Context: an optimization exercise on an open-source flow, tuned for small area and a short achievable clock period. The choices shown serve that exercise and are no tape-out recipe.
Only simulation tests tie the RTL to the original design; equivalence was not proved.
The series may have gaps, and a smaller design here may also do less where the tests do not look.
Power figures rest on the tool's default switching activity, not on a simulated workload.

run_1/m1.png
Cells faint in the background.
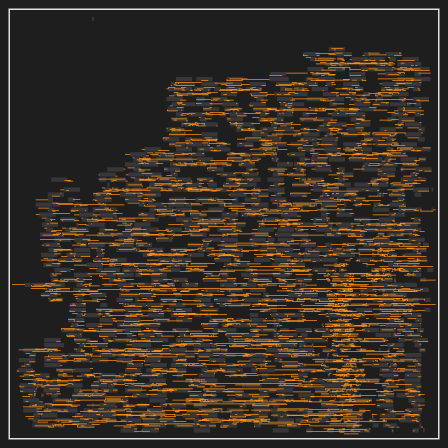
run_1/m2.png
Cells faint in the background.
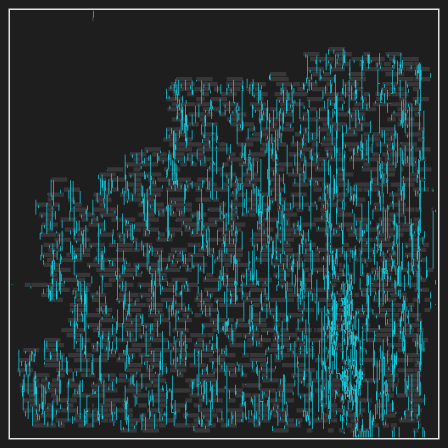
run_1/m3.png
Cells faint in the background.
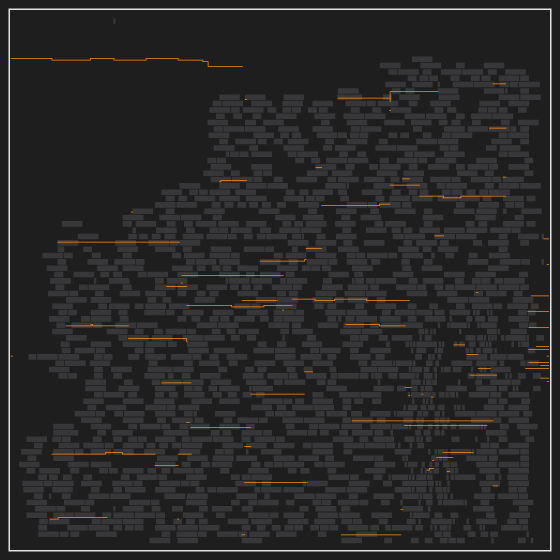
$ cat design/flow/config.mk
export PLATFORM = sky130hd
export DESIGN_NAME = Lowpass
export DESIGN_NICKNAME = Lowpass
export VERILOG_FILES = /design/flow/design.v
export SDC_FILE = /design/flow/constraint.sdc
export NUM_CORES = 4
export LEC_CHECK = 0
export CAP_MARGIN = 20
export CORE_MARGIN = 2
export CORE_UTILIZATION = 40
export SLEW_MARGIN = 20
$ cat design/flow/design.v
module Lowpass(input clk, input rst, input en, input [15:0] in, output [15:0] out);
	reg [15:0] ff [31:0];
	reg [15:0] acc;
	assign out = en ? {6'b0, acc[15:6]} : 16'b0;
	integer i;
	always @(posedge clk or posedge rst) begin
		if (rst) begin
			for (i = 0; i < 32; i = i + 1)
				ff[i] <= 16'b0;
			acc <= 16'b0;
		end else if (en) begin
			ff[0] <= in;
			for (i = 1; i < 32; i = i + 1)
				ff[i] <= ff[i-1];
			acc <= acc + in - ff[31];
		end
	end
endmodule
$ cat design/flow/run.sh
#!/bin/bash
# synth_recipe.tcl (not shown) runs the flow's synth.tcl, then flattens the netlist and writes it again
# the make line also repeats each setting of config.mk as NAME=value (left out here)
make -C /OpenROAD-flow-scripts/flow DESIGN_CONFIG=/design/flow/config.mk WORK_HOME=/design/flow/orfs CLKGATE_MAP_FILE= SYNTH_SCRIPT=/design/flow/synth_recipe.tcl finish
$ cat design/flow/constraint.sdc
create_clock -name core_clock -period 10.0 [get_ports {clk}]
set_input_delay 2.0000 -clock core_clock [delete_from_list [all_inputs] [get_ports {clk}]]
set_output_delay 2.0000 -clock core_clock [all_outputs]
set_load 0.01 [all_outputs]
==> reports/metrics.yaml, run 1 <==
logic_synthesis:
  synth_top_family_by_area: "multiplexers"
  synth_xor_xnor_area_share_pct: 0.421
  proportion_of_synthesized_flip_flops_having_asynchronous_set_or_reset_pct: 100
  synthCells: 1331
  post-synth-top-area-cell: "sky130_fd_sc_hd__dfrtp_1"
cts:
  number_of_clock_sinks_seen_by_cts: 528
  cts.reportedPaths.clkPinSlew_ps: 60
  quantity_of_hold_fixing_buffers_added_after_cts: 0
  tritoncts_clock_tree: "yes"
cells_and_area:
  comb.multi_input.count: 673
  inv_count: 63
  buffers_excl_clock: 39
  layout_commonest_cell: "sky130_fd_sc_hd__dfrtp_1"
  registers.top_by_ff_count: "ff"
  area.sequential_um2: 13200
pwr:
  total_power_mw: 6.95
  power.share.clock_pct: 29.3
  power.ir.vdd_worst_uv: 132
  p_sw_share_pct: 26.3
  combinationalPower_mw: 1.56
worst_setup_path:
  cpMaxStageDelayCell: "sky130_fd_sc_hd__clkdlybuf4s50_1"
  critical_path.reg2reg.startpoint: "acc[1]"
  reg2reg_to: "acc[9]"
  worst_setup_path_start_kind: "input port"
  reg_to_reg_setup_timing_slack_ps: 7230
  cp-end-kind: "primary output"
timing:
  totalNegativeSetupSlack_ps: 0
  max-slew-margin-rel_pct: 24.8
  worst_max_slew_pin_slew_ps: 1130
  final_critical_path_setup_slack_ps: 4140
route:
  met1Wirelength_mm: 14.6
  drt_pre_antenna_iters: 4
  post_drt_wl_per_cell_um: 14.1
  drtIter0Drc: 498
grt:
  grt_start_max_net_pins: 206
  globalRouteOverflowTotal: 0
floorplanning:
  design.die.area_um2: 53800
  core_region_area_um2: 51300
  pin_count: 35
outcome:
  status: "no timing/DRC/antenna violations"
Notes on m1.png above:
main direction	horizontal
share of all routed wire	50%
wire length on this layer	14600 um
nets with wire on the layer	1330

Notes on m2.png above:
nets with wire on the layer	1298
share of all routed wire	44%
wire length on this layer	12900 um
via count: 9954
Total Wirelength: 29.3 mm
met2 usage: 17.5%

Notes on m3.png above:
nets with wire on the layer	27
longest straight run	60.5 um
main direction	horizontal

run_1/top_view.png
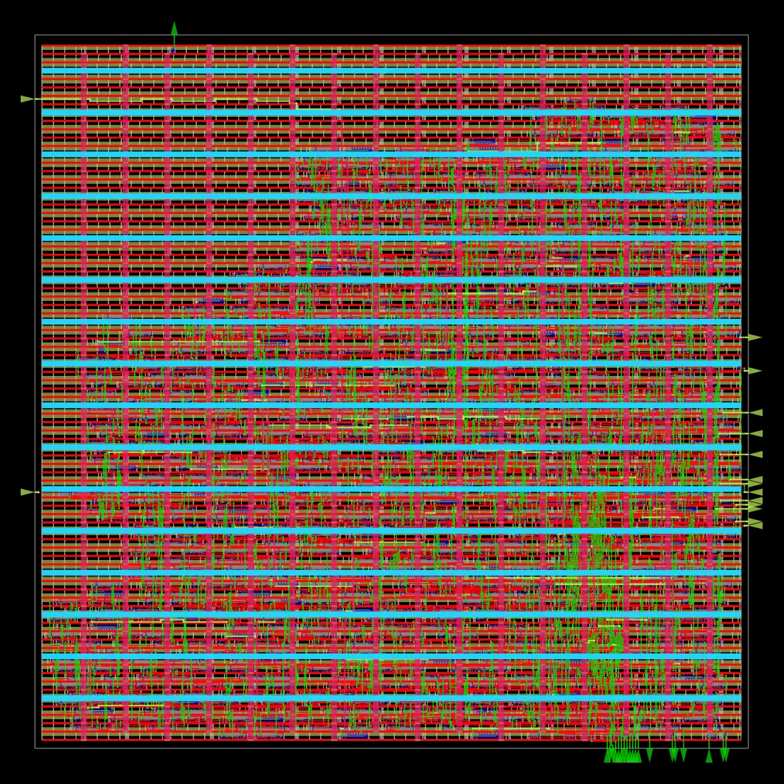

## Run 2: what changed since run 1
==> design/flow/design.v (replaced) <==
module Lowpass(input clk, input rst, input en, input [15:0] in, output [15:0] out);
	reg [15:0] ff [31:0];
	reg [15:0] acc;
	reg [4:0]  cnt;
	reg        full;
	wire [15:0] old = full ? ff[31] : 16'b0;
	assign out = en ? {6'b0, acc[15:6]} : 16'b0;
	integer i;
	always @(posedge clk) begin
		if (en) begin
			ff[0] <= in;
			for (i = 1; i < 32; i = i + 1)
				ff[i] <= ff[i-1];
		end
	end
	always @(posedge clk or posedge rst) begin
		if (rst) begin
			acc  <= 16'b0;
			cnt  <= 5'b0;
			full <= 1'b0;
		end else if (en) begin
			acc <= acc + in - old;
			cnt <= cnt + 5'd1;
			if (cnt == 5'd31)
				full <= 1'b1;
		end
	end
endmodule
--- a/design/flow/config.mk
+++ b/design/flow/config.mk
@@ -10,2 +10,3 @@
 export CORE_UTILIZATION = 40
+export SETUP_SLACK_MARGIN = 5
 export SLEW_MARGIN = 20
run_2/top_view.png
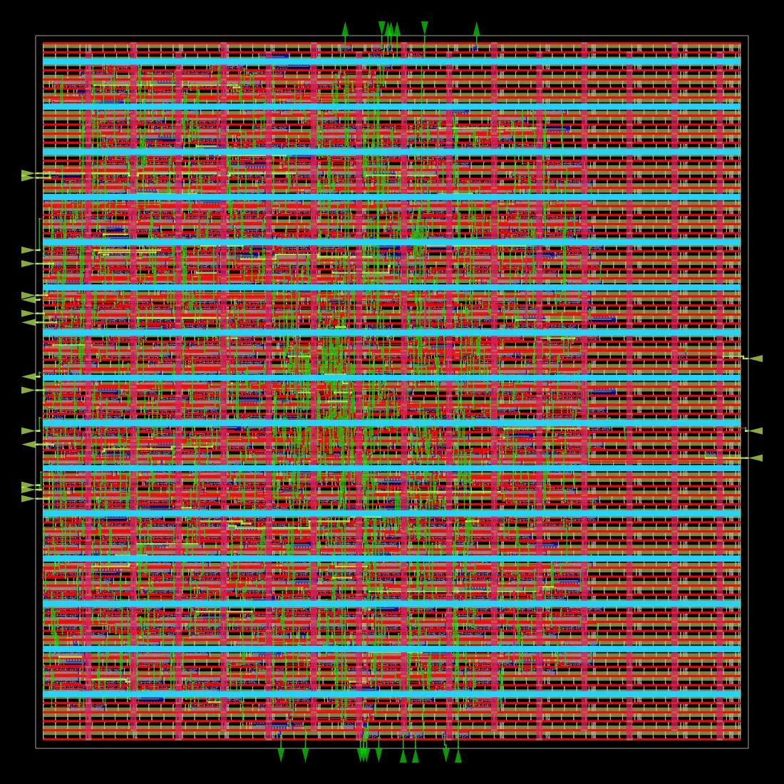
Final Core Density: 46.6%
chip width: 214 um
Die Area: 46000 um2
Layout Cells excl Fill: 1508

run_2/m3.png
Cells faint in the background.
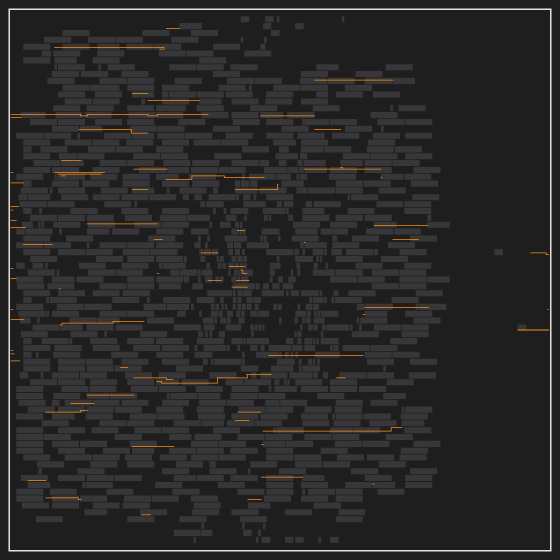
longest straight run	50.8 um
nets with wire on the layer	39

==> run 2 against run 1 <==
Hold slack worse by 67 ps. Die area decreased by 14%. Count of clock-buffer cells in the layout fell by 17. Global-route usage is 1.3 points lower. Core utilization up 0.66 points. Sequential cell count grew 6. Final cell count decreased by 28%. Synthesized cell count down 40%. Synthesized area down 15%. Via count decreased by 32%.
==> reports/metrics.yaml, run 2 <==
worst_setup_path:
  critical_path.reg2reg.startpoint: "full"
  reg_to_reg_setup_timing_slack_ps: 6530  # -700 ps
  cp-end-kind: "primary output"
  path_buf_inv: 3
  worst_setup_path_start_kind: "input port"
  slowest_delay_ps: 530
  cpMaxStageDelayCell: "sky130_fd_sc_hd__clkdlybuf4s50_1"
  reg2reg_to: "acc[14]"
timing:
  timing.clock.skew_ps: 18.7
  timing.hold.ws_ps: 409
  timing.fmax_mhz: 202
  max-slew-margin-rel_pct: 29.0  # +4.3 points
  totalNegativeSetupSlack_ps: 0  # unchanged
  worst_max_slew_pin_slew_ps: 1060  # -63.9 ps
cells_and_area:
  fraction_of_standard_cell_area_in_multi_input_logic_pct: 7.25
  comb.multi_input.count: 189  # -72%
  n_clock_buffer: 65
  area.sequential_um2: 15900  # +21%
  inv_count: 65  # +3.2%
  layout_commonest_cell: "sky130_fd_sc_hd__edfxtp_1"
  syn2layout_area_growth_pct: 15.5
  largest_register_ff_count: 512
  largest_registers_ranked_by_flip_flop_count: "ff: 512 flops, acc: 16 flops, cnt: 5 flops"
  layout.clock.cell_area_share_pct: 7.90
  registers.top_by_ff_count: "ff"
  layout.sequential_cells: 534
  buffers_excl_clock: 35  # -10%
cts:
  cts.reportedPaths.clkPinSlew_ps: 60  # about the same
  quantity_of_hold_fixing_buffers_added_after_cts: 0  # unchanged
  number_of_clock_sinks_seen_by_cts: 534  # +1.1%
  number_of_cts_inserted_buffers: 50
  clk_latency_ps: 570
  tritoncts_clock_tree: "yes"
  clock-root-buffer: "sky130_fd_sc_hd__clkbuf_16"
logic_synthesis:
  synthMuxAreaShare_pct: 0.353
  synth_compound_area_share_pct: 2.15
  synth_seq_cells: 534
  yosysUniqueCellTypes: 47
  synth_xor_xnor_area_share_pct: 0.593  # +0.17 points
  synthCells: 798  # -40%
  post-synth-top-area-cell: "sky130_fd_sc_hd__edfxtp_1"
  proportion_of_synthesized_flip_flops_having_asynchronous_set_or_reset_pct: 4.12  # -96 points
  synth_top_family_by_area: "adder cells"
  post_synth_instance_area_um2: 17700
  simple_logic_cell_fraction_of_the_synthesized_area_pct: 2.18
grt:
  globalRouteOverflowTotal: 0  # unchanged
  grt_start_max_net_pins: 189  # -8.3%
  grt_util_met2_pct: 14.2  # -3.3 points
  grt_antenna_before_repair: 0
  global_route.peak_usage_layer: "met1"
  groute.layer.met3.usage_pct: 2.26
pwr:
  share_comb_of_total_power_pct: 16.0
  power.ir.vdd_worst_uv: 164  # +24%
  combinationalPower_mw: 0.868  # -44%
  total_leakage_power_nw: 7.24
  largestPowerGroup: "registers"
  pwr_density_cell_nw_per_um2: 264
  p_sw_share_pct: 24.7  # -1.6 points
  power.share.clock_pct: 34.0  # +4.7 points
  total_power_mw: 5.41  # -22%
  intPower_mw: 4.07
route:
  met1Wirelength_mm: 12.1  # -17%
  routed_wirelength_mm: 23.6  # -20%
  drtIter0Drc: 623  # +25%
  met3_routed_wirelength_um: 922
  drt_pre_antenna_iters: 4  # unchanged
  vias: 6792  # -32%
  post_drt_wl_per_cell_um: 15.7  # +11%
min_path:
  holdPathEnd: "ff[22][6]"
  timing.hold.worst.class: "reg2reg"
flow_run:
  max-cap-violations: 0
floorplanning:
  core_region_area_um2: 43900  # -14%
  tapcell.inserted: 592
  pin_count: 35  # unchanged
placement:
  dp_hpwl_mm: 11.9
outcome:
  status: "no timing/DRC/antenna violations"
run_2/critical_path.png
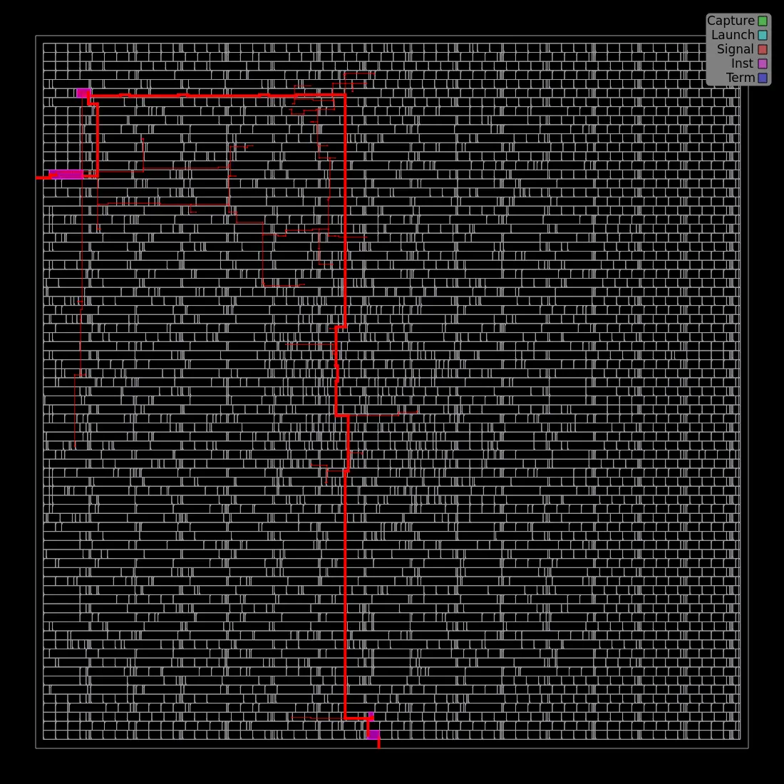
Final min period: 4950 ps
final worst slack: 5050 ps

run_2/m1.png
Cells faint in the background.
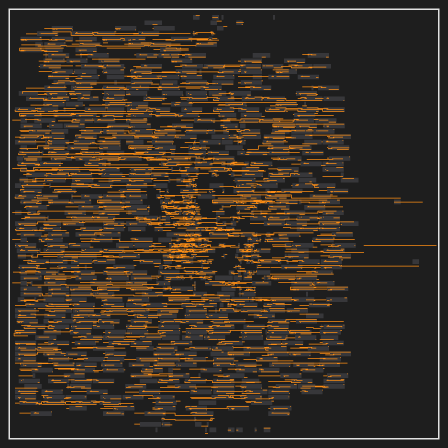

## Run 3: what changed since run 2
--- a/design/flow/config.mk
+++ b/design/flow/config.mk
@@ -10,3 +10,2 @@
 export CORE_UTILIZATION = 40
-export SETUP_SLACK_MARGIN = 5
 export SLEW_MARGIN = 20
run_3/m1.png
Cells faint in the background.
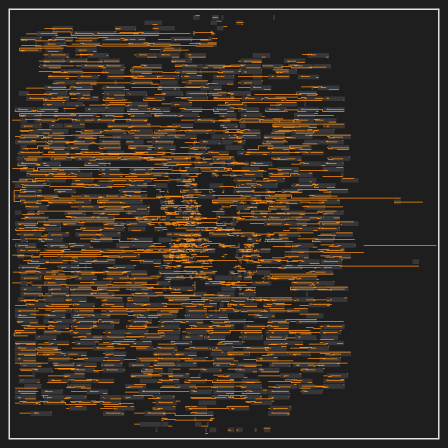
nets with wire on the layer	895
share of all routed wire	52%
main direction	horizontal
wire length on this layer	12100 um

run_3/m3.png
Cells faint in the background.
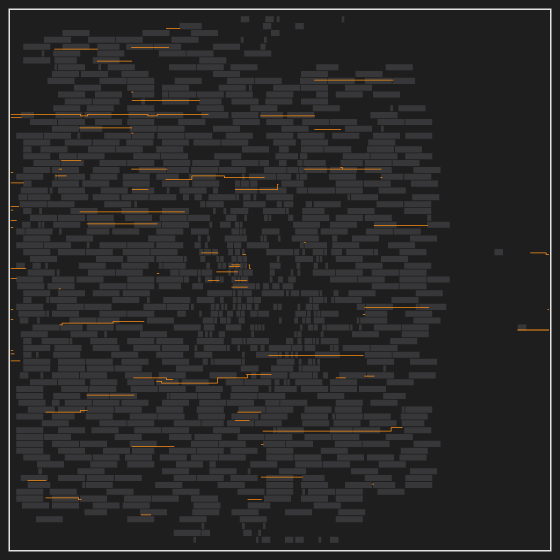
share of all routed wire	3.8%
longest straight run	50.8 um
wire length on this layer	892 um
via count: 6745
Total Wirelength: 23.4 mm
met3 Resource Use GR: 2.26%

run_3/critical_path.png
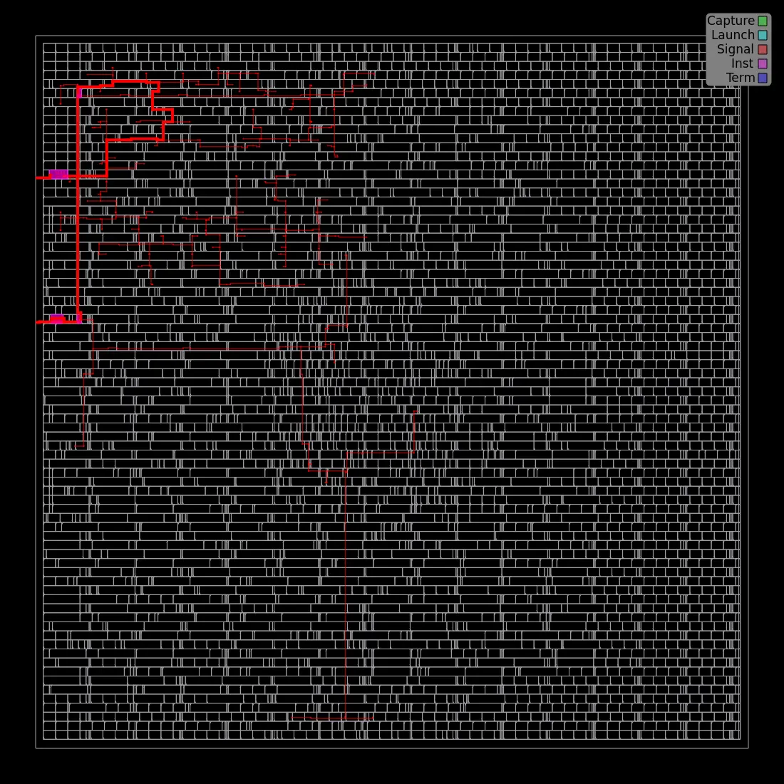
final worst slack: 4270 ps
Layout Cells excl Fill: 1506
final setup TNS: 0 ps
Final Core Density: 46.4%
Final min period: 5730 ps

==> run 3 against run 2 <==
Combinational power barely moved. Clock skew rose by 1.2 ps. Still clean. Non-clock buffer count fell by 2. Power barely moved. Critical path type unchanged. Worst setup slack got worse by 780 ps. Largest cell class unchanged. Critical path depth did not move. Register-to-register slack got worse by 20 ps. Design area fell by 0.46%. Wire length fell by 1.0%. Sequential cell count did not move. Critical endpoint is now out[6].
==> reports/metrics.yaml, run 3 <==
worst_setup_path:
  reg2reg_to: "acc[14]"
  timing_worst_setup_path_type: "in2out"
  slowest_delay_ps: 550  # +20 ps
  reg2regPathDepth: 10
  critical_path.top_delay_family: "buffers and inverters"
  path_buf_inv: 3  # unchanged
  cp-end-kind: "primary output"
  critical_path_peak_fanout: 96
  reg_to_reg_setup_timing_slack_ps: 6510  # -20 ps
  worstSetupPathDepth: 4
  cpMaxStageDelayCell: "sky130_fd_sc_hd__clkdlybuf4s50_1"
  critical_path.cell_chain: "buf_8 -> inv_2 -> nor2_1 -> clkdlybuf4s50_1"
  arrival_ps: 3730
  worst_setup_path_start_kind: "input port"
  critical_path.reg2reg.startpoint: "full"
logic_synthesis:
  synthCells: 798  # unchanged
  proportion_of_synthesized_flip_flops_having_asynchronous_set_or_reset_pct: 4.12  # unchanged
  synthMuxAreaShare_pct: 0.353  # unchanged
  simple_logic_cell_fraction_of_the_synthesized_area_pct: 2.18  # unchanged
  synth_top_family_by_area: "adder cells"
  post_synth_instance_area_um2: 17700  # unchanged
  post-synth-top-area-cell: "sky130_fd_sc_hd__edfxtp_1"
  synth-adder-area-share_pct: 2.97
  synth_compound_area_share_pct: 2.15  # unchanged
  yosys_warnings: 2
  yosysUniqueCellTypes: 47  # unchanged
  synth_xor_xnor_area_share_pct: 0.593  # unchanged
  synth_seq_cells: 534  # unchanged
  synthFlopType: "sky130_fd_sc_hd__edfxtp_1"
grt:
  grt_antenna_before_repair: 0  # unchanged
  globalRouteOverflowTotal: 0  # unchanged
  gr-usage-all-layers_pct: 10.2
  grt_util_met2_pct: 13.9  # -0.35 points
  global_route.peak_usage_layer: "met1"
  grt_start_max_net_pins: 189  # unchanged
pwr:
  total_power_mw: 5.41  # about the same
  total_leakage_power_nw: 7.14  # -1.4%
  pwr_density_cell_nw_per_um2: 265  # +0.43%
  power.ir.vdd_worst_uv: 164  # about the same
  intPower_mw: 4.07  # about the same
  combinationalPower_mw: 0.865  # about the same
  p_clk_mw: 1.84
  largestPowerGroup: "registers"
  p_sw_share_pct: 24.7  # about the same
  power.share.clock_pct: 34.0  # about the same
  share_comb_of_total_power_pct: 16.0  # about the same
cells_and_area:
  layout.sequential_cells: 534  # unchanged
  layout_commonest_cell: "sky130_fd_sc_hd__edfxtp_1"
  post_route_cells_drive_above_1_share_pct: 8.97
  multiInputGateArea_um2: 1480
  fin_nets: 925
  inv_count: 65  # unchanged
  comb.multi_input.count: 189  # unchanged
  layout.clock.cell_area_share_pct: 7.94  # +0.037 points
  largest_registers_ranked_by_flip_flop_count: "ff: 512 flops, acc: 16 flops, cnt: 5 flops"
  syn2layout_area_growth_pct: 14.9
  area.sequential_um2: 15900  # unchanged
  buffers_excl_clock: 33  # -5.7%
  fraction_of_standard_cell_area_in_multi_input_logic_pct: 7.29  # +0.034 points
  largest_register_ff_count: 512  # unchanged
  n_clock_buffer: 65  # unchanged
  registers.top_by_ff_count: "ff"
timing:
  timing.hold.ws_ps: 409  # -0.142 ps
  worst_max_slew_pin_slew_ps: 1060  # -8.01 ps
  final_min_period_over_clock_period_pct: 57.3
  rsz_0062_raised_after_global_routing: "no"
  timing.clock.skew_ps: 20.0  # +1.25 ps
  max-slew-margin-rel_pct: 29.6  # +0.53 points
  timing.fmax_mhz: 174  # -14%
placement:
  dp_hpwl_mm: 11.9  # unchanged
  placedInstanceArea_um2: 18700
  replace_congestion: 0.705
cts:
  number_of_cells_upsized_or_downsized_after_cts: 0
  clk_latency_ps: 570  # about the same
  number_of_clock_sinks_seen_by_cts: 534  # unchanged
  clock-root-buffer: "sky130_fd_sc_hd__clkbuf_16"
  quantity_of_hold_fixing_buffers_added_after_cts: 0  # unchanged
  number_of_cts_inserted_buffers: 50  # unchanged
  cts.path.max_buffers: 3
  cts.reportedPaths.clkPinSlew_ps: 60  # about the same
  postCtsSetupBuffers: 0
  h_tree_levels: 2
  tritoncts_clock_tree: "yes"
floorplanning:
  tapcell.inserted: 592  # unchanged
  die_width_um: 214  # unchanged
  design.die.area_um2: 46000  # unchanged
  core_region_area_um2: 43900  # unchanged
  pin_count: 35  # unchanged
min_path:
  holdPathEnd: "ff[31][4]"
  timing.hold.worst.class: "reg2reg"
route:
  postRouteAntennaNets: 0
  drt_pre_antenna_iters: 4  # unchanged
  met1Wirelength_mm: 12.1  # -0.46%
  met3_routed_wirelength_um: 892  # -3.3%
  drc_errors: 0
  drtIter0Drc: 614  # -1.4%
  post_drt_wl_per_cell_um: 15.5  # -0.88%
flow_run:
  max-cap-violations: 0  # unchanged
outcome:
  status: "no timing/DRC/antenna violations"
run_3/m4.png
Scale bar: 50 um. Cells faint in the background.
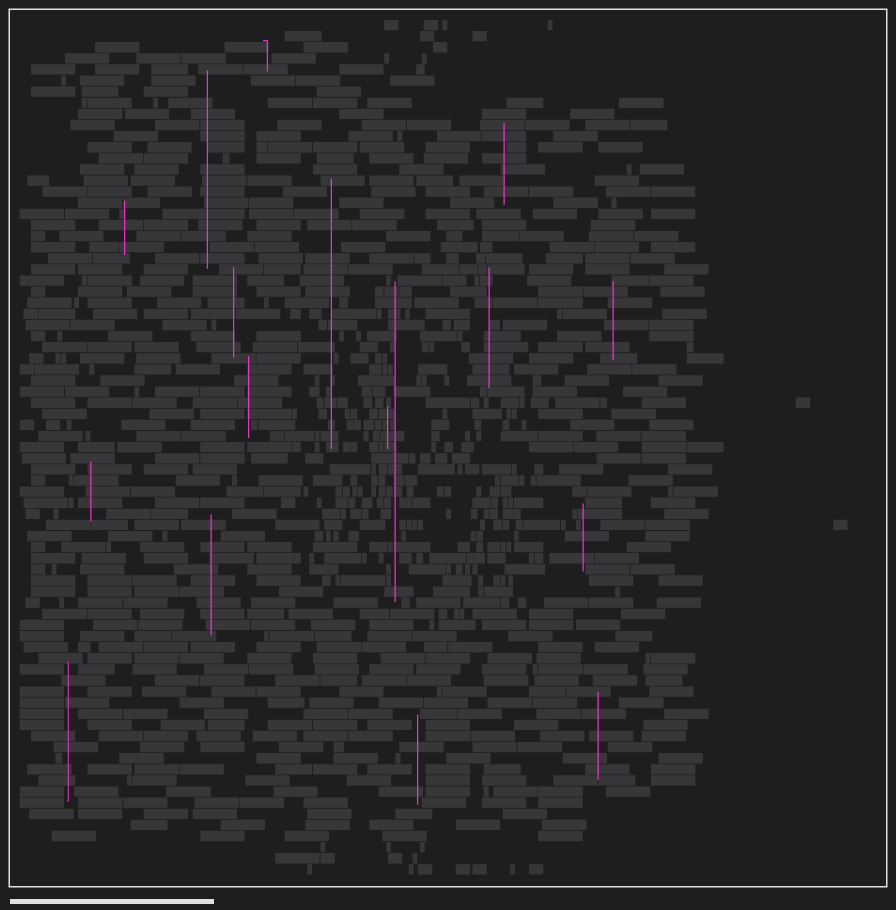

## Run 4: what changed since run 3
--- a/design/flow/config.mk
+++ b/design/flow/config.mk
@@ -7,5 +7,8 @@
 export LEC_CHECK = 0
+export ABC_CLOCK_PERIOD_IN_PS = 2000
 export CAP_MARGIN = 20
 export CORE_MARGIN = 2
-export CORE_UTILIZATION = 40
+export CORE_UTILIZATION = 60
+export CTS_BUF_LIST = sky130_fd_sc_hd__clkbuf_8
+export SETUP_SLACK_MARGIN = 5
 export SLEW_MARGIN = 20
run_4/m4.png
Scale bar: 50 um. Cells faint in the background.
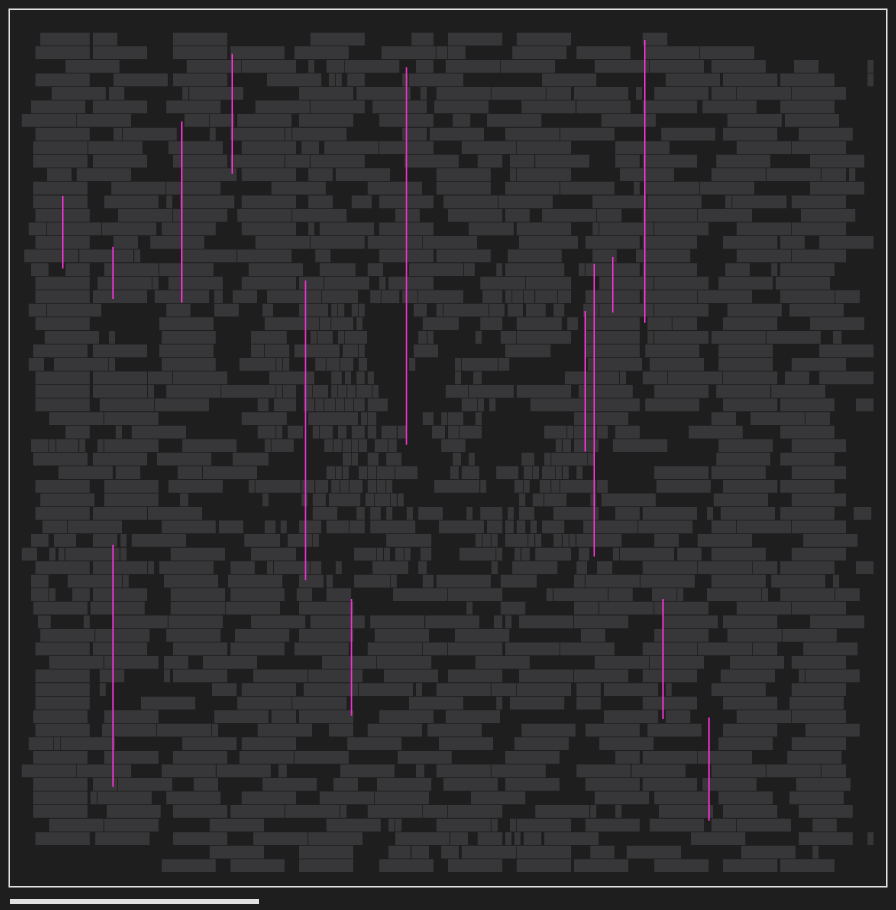
wire length on this layer	489 um
longest straight run	75.5 um
share of all routed wire	2.1%
nets with wire on the layer	9

run_4/m3.png
Cells faint in the background.
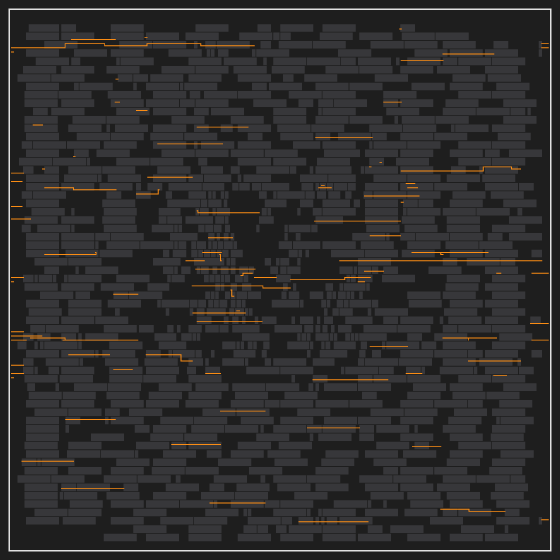
wire length on this layer	1060 um
main direction	horizontal
nets with wire on the layer	50
Total Wirelength: 23.5 mm
met3 Resource Use GR: 3.87%
via count: 6918

==> run 4 against run 3 <==
Combinational power shrank 0.6%. Register-to-register slack gained 30 ps. Clock power shrank 9%. Synthesized cell count is the same. Via count grew 2.6%. First-iteration DRC count shrank 0.49%. Design area shrank 1.3%. Highest routed layer unchanged. Sequential share of layout area grew 1.1 points. Non-clock buffer count grew 1. Die area shrank 33%. Maximum frequency grew 16%.
==> reports/metrics.yaml, run 4 <==
logic_synthesis:
  synth_compound_area_share_pct: 2.15  # unchanged
  simple_logic_cell_fraction_of_the_synthesized_area_pct: 2.18  # unchanged
  post_synth_instance_area_um2: 17700  # unchanged
  synthCells: 798  # unchanged
  yosys_warnings: 2  # unchanged
  synth-adder-area-share_pct: 2.97  # unchanged
  synthFlopType: "sky130_fd_sc_hd__edfxtp_1"
  proportion_of_synthesized_flip_flops_having_asynchronous_set_or_reset_pct: 4.12  # unchanged
  synthMuxAreaShare_pct: 0.353  # unchanged
  post-synth-top-area-cell: "sky130_fd_sc_hd__edfxtp_1"
  synth_xor_xnor_area_share_pct: 0.593  # unchanged
  yosysUniqueCellTypes: 47  # unchanged
  synth_top_family_by_area: "adder cells"
  synth_seq_cells: 534  # unchanged
min_path:
  holdPathEnd: "ff[18][12]"
  holdPathStages: 0
  hold_path_start: "ff[17][12]"
  timing.hold.worst.class: "reg2reg"
pwr:
  total_leakage_power_nw: 7.31  # +2.3%
  total_power_mw: 5.24  # -3.0%
  share_comb_of_total_power_pct: 16.4  # +0.4 points
  power.share.clock_pct: 32.0  # -2.0 points
  power.ir.vdd_worst_uv: 165  # +0.54%
  pwr_density_cell_nw_per_um2: 261  # -1.7%
  intPower_mw: 3.89  # -4.3%
  p_clk_mw: 1.68  # -9%
  largestPowerGroup: "registers"
grt:
  gr-usage-all-layers_pct: 16.0  # +5.9 points
  globalRouteOverflowTotal: 0  # unchanged
  grt_antenna_before_repair: 0  # unchanged
  grt_util_met2_pct: 21.9  # +8.1 points
  global_route.peak_usage_layer: "met1"
  grt_start_max_net_pins: 208  # +10%
cts:
  h_tree_levels: 3  # +1
  cts.path.max_buffers: 3  # unchanged
  quantity_of_hold_fixing_buffers_added_after_cts: 0  # unchanged
  number_of_cts_inserted_buffers: 81  # +62%
  number_of_clock_sinks_seen_by_cts: 534  # unchanged
  number_of_cells_upsized_or_downsized_after_cts: 6  # +6
  cts.reportedPaths.clkPinSlew_ps: 70  # about the same
  clk_latency_ps: 600  # +30 ps
  postCtsSetupBuffers: 0  # unchanged
  clock-root-buffer: "sky130_fd_sc_hd__clkbuf_8"
  tritoncts_clock_tree: "yes"
cells_and_area:
  layout.clock.cell_area_share_pct: 7.67  # -0.27 points
  inv_count: 65  # unchanged
  largest_register_ff_count: 512  # unchanged
  largest_registers_ranked_by_flip_flop_count: "ff: 512 flops, acc: 16 flops, cnt: 5 flops"
  final_core_density_pct: 69.6  # +23 points
  multiInputGateArea_um2: 1480  # unchanged
  comb.multi_input.count: 189  # unchanged
  layout.cells.largest_class: "flip-flops and latches"
  layout.sequential_cells: 534  # unchanged
  layout.cells.non_filler: 1350  # -10%
  syn2layout_area_growth_pct: 13.4
  fin_nets: 957  # +3.5%
  layout_commonest_cell: "sky130_fd_sc_hd__edfxtp_1"
  fraction_of_standard_cell_area_in_multi_input_logic_pct: 7.38  # +0.099 points
  buffers_excl_clock: 34  # +3.0%
  area.sequential_um2: 15900  # unchanged
  post_route_cells_drive_above_1_share_pct: 12.3  # +3.3 points
  n_clock_buffer: 85  # +31%
  registers.top_by_ff_count: "ff"
route:
  drt_pre_antenna_iters: 6  # +2
  drc_errors: 0  # unchanged
  postRouteAntennaNets: 0  # unchanged
  post_drt_wl_per_cell_um: 17.4  # +12%
  drtIter0Drc: 611  # -0.49%
  met3_routed_wirelength_mm: 1.06  # +19%
worst_setup_path:
  cp-end-kind: "primary output"
  worst_setup_path_start_kind: "input port"
  slowest_delay_ps: 540  # about the same
  critical_path.top_delay_family: "buffers and inverters"
  cpMaxStageDelayCell: "sky130_fd_sc_hd__clkdlybuf4s50_1"
  critical_path.reg2reg.startpoint: "full"
  reg_to_reg_setup_timing_slack_ps: 6540  # +30 ps
  worstSetupPathDepth: 4  # unchanged
  reg2reg_to: "acc[14]"
  timing_worst_setup_path_type: "in2out"
  path_buf_inv: 3  # unchanged
  reg2regPathDepth: 10  # unchanged
  critical_path_peak_fanout: 25  # -74%
  arrival_ps: 2960  # -770 ps
placement:
  dp_hpwl_mm: 11.4  # -4.4%
  replace_congestion: 0.746  # +5.8%
  placedInstanceArea_um2: 18500  # -1.4%
timing:
  timing.hold.ws_ps: 400  # -9.55 ps
  rsz_0062_raised_after_global_routing: "no"
  fin_crit_ps: 4960  # -776 ps
  timing.fmax_mhz: 202  # +16%
  final_min_period_over_clock_period_pct: 49.6  # -7.8 points
  timing.clock.skew_ps: 40.9  # +20.9 ps
  totalNegativeSetupSlack_ps: 0  # unchanged
  worst_max_slew_pin_slew_ps: 1080  # +25.8 ps
  max-slew-margin-rel_pct: 27.8  # -1.7 points
floorplanning:
  std_cell_rows: 62
  core_region_area_um2: 28900  # -34%
  tapcell.inserted: 384  # -35%
  pin_count: 35  # unchanged
flow_run:
  max-cap-violations: 0  # unchanged
outcome:
  status: "no timing/DRC/antenna violations"
run_4/m1.png
Cells faint in the background.
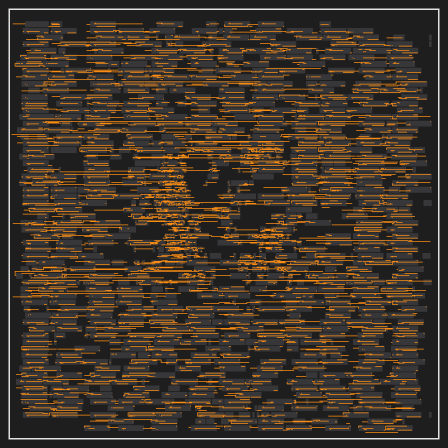
share of all routed wire	50%
longest straight run	87.4 um
wire length on this layer	11700 um
nets with wire on the layer	926
main direction	horizontal
met1 usage: 25.1%

run_4/critical_path.png
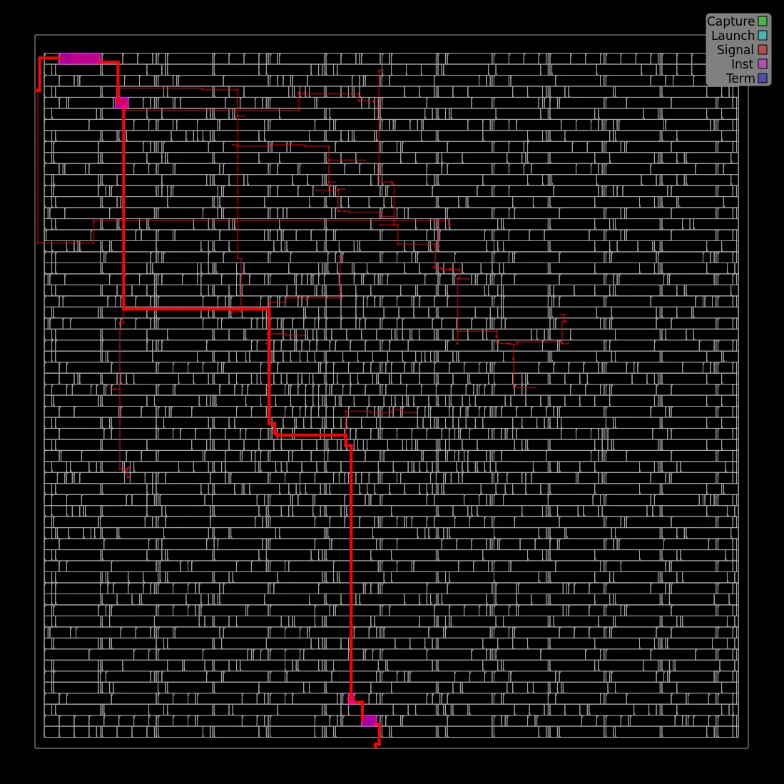

## Run 5: what changed since run 4
--- a/design/flow/config.mk
+++ b/design/flow/config.mk
@@ -7,3 +7,2 @@
 export LEC_CHECK = 0
-export ABC_CLOCK_PERIOD_IN_PS = 2000
 export CAP_MARGIN = 20
@@ -12,2 +11,4 @@
 export CTS_BUF_LIST = sky130_fd_sc_hd__clkbuf_8
+export CTS_CLUSTER_DIAMETER = 60
+export CTS_CLUSTER_SIZE = 24
 export SETUP_SLACK_MARGIN = 5
run_5/critical_path.png
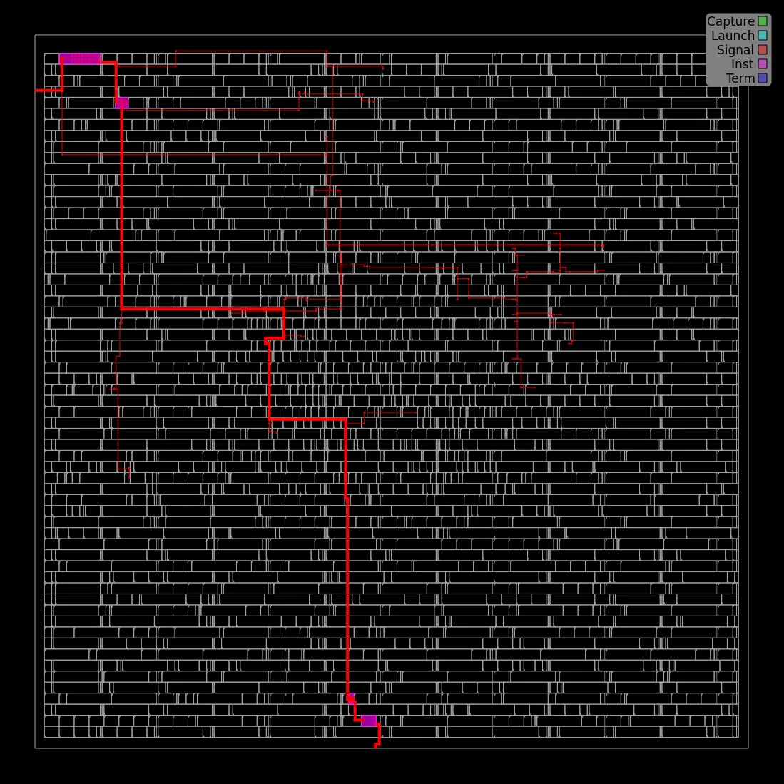
Final min period: 4960 ps
Layout Cells excl Fill: 1266
final worst slack: 5040 ps
Final Core Density: 67.0%

run_5/m1.png
Cells faint in the background.
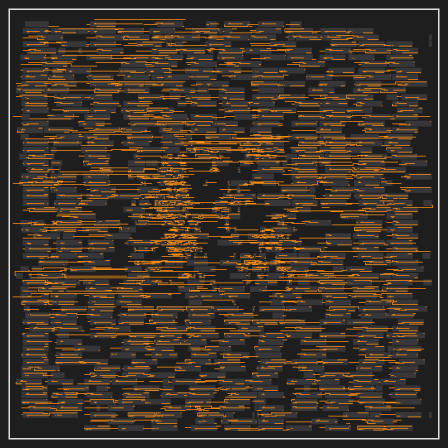
nets with wire on the layer	884
wire length on this layer	11200 um
main direction	horizontal
share of all routed wire	50%
met1 usage: 24.6%
via count: 6627
Total Wirelength: 22.2 mm

run_5/m2.png
Cells faint in the background.
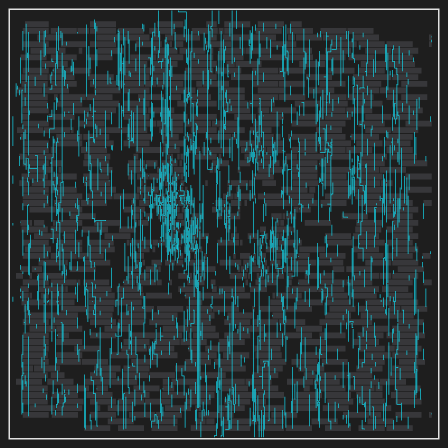
nets with wire on the layer	821
main direction	vertical
wire length on this layer	9720 um
share of all routed wire	44%
longest straight run	53.4 um

==> run 5 against run 4 <==
Still clean. Power down 11%. Critical endpoint unchanged. Sequential share of layout area up 3.1 points. Register-to-register slack better by 20 ps. Largest power group unchanged. Synthesized cell count unchanged. First-iteration DRC count down 3.3%. Count of clock-buffer cells in the layout down 46.
==> reports/metrics.yaml, run 5 <==
logic_synthesis:
  synth_top_family_by_area: "adder cells"
  synthFlopType: "sky130_fd_sc_hd__edfxtp_1"
  yosys_warnings: 2  # unchanged
  proportion_of_synthesized_flip_flops_having_asynchronous_set_or_reset_pct: 4.12  # unchanged
  synthMuxAreaShare_pct: 0.353  # unchanged
  yosysUniqueCellTypes: 47  # unchanged
  synth-adder-area-share_pct: 2.97  # unchanged
  synth_xor_xnor_area_share_pct: 0.593  # unchanged
  synth_enable_flop_cells: 512
  synthCells: 798  # unchanged
  simple_logic_cell_fraction_of_the_synthesized_area_pct: 2.18  # unchanged
  synth_seq_cells: 534  # unchanged
  post-synth-top-area-cell: "sky130_fd_sc_hd__edfxtp_1"
  synth_compound_area_share_pct: 2.15  # unchanged
  post_synth_instance_area_um2: 17700  # unchanged
grt:
  grt_antenna_before_repair: 0  # unchanged
  via_count_of_the_first_global_routing_pass: 6522
  groute.layer.met3.usage_pct: 2.81  # -1.1 points
  globalRouteOverflowTotal: 0  # unchanged
  gr-usage-all-layers_pct: 14.9  # -1.1 points
  global_route.peak_usage_layer: "met1"
  grt_start_max_net_pins: 208  # unchanged
  grt_util_met2_pct: 21.0  # -0.98 points
cells_and_area:
  largest_register_ff_count: 512  # unchanged
  layout.cells.largest_class: "flip-flops and latches"
  post_route_cells_drive_above_1_share_pct: 8.39  # -3.9 points
  layout.clock.cell_area_share_pct: 4.04  # -3.6 points
  registers.top_by_ff_count: "ff"
  layout.sequential_cells: 534  # unchanged
  multiInputGateArea_um2: 1480  # unchanged
  buffers_excl_clock: 34  # unchanged
  largest_registers_ranked_by_flip_flop_count: "ff: 512 flops, acc: 16 flops, cnt: 5 flops"
  inv_count: 65  # unchanged
  comb.multi_input.count: 189  # unchanged
  area.sequential_um2: 15900  # unchanged
  fin_nets: 910  # -4.9%
  fraction_of_standard_cell_area_in_multi_input_logic_pct: 7.67  # +0.29 points
  n_clock_buffer: 39  # -54%
  syn2layout_area_growth_pct: 9.14
  layout_commonest_cell: "sky130_fd_sc_hd__edfxtp_1"
floorplanning:
  pin_count: 35  # unchanged
  std_cell_rows: 62  # unchanged
  tapcell.inserted: 384  # unchanged
  core_region_area_um2: 28900  # unchanged
  die_width_um: 176
timing:
  worst_max_slew_pin_slew_ps: 1200  # +119 ps
  final_min_period_over_clock_period_pct: 49.6  # about the same
  timing.clock.skew_ps: 25.5  # -15.4 ps
  totalNegativeSetupSlack_ps: 0  # unchanged
  rsz_0062_raised_after_global_routing: "no"
  max-slew-margin-rel_pct: 19.9  # -7.9 points
  timing.final.max_slew_violations: 0
  timing.hold.ws_ps: 403  # +3.21 ps
  timing.fmax_mhz: 202  # about the same
pwr:
  power.share.clock_pct: 23.8  # -8.2 points
  largestPowerGroup: "registers"
  pwr_density_cell_nw_per_um2: 241  # -7.5%
  p_clk_mw: 1.11  # -34%
  combinationalPower_mw: 0.859
  share_comb_of_total_power_pct: 18.4  # +2.0 points
  total_power_mw: 4.67  # -11%
  switching_power_mw: 1.24
  total_leakage_power_nw: 6.85  # -6.2%
  intPower_mw: 3.43  # -12%
  power.ir.vdd_worst_uv: 146  # -12%
min_path:
  holdPathStages: 0  # unchanged
  hold_path_start: "ff[10][10]"
  timing.hold.worst.class: "reg2reg"
  holdPathEnd: "ff[11][10]"
route:
  postRouteAntennaNets: 0  # unchanged
  drc_errors: 0  # unchanged
  met1Wirelength_mm: 11.2
  drtIter0Drc: 591  # -3.3%
  post_drt_wl_per_cell_um: 17.6  # +0.91%
  drt_pre_antenna_iters: 5  # -1
  met3_routed_wirelength_um: 883  # -17%
worst_setup_path:
  critical_path.top_delay_family: "buffers and inverters"
  arrival_ps: 2960  # about the same
  reg2reg_to: "acc[14]"
  cpMaxStageDelayCell: "sky130_fd_sc_hd__clkdlybuf4s50_1"
  worstSetupPathDepth: 4  # unchanged
  critical_path_peak_fanout: 25  # unchanged
  worst_setup_path_start_kind: "input port"
  slowest_delay_ps: 540  # about the same
  reg2regPathDepth: 10  # unchanged
  reg_to_reg_setup_timing_slack_ps: 6560  # +20 ps
  cp-end-kind: "primary output"
  timing_worst_setup_path_type: "in2out"
  path_buf_inv: 3  # unchanged
  critical_path.reg2reg.startpoint: "full"
placement:
  numPortBuffers: 28
  placedInstanceArea_um2: 18500  # unchanged
  replace_congestion: 0.746  # unchanged
  dp_hpwl_mm: 11.4  # unchanged
cts:
  tritoncts_clock_tree: "yes"
  postCtsSetupBuffers: 0  # unchanged
  clock-root-buffer: "sky130_fd_sc_hd__clkbuf_8"
  cts.path.max_buffers: 3  # unchanged
  number_of_clock_sinks_seen_by_cts: 534  # unchanged
  clk_latency_ps: 560  # -40 ps
  h_tree_levels: 2  # -1
  number_of_cells_upsized_or_downsized_after_cts: 5  # -1
  number_of_cts_inserted_buffers: 34  # -58%
  quantity_of_hold_fixing_buffers_added_after_cts: 0  # unchanged
  cts.reportedPaths.clkPinSlew_ps: 120  # +50 ps
flow_run:
  max-cap-violations: 0  # unchanged
outcome:
  status: "no timing/DRC/antenna violations"
run_5/m4.png
Scale bar: 50 um. Cells faint in the background.
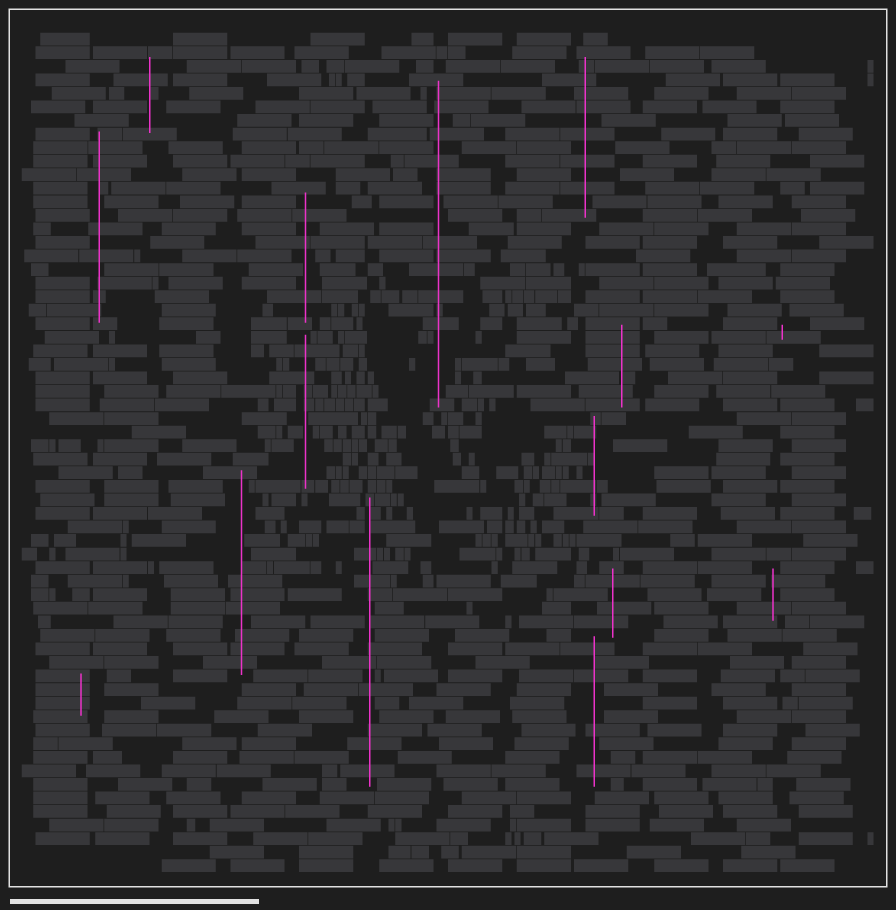

## Run 6: what changed since run 5
--- a/design/flow/config.mk
+++ b/design/flow/config.mk
@@ -10,5 +10,5 @@
 export CORE_UTILIZATION = 60
-export CTS_BUF_LIST = sky130_fd_sc_hd__clkbuf_8
-export CTS_CLUSTER_DIAMETER = 60
-export CTS_CLUSTER_SIZE = 24
+export CTS_BUF_LIST = sky130_fd_sc_hd__clkbuf_4
+export CTS_CLUSTER_DIAMETER = 40
+export CTS_CLUSTER_SIZE = 12
 export SETUP_SLACK_MARGIN = 5
run_6/m4.png
Scale bar: 50 um. Cells faint in the background.
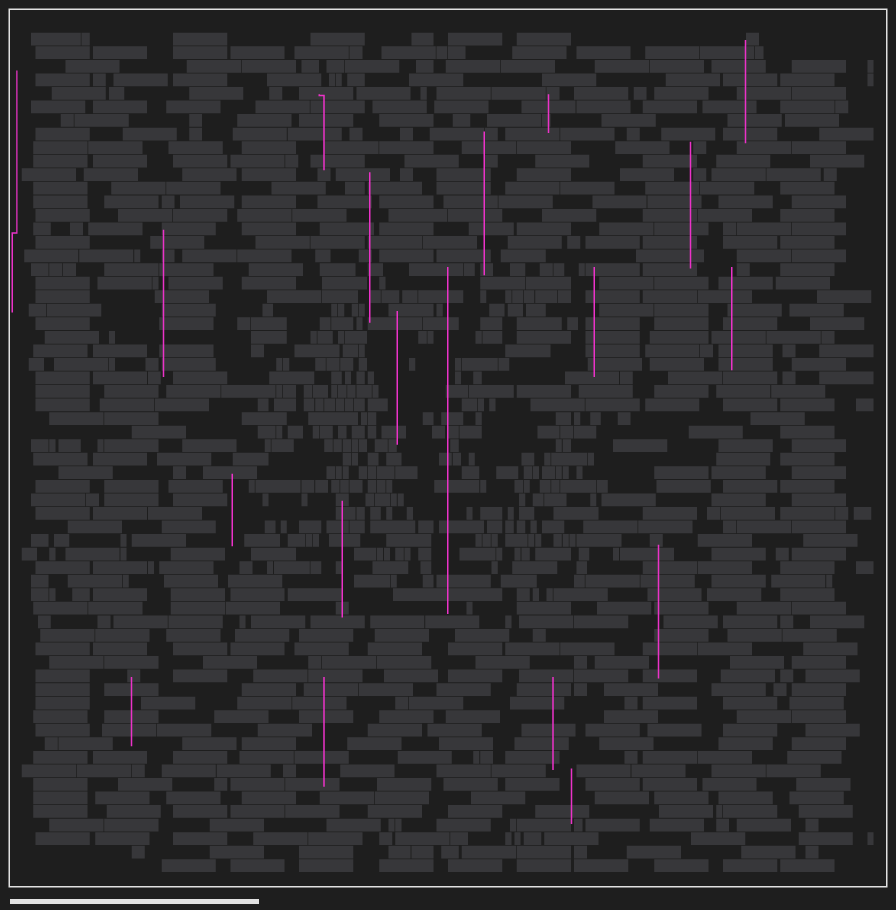
longest straight run	69.4 um
share of all routed wire	2.1%
nets with wire on the layer	6
wire length on this layer	472 um

run_6/m1.png
Cells faint in the background.
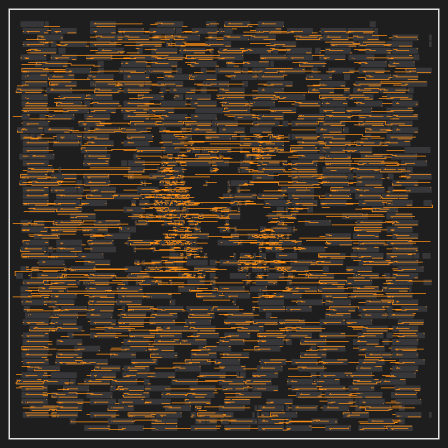
wire length on this layer	11500 um
share of all routed wire	50%
main direction	horizontal
nets with wire on the layer	904
via count: 6803
Total Wirelength: 23.0 mm
met1 usage: 24.9%

run_6/m2.png
Cells faint in the background.
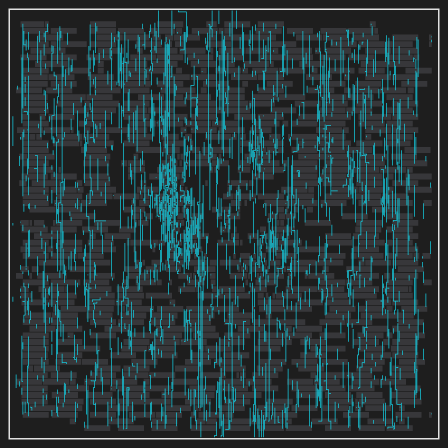
longest straight run	53.4 um
wire length on this layer	10000 um
main direction	vertical
met2 usage: 21.8%

==> run 6 against run 5 <==
Still clean on timing, DRC and antenna. Sequential cell count unchanged. Die area unchanged. Sequential power about the same. Sequential share of layout area decreased by 0.38 points. Largest cell class unchanged.
==> reports/metrics.yaml, run 6 <==
cts:
  number_of_cts_inserted_buffers: 56  # +65%
  number_of_clock_sinks_seen_by_cts: 534  # unchanged
  quantity_of_hold_fixing_buffers_added_after_cts: 0  # unchanged
  clock-root-buffer: "sky130_fd_sc_hd__clkbuf_4"
  postCtsSetupBuffers: 0  # unchanged
  number_of_cells_upsized_or_downsized_after_cts: 7  # +2
  cts.path.max_buffers: 3  # unchanged
  clk_latency_ps: 720  # +160 ps
cells_and_area:
  registers.top_by_ff_count: "ff"
  layout.cells.largest_class: "flip-flops and latches"
  final_core_density_pct: 67.3  # +0.31 points
  buffers_excl_clock: 34  # unchanged
  largest_registers_ranked_by_flip_flop_count: "ff: 512 flops, acc: 16 flops, cnt: 5 flops"
  layout_commonest_cell: "sky130_fd_sc_hd__edfxtp_1"
  fin_nets: 932  # +2.4%
  layout.clock.cell_area_share_pct: 4.50  # +0.46 points
  n_clock_buffer: 78  # +100%
  layout.cells.non_filler: 1306  # +3.2%
  largest_register_ff_count: 512  # unchanged
timing:
  final_min_period_over_clock_period_pct: 49.6  # about the same
  max-slew-margin-rel_pct: 20.8  # +0.88 points
  worst_max_slew_pin_slew_ps: 1190  # -13.2 ps
  timing.final.max_slew_violations: 0  # unchanged
  final_critical_path_setup_slack_ps: 5040  # +0.730 ps
worst_setup_path:
  worstSetupPathDepth: 4  # unchanged
  cpMaxStageDelayCell: "sky130_fd_sc_hd__clkdlybuf4s50_1"
  critical_path_peak_fanout: 25  # unchanged
  reg2reg_to: "acc[14]"
  reg2regPathDepth: 10  # unchanged
  arrival_ps: 2960  # about the same
  reg_to_reg_setup_timing_slack_ps: 6520  # -40 ps
grt:
  via_count_of_the_first_global_routing_pass: 6811  # +4.4%
  groute.layer.met3.usage_pct: 3.55  # +0.74 points
  global_route.peak_usage_layer: "met1"
  grt_antenna_before_repair: 1  # +1
logic_synthesis:
  synth_top_family_by_area: "adder cells"
  post-synth-top-area-cell: "sky130_fd_sc_hd__edfxtp_1"
  simple_logic_cell_fraction_of_the_synthesized_area_pct: 2.18  # unchanged
  synth-adder-area-share_pct: 2.97  # unchanged
  proportion_of_synthesized_flip_flops_having_asynchronous_set_or_reset_pct: 4.12  # unchanged
  synth_seq_cells: 534  # unchanged
  synthFlopType: "sky130_fd_sc_hd__edfxtp_1"
  synth_xor_xnor_area_share_pct: 0.593  # unchanged
  synthMuxAreaShare_pct: 0.353  # unchanged
  post_synth_instance_area_um2: 17700  # unchanged
pwr:
  total_leakage_power_nw: 6.96  # +1.6%
  switching_power_mw: 1.23  # -0.78%
  pwr_density_cell_nw_per_um2: 245  # +1.6%
  power.share.clock_pct: 25.4  # +1.6 points
  share_comb_of_total_power_pct: 18.0  # -0.4 points
  largestPowerGroup: "registers"
  p_clk_mw: 1.21  # +9%
  total_power_mw: 4.77  # +2.1%
floorplanning:
  std_cell_rows: 62  # unchanged
  die_width_um: 176  # unchanged
  core_region_area_um2: 28900  # unchanged
placement:
  replace_congestion: 0.746  # unchanged
  placedInstanceArea_um2: 18500  # unchanged
  numPortBuffers: 28  # unchanged
min_path:
  holdPathEnd: "ff[3][0]"
  timing.hold.worst.class: "reg2reg"
  hold_path_start: "ff[2][0]"
  holdPathStages: 0  # unchanged
flow_run:
  max-cap-violations: 0  # unchanged
route:
  met1Wirelength_mm: 11.5  # +2.1%
  drtIter0Drc: 651  # +10%
  postRouteAntennaNets: 0  # unchanged
outcome:
  status: "no timing/DRC/antenna violations"
run_6/top_view.png
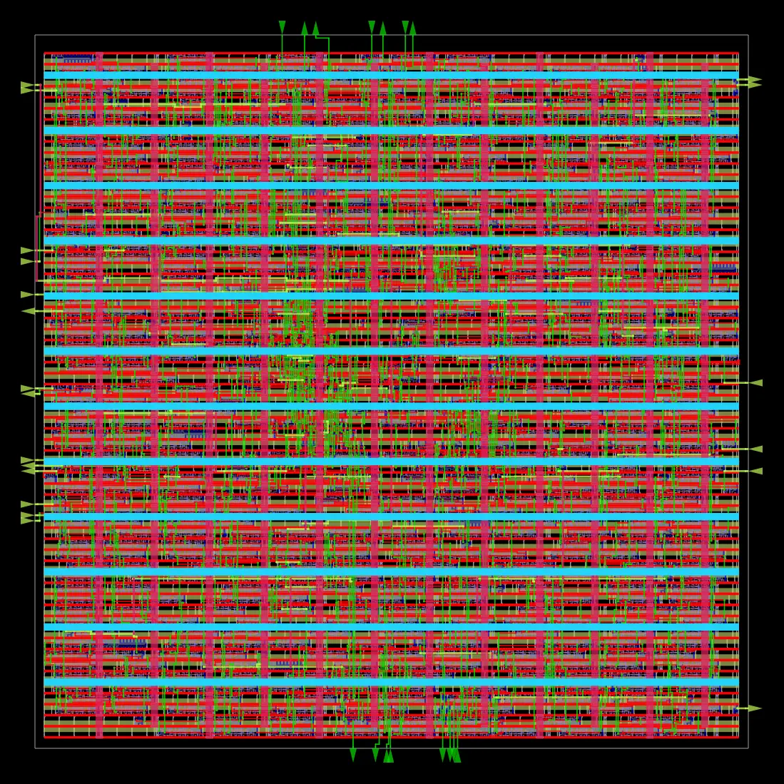

## Run 7: what changed since run 6
==> design/flow/flow/run.sh (new file) <==
#!/bin/bash
# The standard layout, with a larger setup margin for timing repair and
# stronger port buffers. make's output goes to flow_make.log.
set -euo pipefail
bash standard.sh SETUP_SLACK_MARGIN=6 "BUFFER_PORTS_ARGS=-buffer_cell sky130_fd_sc_hd__buf_2" finish > flow_make.log 2>&1
==> design/flow/standard.sh (new file) <==
#!/bin/bash
# synth_recipe.tcl (not shown) runs the flow's synth.tcl, then flattens the netlist and writes it again
# the make line also repeats each setting of config.mk as NAME=value (left out here)
make -C /OpenROAD-flow-scripts/flow DESIGN_CONFIG=/design/flow/config.mk WORK_HOME=/design/flow/orfs CLKGATE_MAP_FILE= SYNTH_SCRIPT=/design/flow/synth_recipe.tcl "${@:-finish}"
--- a/design/flow/config.mk
+++ b/design/flow/config.mk
@@ -10,5 +10,5 @@
 export CORE_UTILIZATION = 60
-export CTS_BUF_LIST = sky130_fd_sc_hd__clkbuf_4
-export CTS_CLUSTER_DIAMETER = 40
-export CTS_CLUSTER_SIZE = 12
+export CTS_BUF_LIST = sky130_fd_sc_hd__clkbuf_16
+export CTS_CLUSTER_DIAMETER = 60
+export CTS_CLUSTER_SIZE = 24
 export SETUP_SLACK_MARGIN = 5
removed: design/flow/run.sh
run_7/top_view.png
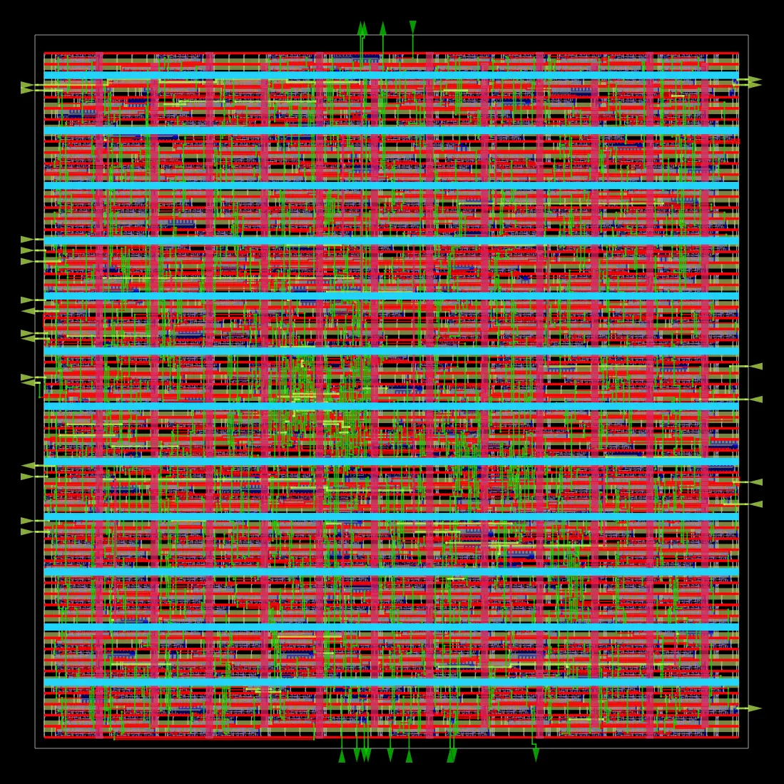
chip width: 176 um
Die Area: 30900 um2
Total Wirelength: 23.3 mm
ports placed on the boundary: 35

run_7/m4.png
Scale bar: 50 um. Cells faint in the background.
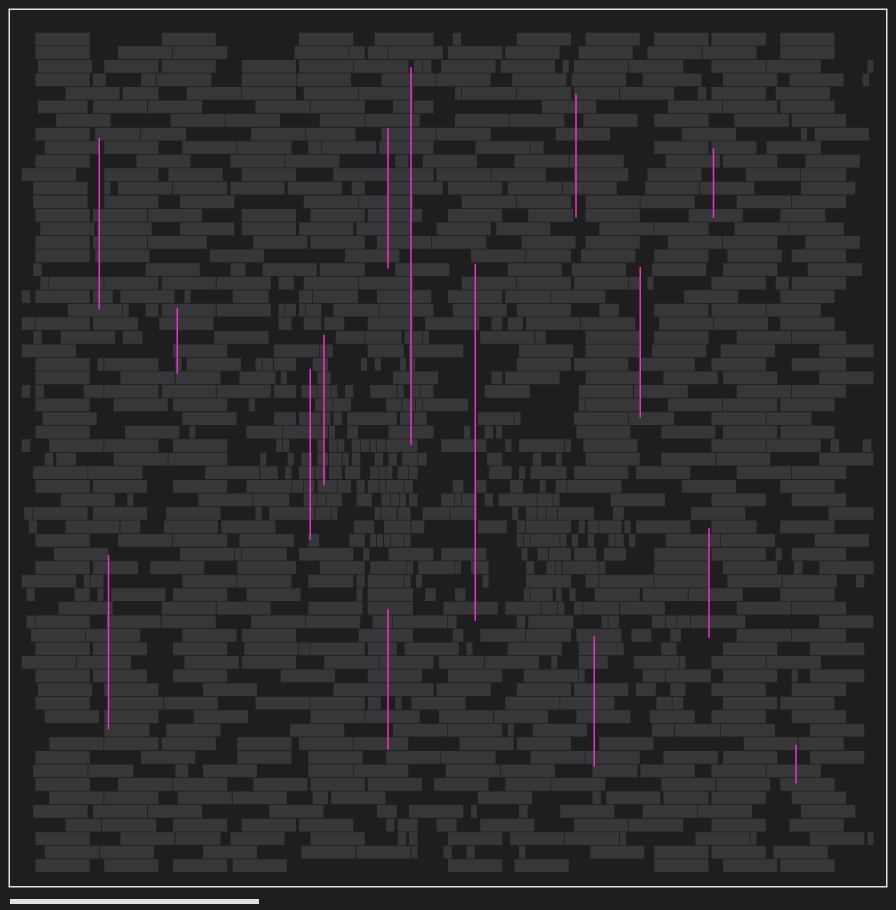
share of all routed wire	2.0%
nets with wire on the layer	8

run_7/m3.png
Cells faint in the background.
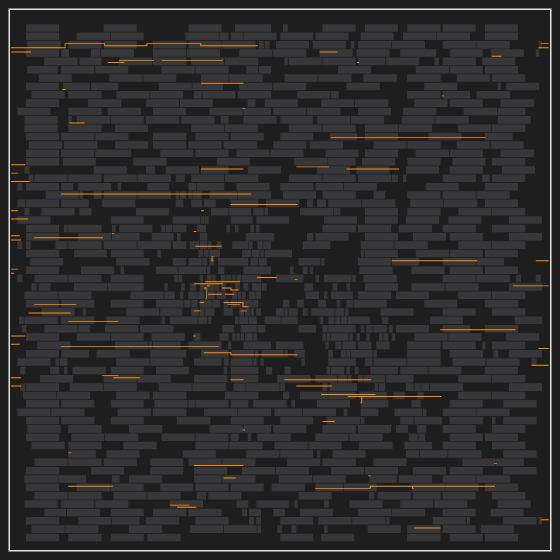
wire length on this layer	897 um
share of all routed wire	3.9%
nets with wire on the layer	53
longest straight run	61.6 um
via count: 6718
met3 Resource Use GR: 2.81%

==> run 7 against run 6 <==
Still clean. Count of clock-buffer cells in the layout decreased by 41. Maximum frequency increased by 10%. Sequential share of layout area shrank 2.3 points. Synthesized cell count did not move. Critical endpoint is now out[9]. Highest routed layer unchanged.
==> reports/metrics.yaml, run 7 <==
cells_and_area:
  area.sequential_um2: 15900
  largest_register_ff_count: 512  # unchanged
  n_clock_buffer: 37  # -53%
  final_design_area_no_fill_um2: 20000
  fraction_of_standard_cell_area_in_multi_input_logic_pct: 8.38
  buffers_excl_clock: 49  # +44%
  layout.clock.cell_area_share_pct: 5.77  # +1.3 points
  top_library_cells_by_usage_in_the_layout_fill_and_taps_aside: "512 x sky130_fd_sc_hd__edfxtp_1, 64 x sky130_fd_sc_hd__inv_1, 37 x sky130_fd_sc_hd__clkbuf_16"
  layout.cells.largest_class: "flip-flops and latches"
  layout.cells.non_filler: 1284  # -1.7%
  comb.multi_input.count: 189
  layout_commonest_cell: "sky130_fd_sc_hd__edfxtp_1"
  syn2layout_area_growth_pct: 12.8
  registers.top_by_ff_count: "ff"
  fin_nets: 926  # -0.64%
  final_core_density_pct: 69.2  # +1.9 points
  largest_registers_ranked_by_flip_flop_count: "ff: 512 flops, acc: 16 flops, cnt: 5 flops"
  layout.filler_cells: 1817
  layout.sequential_cells: 534
  seq-cell-share_pct: 79.7
logic_synthesis:
  synthFlopType: "sky130_fd_sc_hd__edfxtp_1"
  synth_top_family_by_area: "adder cells"
  post_synth_instance_area_um2: 17700  # unchanged
  simple_logic_cell_fraction_of_the_synthesized_area_pct: 2.18  # unchanged
  synth_xor_xnor_area_share_pct: 0.593  # unchanged
  synth_seq_cells: 534  # unchanged
  synth_common_cells: "512 x sky130_fd_sc_hd__edfxtp_1, 64 x sky130_fd_sc_hd__inv_1, 22 x sky130_fd_sc_hd__dfrtp_1, 20 x sky130_fd_sc_hd__nand2_1, 19 x sky130_fd_sc_hd__and2_1"
  proportion_of_synthesized_flip_flops_having_asynchronous_set_or_reset_pct: 4.12  # unchanged
  yosysUniqueCellTypes: 47
  yosys_warnings: 2
  synth.avg_cell_area_um2: 22.2
  synthMuxAreaShare_pct: 0.353  # unchanged
  post-synth-top-area-cell: "sky130_fd_sc_hd__edfxtp_1"
  synth-adder-area-share_pct: 2.97  # unchanged
floorplanning:
  core_region_area_um2: 28900  # unchanged
  std_cell_rows: 62  # unchanged
  starting_density_of_the_core_pct: 61.4
  tapcell.inserted: 384
grt:
  globalRouteMet1Util_pct: 25.6  # +0.67 points
  grt_util_met2_pct: 22.4  # +0.67 points
  via_count_of_the_first_global_routing_pass: 6744  # -0.98%
  grt_antenna_before_repair: 0  # -1
  global_route.peak_usage_layer: "met1"
worst_setup_path:
  reg_to_reg_setup_timing_slack_ps: 6870  # +350 ps
  cp_data_required_time_ps: 8000
  critical_path.reg2reg.startpoint: "full"
  worstSetupPathDepth: 4  # unchanged
  critical_path_peak_fanout: 4  # -84%
  critical_path.cell_chain: "buf_16 -> buf_16 -> and2_4 -> buf_6"
  timing.critical_path.mode_cell: "sky130_fd_sc_hd__buf_16"
  arrival_ps: 2490  # -470 ps
  reg2reg_to: "acc[14]"
  cpMaxStageDelayCell: "sky130_fd_sc_hd__buf_16"
  crit_path_to: "out[9]"
  reg2regPathDepth: 11  # +1
timing:
  report.final.hold_viol_count: 0
  final_min_period_over_clock_period_pct: 44.9  # -4.6 points
  final_critical_path_setup_slack_ps: 5510  # +464 ps
  setup_violators_final: 0
  timing.hold.ws_ps: 415
  timing.clock.skew_ps: 20.5
  max-slew-margin-rel_pct: 35.3  # +15 points
  timing.final.max_slew_violations: 0  # unchanged
  rsz_0062_raised_after_global_routing: "yes"
  totalNegativeSetupSlack_ps: 0
  worst_max_slew_pin_slew_ps: 970  # -218 ps
  timing.fmax_mhz: 223
route:
  met3_routed_wirelength_um: 896
  post_drt_wl_per_cell_um: 18.1
  met1Wirelength_mm: 11.8  # +2.7%
  drc_errors: 0
  drtIter0Drc: 648  # -0.46%
  highest-signal-layer: "met4"
  postRouteAntennaNets: 0  # unchanged
cts:
  cts.path.max_buffers: 3  # unchanged
  number_of_clock_sinks_seen_by_cts: 534  # unchanged
  clock-root-buffer: "sky130_fd_sc_hd__clkbuf_16"
  clk_latency_ps: 520  # -200 ps
  quantity_of_hold_fixing_buffers_added_after_cts: 0  # unchanged
  cts.reportedPaths.clkPinSlew_ps: 80
  h_tree_levels: 2
  number_of_cts_inserted_buffers: 35  # -38%
  number_of_cells_upsized_or_downsized_after_cts: 21  # +14
  postCtsSetupBuffers: 8  # +8
pwr:
  largestPowerGroup: "registers"
  power.ir.vdd_worst_uv: 152
  pwr.group.sequential_mw: 2.69
  p_sw_share_pct: 26.2
  total_power_mw: 5.17  # +8.4%
  p_clk_mw: 1.44  # +19%
  power_frac_seq_pct: 52.1
  pwr_density_cell_nw_per_um2: 259  # +5.4%
  total_leakage_power_nw: 7.11  # +2.2%
  power.share.clock_pct: 27.8  # +2.4 points
  share_comb_of_total_power_pct: 20.1  # +2.1 points
  switching_power_mw: 1.35  # +11%
placement:
  place_inst: 1206
  dp_slack_ps: 4130
  numPortBuffers: 28  # unchanged
  placedInstanceArea_um2: 18500  # +0.14%
  replace_congestion: 0.764  # +2.3%
  dp_hpwl_mm: 12.1
flow_run:
  max-cap-violations: 0  # unchanged
min_path:
  timing.hold.worst.class: "reg2reg"
  hold_path_start: "ff[7][6]"
  holdPathEnd: "ff[8][6]"
  holdPathStages: 0  # unchanged
outcome:
  status: "no timing/DRC/antenna violations"
run_7/m1.png
Cells faint in the background.
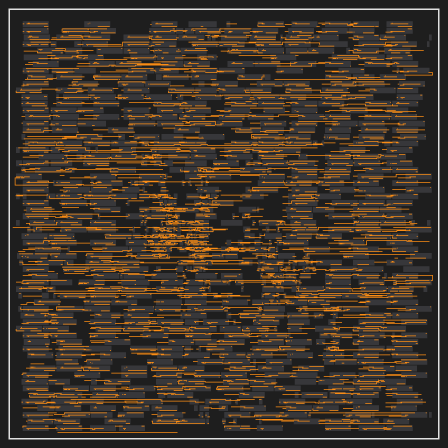

## Run 8: what changed since run 7
--- a/design/flow/config.mk
+++ b/design/flow/config.mk
@@ -11,4 +11,4 @@
 export CTS_BUF_LIST = sky130_fd_sc_hd__clkbuf_16
-export CTS_CLUSTER_DIAMETER = 60
-export CTS_CLUSTER_SIZE = 24
+export CTS_CLUSTER_DIAMETER = 100
+export CTS_CLUSTER_SIZE = 30
 export SETUP_SLACK_MARGIN = 5
run_8/m1.png
Cells faint in the background.
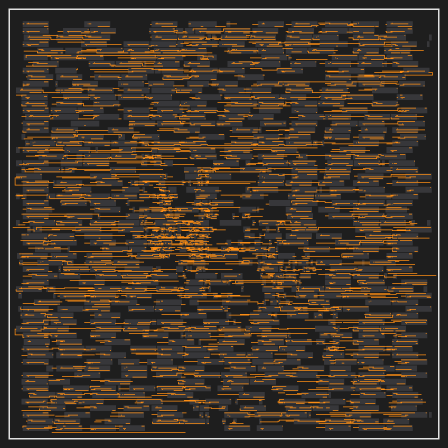
share of all routed wire	50%
longest straight run	76.4 um

run_8/m3.png
Cells faint in the background.
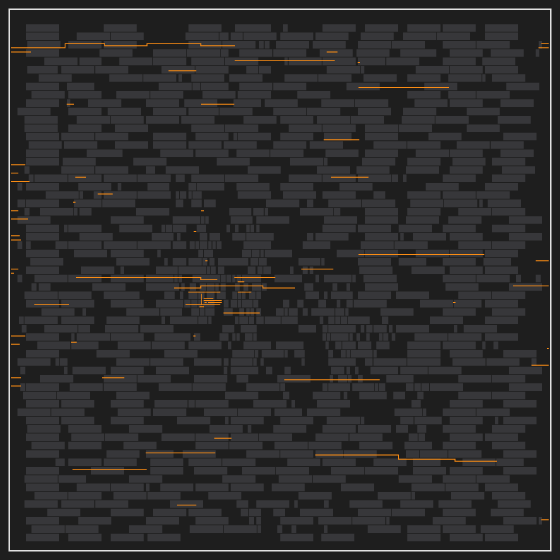
longest straight run	40.7 um
share of all routed wire	2.8%
nets with wire on the layer	43
wire length on this layer	645 um
main direction	horizontal
met3 Resource Use GR: 2.12%
via count: 6643

run_8/m4.png
Scale bar: 50 um. Cells faint in the background.
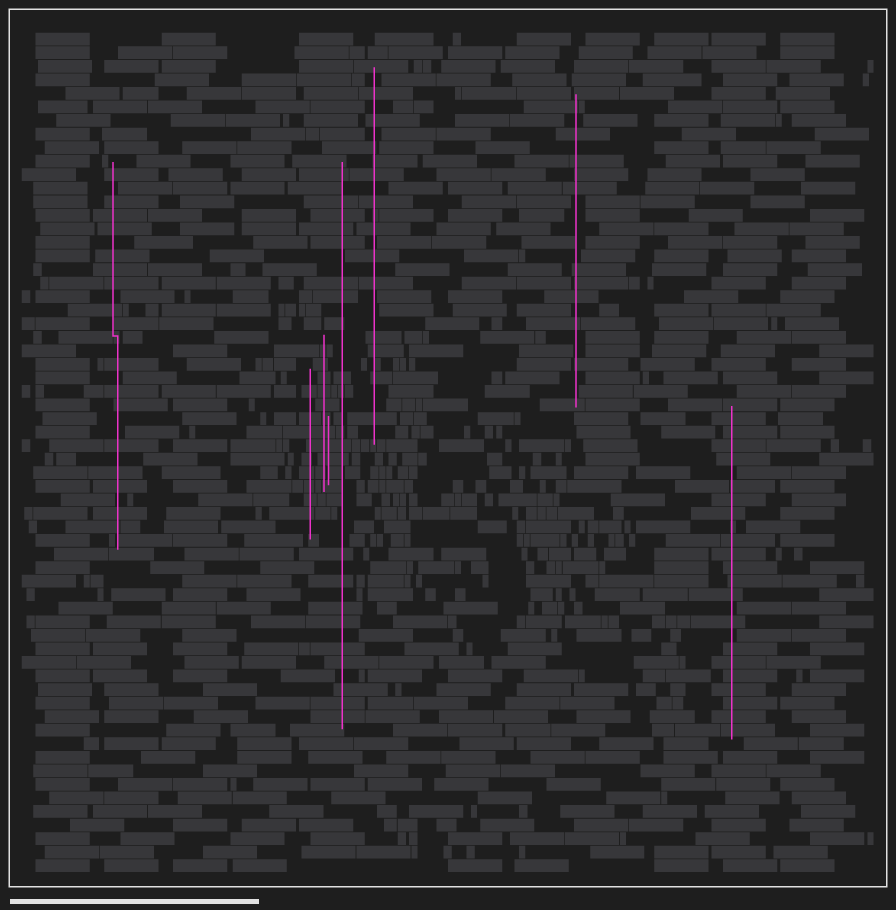
nets with wire on the layer	6
longest straight run	114 um
wire length on this layer	476 um

==> run 8 against run 7 <==
Still clean on timing, DRC and antenna. Synthesized area unchanged. Maximum frequency barely moved. Sequential share of layout area grew 2.4 points. Design area decreased by 2.9%. Hold slack worse by 3.5 ps. Synthesized cell count is the same. Die area unchanged. Via count shrank 1.1%. Final cell count shrank 2.2%. Worst setup slack better by 3.1 ps. Sequential cell count stayed put.
==> reports/metrics.yaml, run 8 <==
floorplanning:
  starting_density_of_the_core_pct: 61.4  # unchanged
  core_region_area_um2: 28900  # unchanged
  std_cell_rows: 62  # unchanged
  die_width_um: 176  # unchanged
  pin_count: 35  # unchanged
logic_synthesis:
  post-synth-top-area-cell: "sky130_fd_sc_hd__edfxtp_1"
  synthMuxAreaShare_pct: 0.353  # unchanged
  post_synth_instance_area_um2: 17700  # unchanged
  yosysUniqueCellTypes: 47  # unchanged
  synth_common_cells: "512 x sky130_fd_sc_hd__edfxtp_1, 64 x sky130_fd_sc_hd__inv_1, 22 x sky130_fd_sc_hd__dfrtp_1, 20 x sky130_fd_sc_hd__nand2_1, 19 x sky130_fd_sc_hd__and2_1"
  synth-adder-area-share_pct: 2.97  # unchanged
  synthFlopType: "sky130_fd_sc_hd__edfxtp_1"
  synth.avg_cell_area_um2: 22.2  # unchanged
  yosys_warnings: 2  # unchanged
  simple_logic_cell_fraction_of_the_synthesized_area_pct: 2.18  # unchanged
  synth_seq_cells: 534  # unchanged
  synth_top_family_by_area: "adder cells"
timing:
  setup_violators_final: 0  # unchanged
  worst_max_slew_pin_slew_ps: 941  # -29.5 ps
  timing.hold.ws_ps: 411  # -3.48 ps
  final_critical_path_setup_slack_ps: 5510  # +3.11 ps
  rsz_0062_raised_after_global_routing: "yes"
  timing.clock.skew_ps: 17.3  # -3.23 ps
  timing.fmax_mhz: 223  # about the same
pwr:
  share_comb_of_total_power_pct: 22.0  # +1.9 points
  p_clk_mw: 0.971  # -33%
  total_power_mw: 4.69  # -9.2%
  total_leakage_power_nw: 6.88  # -3.3%
  power.ir.vdd_worst_uv: 156  # +2.9%
  pwr_density_cell_nw_per_um2: 242  # -6.5%
  pwr.group.sequential_mw: 2.69  # about the same
  power.share.clock_pct: 20.7  # -7.1 points
  p_sw_share_pct: 26.1  # -0.11 points
cells_and_area:
  top_library_cells_by_usage_in_the_layout_fill_and_taps_aside: "512 x sky130_fd_sc_hd__edfxtp_1, 73 x sky130_fd_sc_hd__inv_1, 24 x sky130_fd_sc_hd__buf_2"
  layout.filler_cells: 1872  # +3.0%
  final_core_density_pct: 67.3  # -2.0 points
  largest_register_ff_count: 512  # unchanged
  largest_registers_ranked_by_flip_flop_count: "ff: 512 flops, acc: 16 flops, cnt: 5 flops"
  comb.multi_input.count: 189  # unchanged
  layout.cells.largest_class: "flip-flops and latches"
  layout.sequential_cells: 534  # unchanged
  final_design_area_no_fill_um2: 19400  # -2.9%
  buffers_excl_clock: 47  # -4.1%
  fin_nets: 910  # -1.7%
  syn2layout_area_growth_pct: 9.53
  layout.cells.non_filler: 1256  # -2.2%
  fraction_of_standard_cell_area_in_multi_input_logic_pct: 8.64  # +0.25 points
cts:
  number_of_cts_inserted_buffers: 21  # -40%
  cts.reportedPaths.clkPinSlew_ps: 110  # +30 ps
  quantity_of_hold_fixing_buffers_added_after_cts: 0  # unchanged
  clock-root-buffer: "sky130_fd_sc_hd__clkbuf_16"
  number_of_clock_sinks_seen_by_cts: 534  # unchanged
  h_tree_levels: 1  # -1
  cts.path.max_buffers: 3  # unchanged
  postCtsSetupBuffers: 7  # -1
worst_setup_path:
  cp_data_required_time_ps: 8000  # about the same
  timing.critical_path.mode_cell: "sky130_fd_sc_hd__buf_16"
  critical_path.cell_chain: "buf_16 -> buf_16 -> and2_4 -> buf_6"
  critical_path_peak_fanout: 4  # unchanged
  cpMaxStageDelayCell: "sky130_fd_sc_hd__buf_16"
  crit_path_to: "out[9]"
  reg_to_reg_setup_timing_slack_ps: 6880  # about the same
route:
  met3_routed_wirelength_um: 644  # -28%
  met1Wirelength_mm: 11.4  # -2.8%
  drtIter0Drc: 587  # -9.4%
  highest-signal-layer: "met4"
min_path:
  hold_path_start: "ff[6][12]"
  timing.hold.worst.class: "reg2reg"
  holdPathStages: 0  # unchanged
placement:
  replace_congestion: 0.764  # unchanged
  placedInstanceArea_um2: 18500  # unchanged
  numPortBuffers: 28  # unchanged
  place_inst: 1206  # unchanged
grt:
  global_route.peak_usage_layer: "met1"
  globalRouteMet1Util_pct: 25.3  # -0.25 points
  grt_util_met2_pct: 22.2  # -0.28 points
  via_count_of_the_first_global_routing_pass: 6541  # -3.0%
flow_run:
  max-cap-violations: 0  # unchanged
outcome:
  status: "no timing/DRC/antenna violations"
run_8/m2.png
Cells faint in the background.
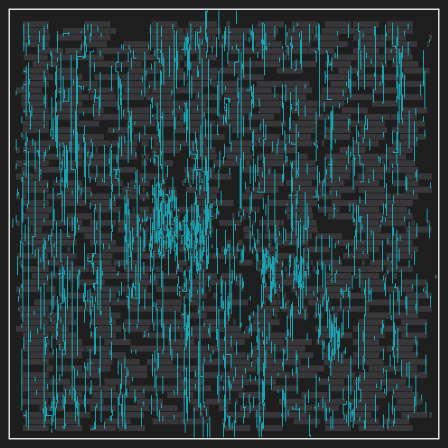

## Run 9: what changed since run 8
--- a/design/flow/design.v
+++ b/design/flow/design.v
@@ -21,3 +21,3 @@
 		end else if (en) begin
-			acc <= acc + in - old;
+			acc <= acc + in + ~old + 16'd1;
 			cnt <= cnt + 5'd1;
run_9/m2.png
Cells faint in the background.
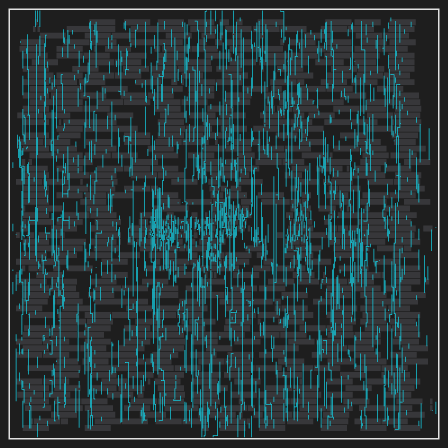
nets with wire on the layer	808
main direction	vertical
wire length on this layer	10300 um
longest straight run	88.7 um

run_9/critical_path.png
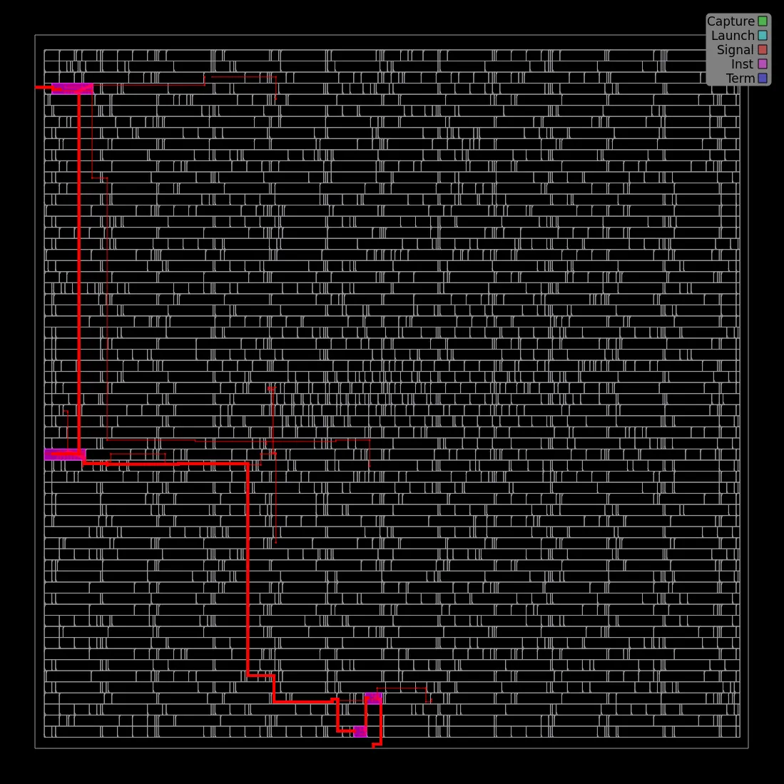
Layout Cells excl Fill: 1203
Final min period: 4540 ps
Final Core Density: 67.2%
final worst slack: 5460 ps

run_9/m4.png
Scale bar: 50 um. Cells faint in the background.
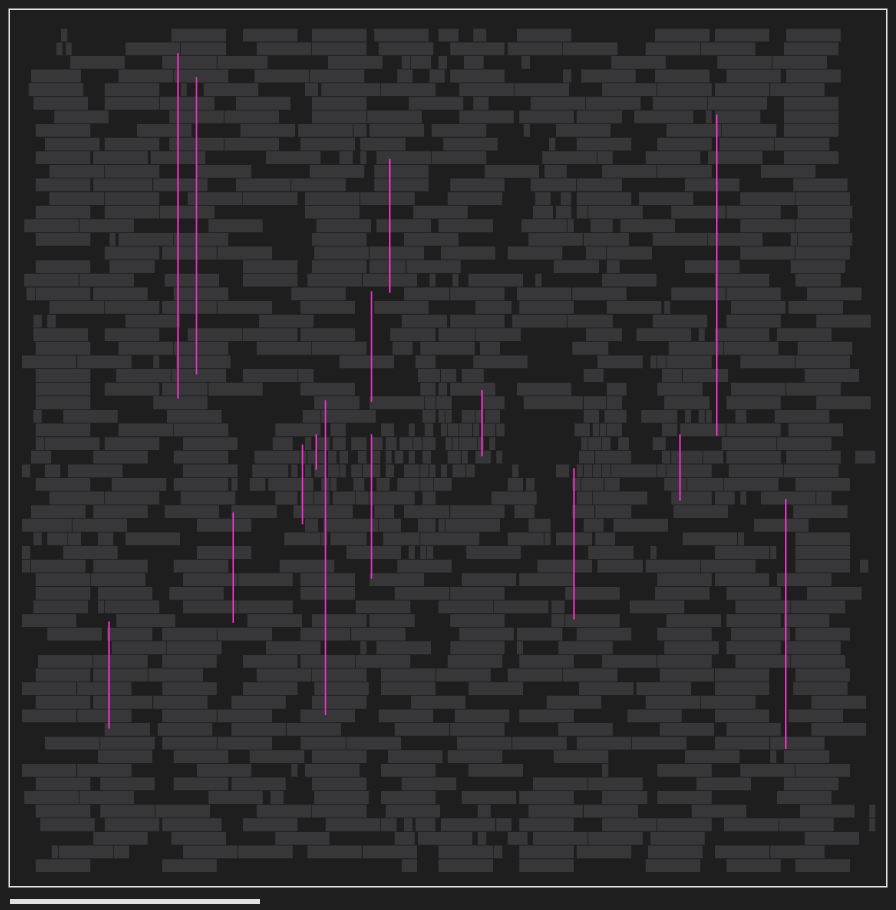
longest straight run	68.7 um
main direction	vertical
share of all routed wire	2.2%
via count: 6535
Total Wirelength: 23.2 mm

==> run 9 against run 8 <==
Still clean. Count of clock-buffer cells in the layout is the same. Sequential share of layout area grew 0.24 points. Core utilization is essentially flat. Via count shrank 1.6%. First-iteration DRC count shrank 3.6%. Maximum frequency shrank 1.2%. Critical endpoint is now out[5].
==> reports/metrics.yaml, run 9 <==
worst_setup_path:
  critical_path_peak_fanout: 7  # +3
  worst_setup_path_start_kind: "input port"
  slowest_delay_ps: 150
  reg_to_reg_setup_timing_slack_ps: 6770  # -110 ps
  timing.critical_path.mode_cell: "sky130_fd_sc_hd__buf_16"
  critical_path.reg2reg.startpoint: "full"
  cpMaxStageDelayCell: "sky130_fd_sc_hd__buf_16"
  critical_path.top_delay_family: "buffers and inverters"
  crit_path_to: "out[5]"
  timing_worst_setup_path_type: "in2out"
  worstSetupPathDepth: 4
  critical_path.cell_chain: "buf_16 -> buf_16 -> and2_4 -> buf_6"
  cp_data_required_time_ps: 8000  # about the same
cells_and_area:
  layout.filler_cells: 1837  # -1.9%
  registers.top_by_ff_count: "ff"
  largest_register_ff_count: 512  # unchanged
  layout.sequential_cells: 534  # unchanged
  comb.multi_input.count: 186  # -1.6%
  final_design_area_no_fill_um2: 19400  # -0.29%
  buffers_excl_clock: 52  # +11%
  area.sequential_um2: 15900
  layout.clock.cell_area_share_pct: 3.10
  largest_registers_ranked_by_flip_flop_count: "ff: 512 flops, acc: 16 flops, cnt: 5 flops"
  top_library_cells_by_usage_in_the_layout_fill_and_taps_aside: "512 x sky130_fd_sc_hd__edfxtp_1, 29 x sky130_fd_sc_hd__nand2_1, 22 x sky130_fd_sc_hd__dfrtp_1"
  fraction_of_standard_cell_area_in_multi_input_logic_pct: 8.15  # -0.49 points
  fin_nets: 856  # -5.9%
  post_route_cells_drive_above_1_share_pct: 13.2
  syn2layout_area_growth_pct: 10.3
  layout.cells.largest_class: "flip-flops and latches"
route:
  post_drt_wl_per_cell_um: 19.3
  drt_pre_antenna_iters: 4
  highest-signal-layer: "met4"
  met3_routed_wirelength_um: 745  # +16%
  postRouteAntennaNets: 0
  met1Wirelength_mm: 11.7  # +2.0%
  drtIter0Drc: 566  # -3.6%
timing:
  timing.clock.skew_ps: 14.1  # -3.16 ps
  report.final.hold_viol_count: 0
  setup_violators_final: 0  # unchanged
  timing.final.max_slew_violations: 0
  timing.fmax_mhz: 220  # -1.2%
  worst_max_slew_pin_slew_ps: 965  # +24.2 ps
  rsz_0062_raised_after_global_routing: "yes"
  timing.hold.ws_ps: 417  # +5.71 ps
floorplanning:
  core_region_area_um2: 28800  # -0.27%
  std_cell_rows: 62  # unchanged
  die_width_um: 175  # -0.47%
  pin_count: 35  # unchanged
  starting_density_of_the_core_pct: 61.0  # -0.43 points
grt:
  globalRouteMet1Util_pct: 25.8  # +0.53 points
  via_count_of_the_first_global_routing_pass: 6498  # -0.66%
  global_route.peak_usage_layer: "met1"
  grt_antenna_before_repair: 0
  grt_util_met2_pct: 22.8  # +0.66 points
  groute.layer.met3.usage_pct: 2.39  # +0.27 points
  gr-usage-all-layers_pct: 15.7
logic_synthesis:
  synth_common_cells: "512 x sky130_fd_sc_hd__edfxtp_1, 29 x sky130_fd_sc_hd__nand2_1, 22 x sky130_fd_sc_hd__dfrtp_1, 18 x sky130_fd_sc_hd__ha_1, 16 x sky130_fd_sc_hd__a21oi_1"
  synth_compound_area_share_pct: 1.81
  synthFlopType: "sky130_fd_sc_hd__edfxtp_1"
  synth.avg_cell_area_um2: 23.8  # +7.2%
  synth-adder-area-share_pct: 2.99  # +0.029 points
  synth_seq_cells: 534  # unchanged
  post-synth-top-area-cell: "sky130_fd_sc_hd__edfxtp_1"
  yosys_warnings: 2  # unchanged
  ys_top_cells_by_area: "sky130_fd_sc_hd__edfxtp_1 88%, sky130_fd_sc_hd__dfrtp_1 3.1%, sky130_fd_sc_hd__fa_1 1.7%"
  synth_top_family_by_area: "adder cells"
  simple_logic_cell_fraction_of_the_synthesized_area_pct: 1.97  # -0.21 points
  yosysUniqueCellTypes: 52  # +11%
  proportion_of_synthesized_flip_flops_having_asynchronous_set_or_reset_pct: 4.12
  sequential_share_of_the_synthesized_area_pct: 90.7
  synthMuxAreaShare_pct: 0.948  # +0.60 points
  post_synth_instance_area_um2: 17600  # -0.96%
cts:
  cts.reportedPaths.clkPinSlew_ps: 110  # about the same
  clock-root-buffer: "sky130_fd_sc_hd__clkbuf_16"
  clk_latency_ps: 560
  quantity_of_hold_fixing_buffers_added_after_cts: 0  # unchanged
  number_of_clock_sinks_seen_by_cts: 534  # unchanged
  cts.path.max_buffers: 3  # unchanged
  tritoncts_clock_tree: "yes"
  postCtsSetupBuffers: 6  # -1
  number_of_cts_inserted_buffers: 21  # unchanged
  h_tree_levels: 1  # unchanged
min_path:
  hold_path_start: "ff[14][12]"
  holdPathStages: 0  # unchanged
  timing.hold.worst.class: "reg2reg"
pwr:
  p_clk_mw: 0.986  # +2%
  total_leakage_power_nw: 6.73  # -2.1%
  p_sw_share_pct: 25.4  # -0.73 points
  share_comb_of_total_power_pct: 19.3  # -2.7 points
  power.ir.vdd_worst_uv: 156  # +0.18%
  total_power_mw: 4.60  # -1.9%
  power.share.clock_pct: 21.4  # +0.7 points
  switching_power_mw: 1.17
  pwr_density_cell_nw_per_um2: 238  # -1.6%
  pwr.group.sequential_mw: 2.73  # +1%
outcome:
  status: "no timing/DRC/antenna violations"
placement:
  placedInstanceArea_um2: 18200  # -1.5%
  place_inst: 1147  # -4.9%
  replace_congestion: 0.848  # +11%
  dp_hpwl_mm: 11.9
  numPortBuffers: 28  # unchanged
flow_run:
  max-cap-violations: 0  # unchanged
run_9/top_view.png
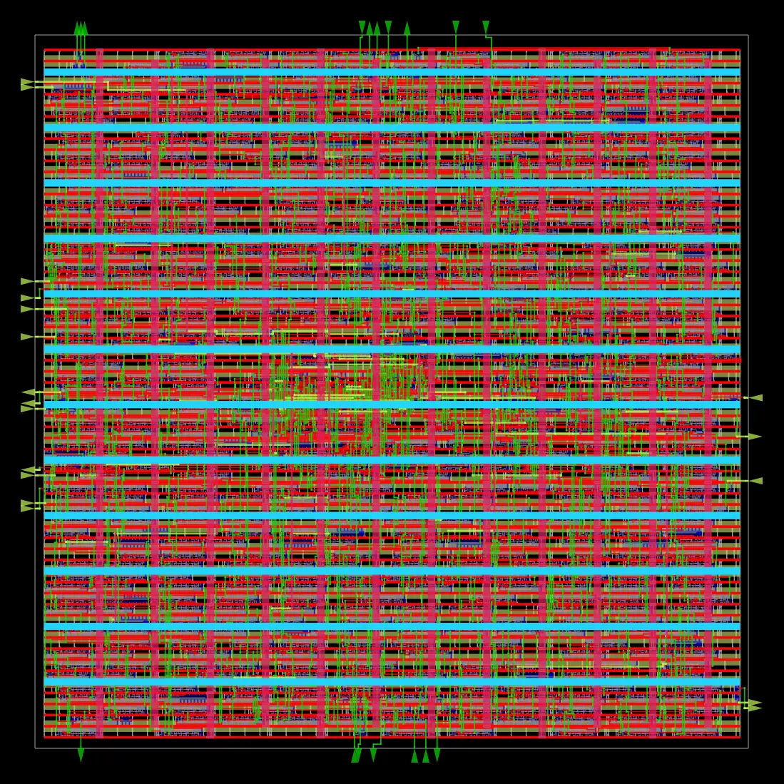

## Run 10: what changed since run 9
--- a/design/flow/design.v
+++ b/design/flow/design.v
@@ -21,3 +21,3 @@
 		end else if (en) begin
-			acc <= acc + in + ~old + 16'd1;
+			acc <= acc + in - old;
 			cnt <= cnt + 5'd1;
--- a/design/flow/config.mk
+++ b/design/flow/config.mk
@@ -7,5 +7,5 @@
 export LEC_CHECK = 0
-export CAP_MARGIN = 20
+export CAP_MARGIN = 10
 export CORE_MARGIN = 2
-export CORE_UTILIZATION = 60
+export CORE_UTILIZATION = 75
 export CTS_BUF_LIST = sky130_fd_sc_hd__clkbuf_16
@@ -14,2 +14,2 @@
 export SETUP_SLACK_MARGIN = 5
-export SLEW_MARGIN = 20
+export SLEW_MARGIN = 10
run_10/top_view.png
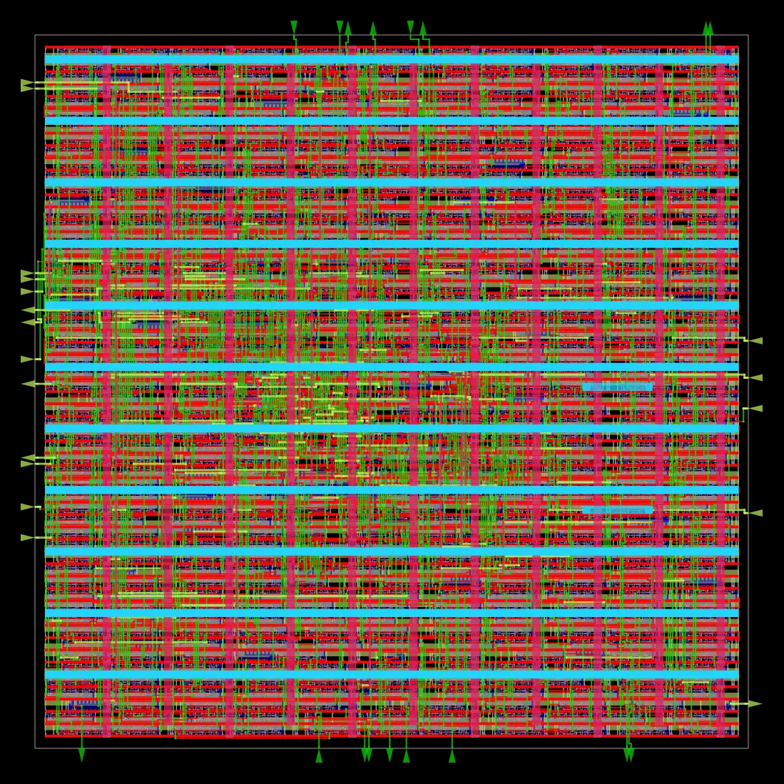
cell row count: 56
Total Wirelength: 27.0 mm
chip width: 158 um

run_10/m1.png
Cells faint in the background.
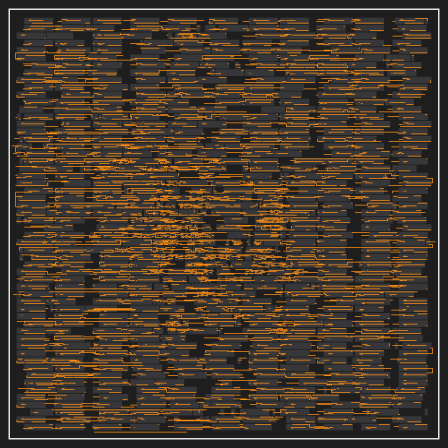
main direction	horizontal
wire length on this layer	11700 um
longest straight run	57.0 um
share of all routed wire	43%
nets with wire on the layer	888
via count: 6921
met1 usage: 31.4%

==> run 10 against run 9 <==
Still clean. Design area about the same. Largest power group unchanged. Sequential power about the same. Register-to-register slack worse by 120 ps. Highest routed layer is now met5.
==> reports/metrics.yaml, run 10 <==
cells_and_area:
  top_library_cells_by_usage_in_the_layout_fill_and_taps_aside: "512 x sky130_fd_sc_hd__edfxtp_1, 75 x sky130_fd_sc_hd__inv_1, 24 x sky130_fd_sc_hd__buf_2"
  largest_register_ff_count: 512  # unchanged
  layout.sequential_cells: 534  # unchanged
  multiInputGateArea_um2: 1680
  fraction_of_standard_cell_area_in_multi_input_logic_pct: 8.67  # +0.52 points
  layout.cells.largest_class: "flip-flops and latches"
  fin_nets: 911  # +6.4%
  syn2layout_area_growth_pct: 9.15
  area.sequential_um2: 15900  # unchanged
  seq-cell-share_pct: 82.3
  registers.top_by_ff_count: "ff"
  final_core_density_pct: 82.9  # +16 points
  final_design_area_no_fill_um2: 19300  # about the same
  layout.clock.cell_area_share_pct: 3.03  # -0.063 points
  bufAreaShareNonClock_pct: 2.51
  post_route_cells_drive_above_1_share_pct: 12.3  # -0.92 points
  layout.cells.non_filler: 1191  # -1.0%
  largest_registers_ranked_by_flip_flop_count: "ff: 512 flops, acc: 16 flops, cnt: 5 flops"
  layout.filler_cells: 995  # -46%
  buffers_excl_clock: 48  # -7.7%
logic_synthesis:
  yosys_warnings: 2  # unchanged
  synth_compound_area_share_pct: 2.15  # +0.34 points
  synth-adder-area-share_pct: 2.97  # -0.029 points
  synth.avg_cell_area_um2: 22.2  # -6.7%
  simple_logic_cell_fraction_of_the_synthesized_area_pct: 2.18  # +0.21 points
  synth_common_cells: "512 x sky130_fd_sc_hd__edfxtp_1, 64 x sky130_fd_sc_hd__inv_1, 22 x sky130_fd_sc_hd__dfrtp_1, 20 x sky130_fd_sc_hd__nand2_1, 19 x sky130_fd_sc_hd__and2_1"
  post_synth_instance_area_um2: 17700  # +0.97%
  synthFlopType: "sky130_fd_sc_hd__edfxtp_1"
  synth_top_family_by_area: "adder cells"
  synth_seq_cells: 534  # unchanged
  post-synth-top-area-cell: "sky130_fd_sc_hd__edfxtp_1"
  proportion_of_synthesized_flip_flops_having_asynchronous_set_or_reset_pct: 4.12  # unchanged
  sequential_share_of_the_synthesized_area_pct: 89.9  # -0.87 points
  synthMuxAreaShare_pct: 0.353  # -0.60 points
  yosysUniqueCellTypes: 47  # -9.6%
  ys_top_cells_by_area: "sky130_fd_sc_hd__edfxtp_1 87%, sky130_fd_sc_hd__dfrtp_1 3.1%, sky130_fd_sc_hd__fa_1 1.7%"
timing:
  final_min_period_over_clock_period_pct: 45.2
  rsz_0062_raised_after_global_routing: "yes"
  report.final.hold_viol_count: 0  # unchanged
  timing.final.max_slew_violations: 0  # unchanged
  timing.hold.ws_ps: 425  # +7.70 ps
  final_critical_path_setup_slack_ps: 5480  # +21.5 ps
  worst_max_slew_pin_slew_ps: 1260  # +292 ps
  totalNegativeSetupSlack_ps: 0
  timing.fmax_mhz: 221  # +0.48%
  fin_crit_ps: 4520  # -21.5 ps
  setup_violators_final: 0  # unchanged
  timing.clock.skew_ps: 22.3  # +8.20 ps
  max-slew-margin-rel_pct: 16.2
cts:
  number_of_cts_inserted_buffers: 21  # unchanged
  cts.reportedPaths.clkPinSlew_ps: 110  # about the same
  clk_latency_ps: 540  # -20 ps
  cts.path.max_buffers: 3  # unchanged
  number_of_clock_sinks_seen_by_cts: 534  # unchanged
  quantity_of_hold_fixing_buffers_added_after_cts: 0  # unchanged
  tritoncts_clock_tree: "yes"
  postCtsSetupBuffers: 7  # +1
  clock-root-buffer: "sky130_fd_sc_hd__clkbuf_16"
  h_tree_levels: 1  # unchanged
min_path:
  holdPathStages: 0  # unchanged
  hold_path_start: "ff[30][7]"
  timing.hold.worst.class: "reg2reg"
pwr:
  combinationalPower_mw: 1.10
  power_frac_seq_pct: 56.4
  switching_power_mw: 1.32  # +13%
  pwr.group.sequential_mw: 2.71  # about the same
  share_comb_of_total_power_pct: 22.9  # +3.6 points
  p_sw_share_pct: 27.4  # +2.1 points
  power.ir.vdd_worst_uv: 254  # +62%
  p_clk_mw: 0.992  # +0.6%
  largestPowerGroup: "registers"
  total_power_mw: 4.80  # +4.4%
  power.share.clock_pct: 20.6  # -0.8 points
  total_leakage_power_nw: 6.88  # +2.2%
floorplanning:
  pin_count: 35  # unchanged
  core_region_area_um2: 23300  # -19%
  starting_density_of_the_core_pct: 75.9  # +15 points
route:
  met3_routed_wirelength_mm: 1.31  # +76%
  post_drt_wl_per_cell_um: 22.7  # +17%
  postRouteAntennaNets: 0  # unchanged
  drt_pre_antenna_iters: 5  # +1
  met1Wirelength_mm: 11.7  # about the same
  drtIter0Drc: 748  # +32%
  highest-signal-layer: "met5"
worst_setup_path:
  critical_path.top_delay_family: "buffers and inverters"
  cpMaxStageDelayCell: "sky130_fd_sc_hd__buf_16"
  critical_path.reg2reg.startpoint: "full"
  critical_path.cell_chain: "buf_16 -> buf_16 -> and2_4 -> buf_6"
  crit_path_to: "out[9]"
  worstSetupPathDepth: 4  # unchanged
  reg_to_reg_setup_timing_slack_ps: 6650  # -120 ps
  critical_path_peak_fanout: 4  # -3
  timing.critical_path.mode_cell: "sky130_fd_sc_hd__buf_16"
  cp_data_required_time_ps: 8000  # about the same
  slowest_delay_ps: 130  # -20 ps
  timing_worst_setup_path_type: "in2out"
  cp-end-kind: "primary output"
  worst_setup_path_start_kind: "input port"
outcome:
  status: "no timing/DRC/antenna violations"
grt:
  gr-usage-all-layers_pct: 21.4  # +5.7 points
  groute.layer.met3.usage_pct: 3.34  # +0.95 points
  via_count_of_the_first_global_routing_pass: 6580  # +1.3%
  global_route.peak_usage_layer: "met2"
  grt_antenna_before_repair: 2  # +2
placement:
  dp_hpwl_mm: 12.0  # +1.4%
  place_inst: 1139  # -0.70%
  numPortBuffers: 28  # unchanged
  replace_congestion: 0.839  # -1.1%
  placedInstanceArea_um2: 18400  # +1.1%
run_10/m2.png
Cells faint in the background.
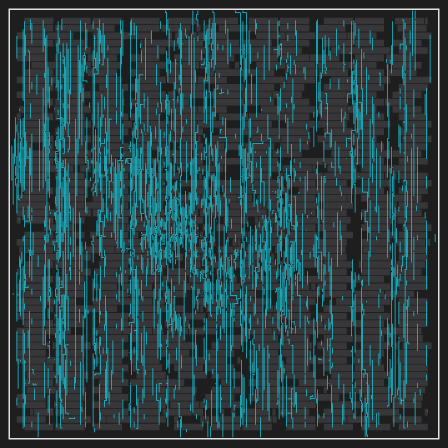
longest straight run	97.2 um
wire length on this layer	13200 um
nets with wire on the layer	868
main direction	vertical
met2 usage: 34.9%

run_10/m4.png
Scale bar: 50 um. Cells faint in the background.
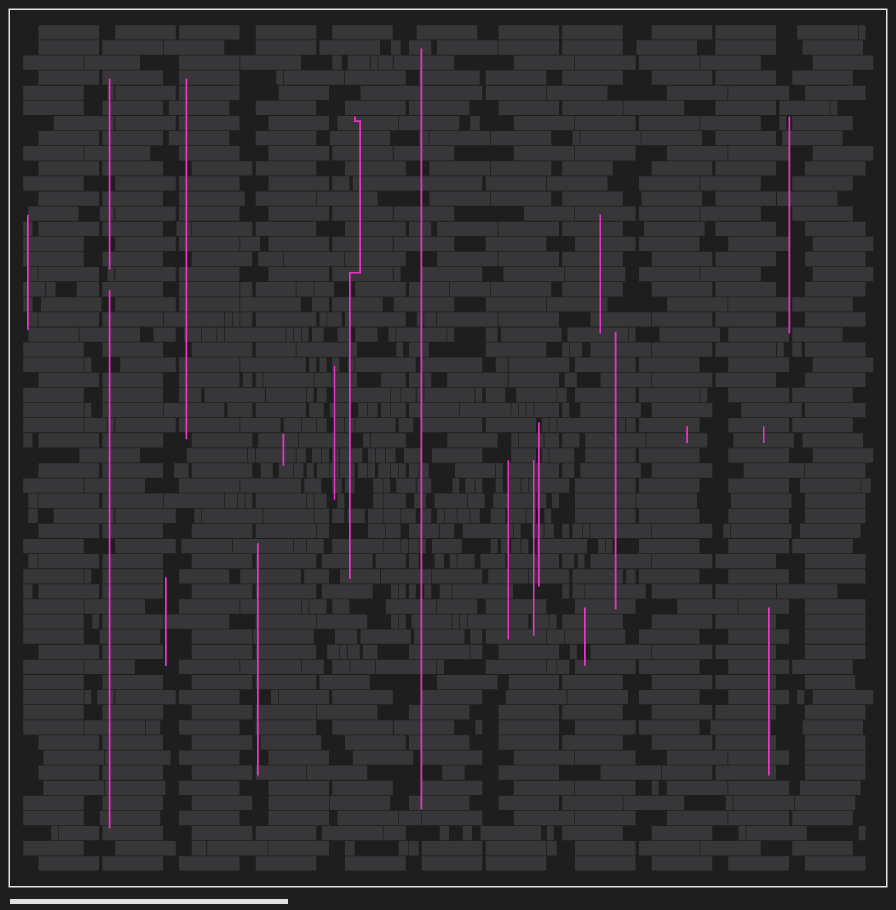

## Run 11: what changed since run 10
--- a/design/flow/design.v
+++ b/design/flow/design.v
@@ -21,3 +21,3 @@
 		end else if (en) begin
-			acc <= acc + in - old;
+			acc <= acc + in + ~old + 16'd1;
 			cnt <= cnt + 5'd1;
==> design/flow/flow/run.sh (replaced) <==
#!/bin/bash
# The standard layout, with a larger setup margin for timing repair and
# stronger port buffers. make's output goes to flow_make.log.
set -euo pipefail
bash standard.sh SETUP_SLACK_MARGIN=7 "BUFFER_PORTS_ARGS=-buffer_cell sky130_fd_sc_hd__buf_2" finish > flow_make.log 2>&1
--- a/design/flow/config.mk
+++ b/design/flow/config.mk
@@ -7,5 +7,5 @@
 export LEC_CHECK = 0
-export CAP_MARGIN = 10
+export CAP_MARGIN = 20
 export CORE_MARGIN = 2
-export CORE_UTILIZATION = 75
+export CORE_UTILIZATION = 60
 export CTS_BUF_LIST = sky130_fd_sc_hd__clkbuf_16
@@ -14,2 +14,2 @@
 export SETUP_SLACK_MARGIN = 5
-export SLEW_MARGIN = 10
+export SLEW_MARGIN = 20
run_11/m4.png
Scale bar: 50 um. Cells faint in the background.
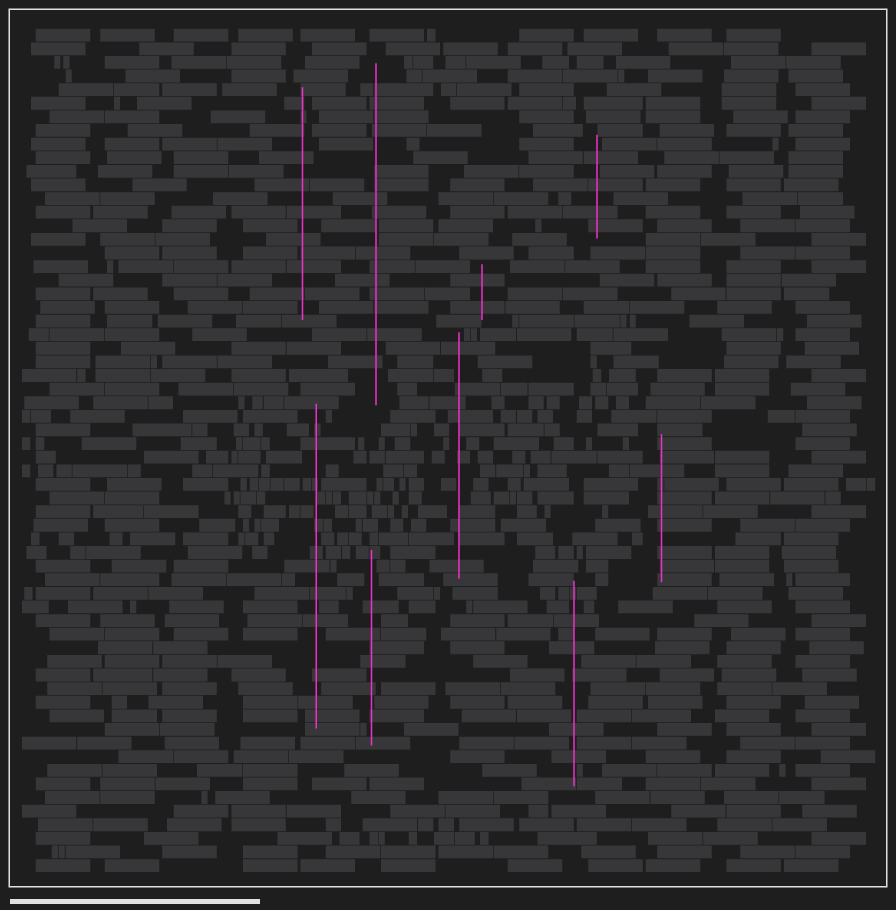
share of all routed wire	1.6%
longest straight run	68.0 um
main direction	vertical
Total Wirelength: 23.4 mm
via count: 6460

run_11/top_view.png
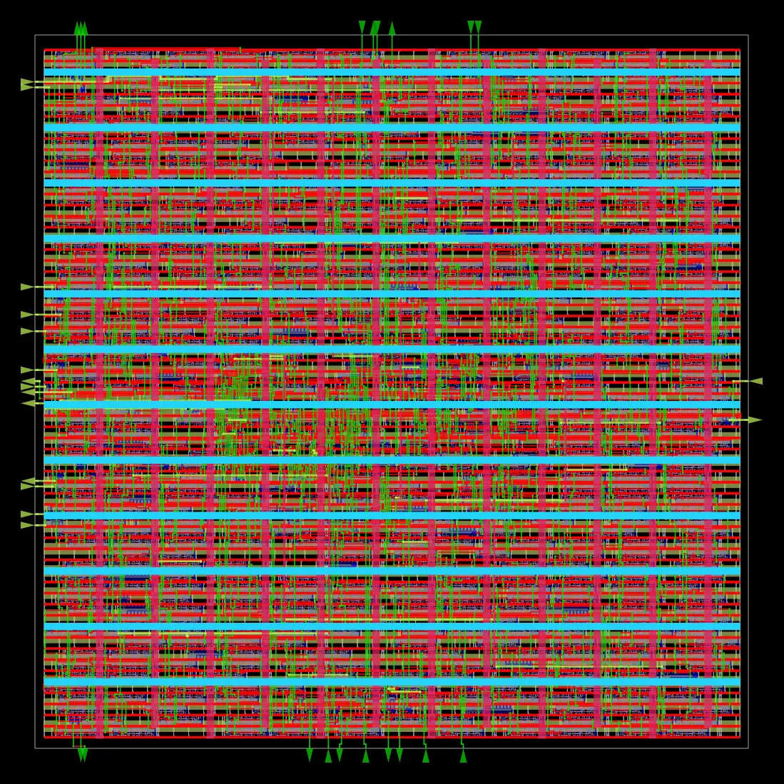
Final Cell Area: 19700 um2
chip width: 175 um

==> run 11 against run 10 <==
Still clean on timing, DRC and antenna. Global-route usage shrank 5.5 points. Hold slack lost 7.1 ps. Power grew 2.5%. Final cell count grew 1.3%. Maximum frequency shrank 0.14%. Combinational power grew 11%. Worst setup slack lost 6.4 ps. Via count shrank 6.7%. Critical endpoint is now out[0]. Largest cell class unchanged.
==> reports/metrics.yaml, run 11 <==
outcome:
  status: "no timing/DRC/antenna violations"
cts:
  quantity_of_hold_fixing_buffers_added_after_cts: 0  # unchanged
  number_of_clock_sinks_seen_by_cts: 534  # unchanged
  tritoncts_clock_tree: "yes"
  clk_latency_ps: 540  # about the same
  cts.path.max_buffers: 3  # unchanged
worst_setup_path:
  critical_path.cell_chain: "bufbuf_16 -> and2_4 -> buf_6"
  reg_to_reg_setup_timing_slack_ps: 6820  # +170 ps
  timing_worst_setup_path_type: "in2out"
  critical_path.top_delay_family: "buffers and inverters"
  slowest_delay_ps: 270  # +140 ps
  cp_data_required_time_ps: 8000  # about the same
  worstSetupPathDepth: 3  # -1
cells_and_area:
  top_library_cells_by_usage_in_the_layout_fill_and_taps_aside: "512 x sky130_fd_sc_hd__edfxtp_1, 27 x sky130_fd_sc_hd__nand2_1, 22 x sky130_fd_sc_hd__dfrtp_1"
  layout.cells.largest_class: "flip-flops and latches"
  largest_registers_ranked_by_flip_flop_count: "ff: 512 flops, acc: 16 flops, cnt: 5 flops"
  registers.top_by_ff_count: "ff"
  area.sequential_um2: 15900  # unchanged
  bufAreaShareNonClock_pct: 3.75  # +1.2 points
  post_route_cells_drive_above_1_share_pct: 17.9  # +5.6 points
  final_core_density_pct: 68.3  # -15 points
  seq-cell-share_pct: 81.0  # -1.3 points
  layout.clock.cell_area_share_pct: 3.00  # -0.029 points
min_path:
  holdPathStages: 0  # unchanged
  timing.hold.worst.class: "reg2reg"
route:
  met1Wirelength_mm: 11.7  # about the same
  drt_pre_antenna_iters: 4  # -1
  drtIter0Drc: 605  # -19%
  post_drt_wl_per_cell_um: 19.4  # -14%
timing:
  rsz_0062_raised_after_global_routing: "yes"
  worst_max_slew_pin_slew_ps: 1020  # -236 ps
  timing.fmax_mhz: 221  # -0.14%
  timing.final.max_slew_violations: 0  # unchanged
  final_min_period_over_clock_period_pct: 45.3  # +0.064 points
  report.final.hold_viol_count: 0  # unchanged
  timing.hold.ws_ps: 418  # -7.10 ps
logic_synthesis:
  synthFlopType: "sky130_fd_sc_hd__edfxtp_1"
  proportion_of_synthesized_flip_flops_having_asynchronous_set_or_reset_pct: 4.12  # unchanged
  yosys_warnings: 2  # unchanged
  sequential_share_of_the_synthesized_area_pct: 90.7  # +0.87 points
  post_synth_instance_area_um2: 17600  # -0.96%
  post-synth-top-area-cell: "sky130_fd_sc_hd__edfxtp_1"
  synth_compound_area_share_pct: 1.81  # -0.34 points
placement:
  dp_hpwl_mm: 11.9  # -0.65%
  place_inst: 1147  # +0.70%
  placedInstanceArea_um2: 18300  # -0.52%
  replace_congestion: 0.788  # -6.1%
  numPortBuffers: 28  # unchanged
pwr:
  largestPowerGroup: "registers"
  p_clk_mw: 0.974  # -2%
  p_sw_share_pct: 26.0  # -1.5 points
  switching_power_mw: 1.28  # -3.0%
  power.ir.vdd_worst_uv: 149  # -41%
  power.share.clock_pct: 19.8  # -0.8 points
  combinationalPower_mw: 1.22  # +11%
  share_comb_of_total_power_pct: 24.8  # +1.9 points
  total_leakage_power_nw: 6.77  # -1.6%
  pwr.group.sequential_mw: 2.73  # about the same
grt:
  globalRouteMet1Util_pct: 26.1  # -5.2 points
  grt_antenna_before_repair: 0  # -2
  via_count_of_the_first_global_routing_pass: 6608  # +0.43%
  gr-usage-all-layers_pct: 16.0  # -5.5 points
floorplanning:
  pin_count: 35  # unchanged
run_11/m3.png
Cells faint in the background.
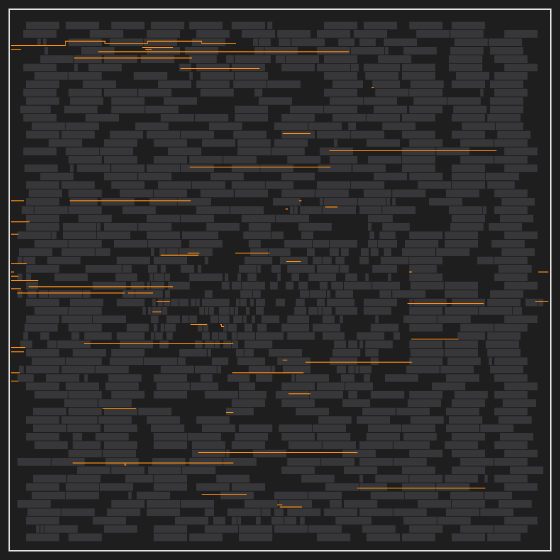
longest straight run	81.0 um
nets with wire on the layer	37
main direction	horizontal
share of all routed wire	3.9%


==> gallery <==
Signal wires on met2.
Cells faint in the background.
shot_01.png
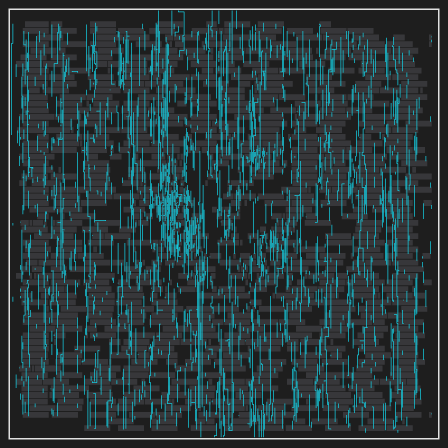
shot_02.png
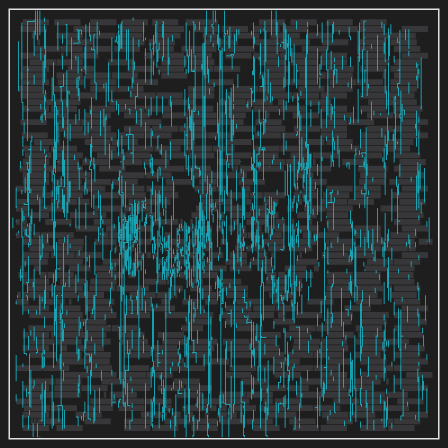
shot_03.png
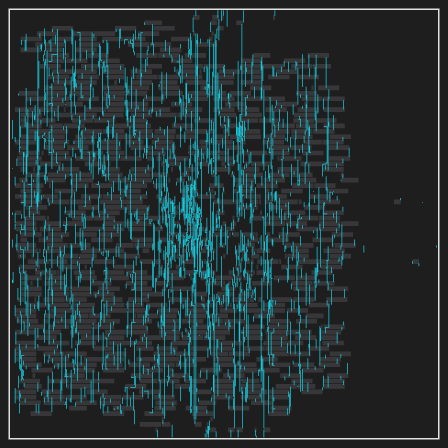
shot_04.png
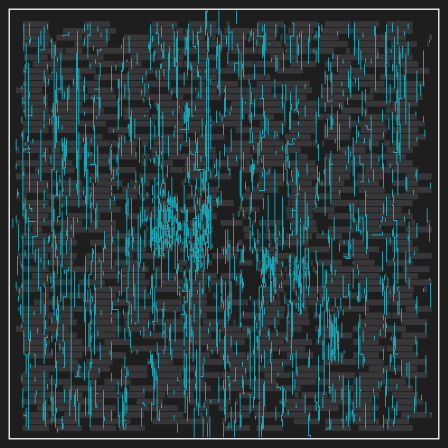
shot_04.png -> run 7
shot_02.png -> run 11
shot_03.png -> run 2
shot_01.png -> run 4

-- static timing again, ports no longer ideal --
Ports are ideal in the flow. The routed layouts listed here were re-timed in OpenROAD.
Step 1 sets driving cells, clkbuf_16 on the clock port and buf_2 on the other inputs (assumed; they add their load-dependent delay and slew).
Step 2 moves the port delays by t, midway between the first and last clock arrival at a register: inputs arrive t later, outputs are due t later. That takes back most of the time a late clock gives input paths.
Slacks: ideal ports / drivers / drivers and shift; pairs: ideal ports / drivers.
run	shift t [ns]	setup slack, ns	latest minus earliest clock arrival (ns)	worst register clock-pin slew, ns
run 1	0.626	4.144 / 4.093 / 4.093	0.023 / 0.022	0.06 / 0.06
run 2	0.603	5.051 / 4.898 / 4.695	0.022 / 0.021	0.06 / 0.06
run 3	0.603	4.267 / 4.220 / 4.220	0.023 / 0.023	0.06 / 0.06
run 4	0.621	5.043 / 4.829 / 4.731	0.041 / 0.041	0.07 / 0.07
run 5	0.595	5.043 / 4.813 / 4.746	0.035 / 0.035	0.13 / 0.13
run 6	0.744	5.043 / 4.810 / 4.737	0.041 / 0.041	0.12 / 0.12
run 7	0.557	5.508 / 5.361 / 5.361	0.022 / 0.023	0.09 / 0.09
run 8	0.577	5.511 / 5.376 / 5.376	0.018 / 0.019	0.11 / 0.11
run 9	0.591	5.458 / 5.269 / 5.269	0.023 / 0.022	0.11 / 0.11
run 10	0.583	5.479 / 5.298 / 5.298	0.025 / 0.025	0.11 / 0.11
run 11	0.577	5.473 / 5.171 / 5.171	0.024 / 0.025	0.11 / 0.11
After both steps every run listed still meets setup and hold. For run 2, which loses most, drivers alone change the setup slack by -0.153 ns; drivers and shift together by -0.356 ns.
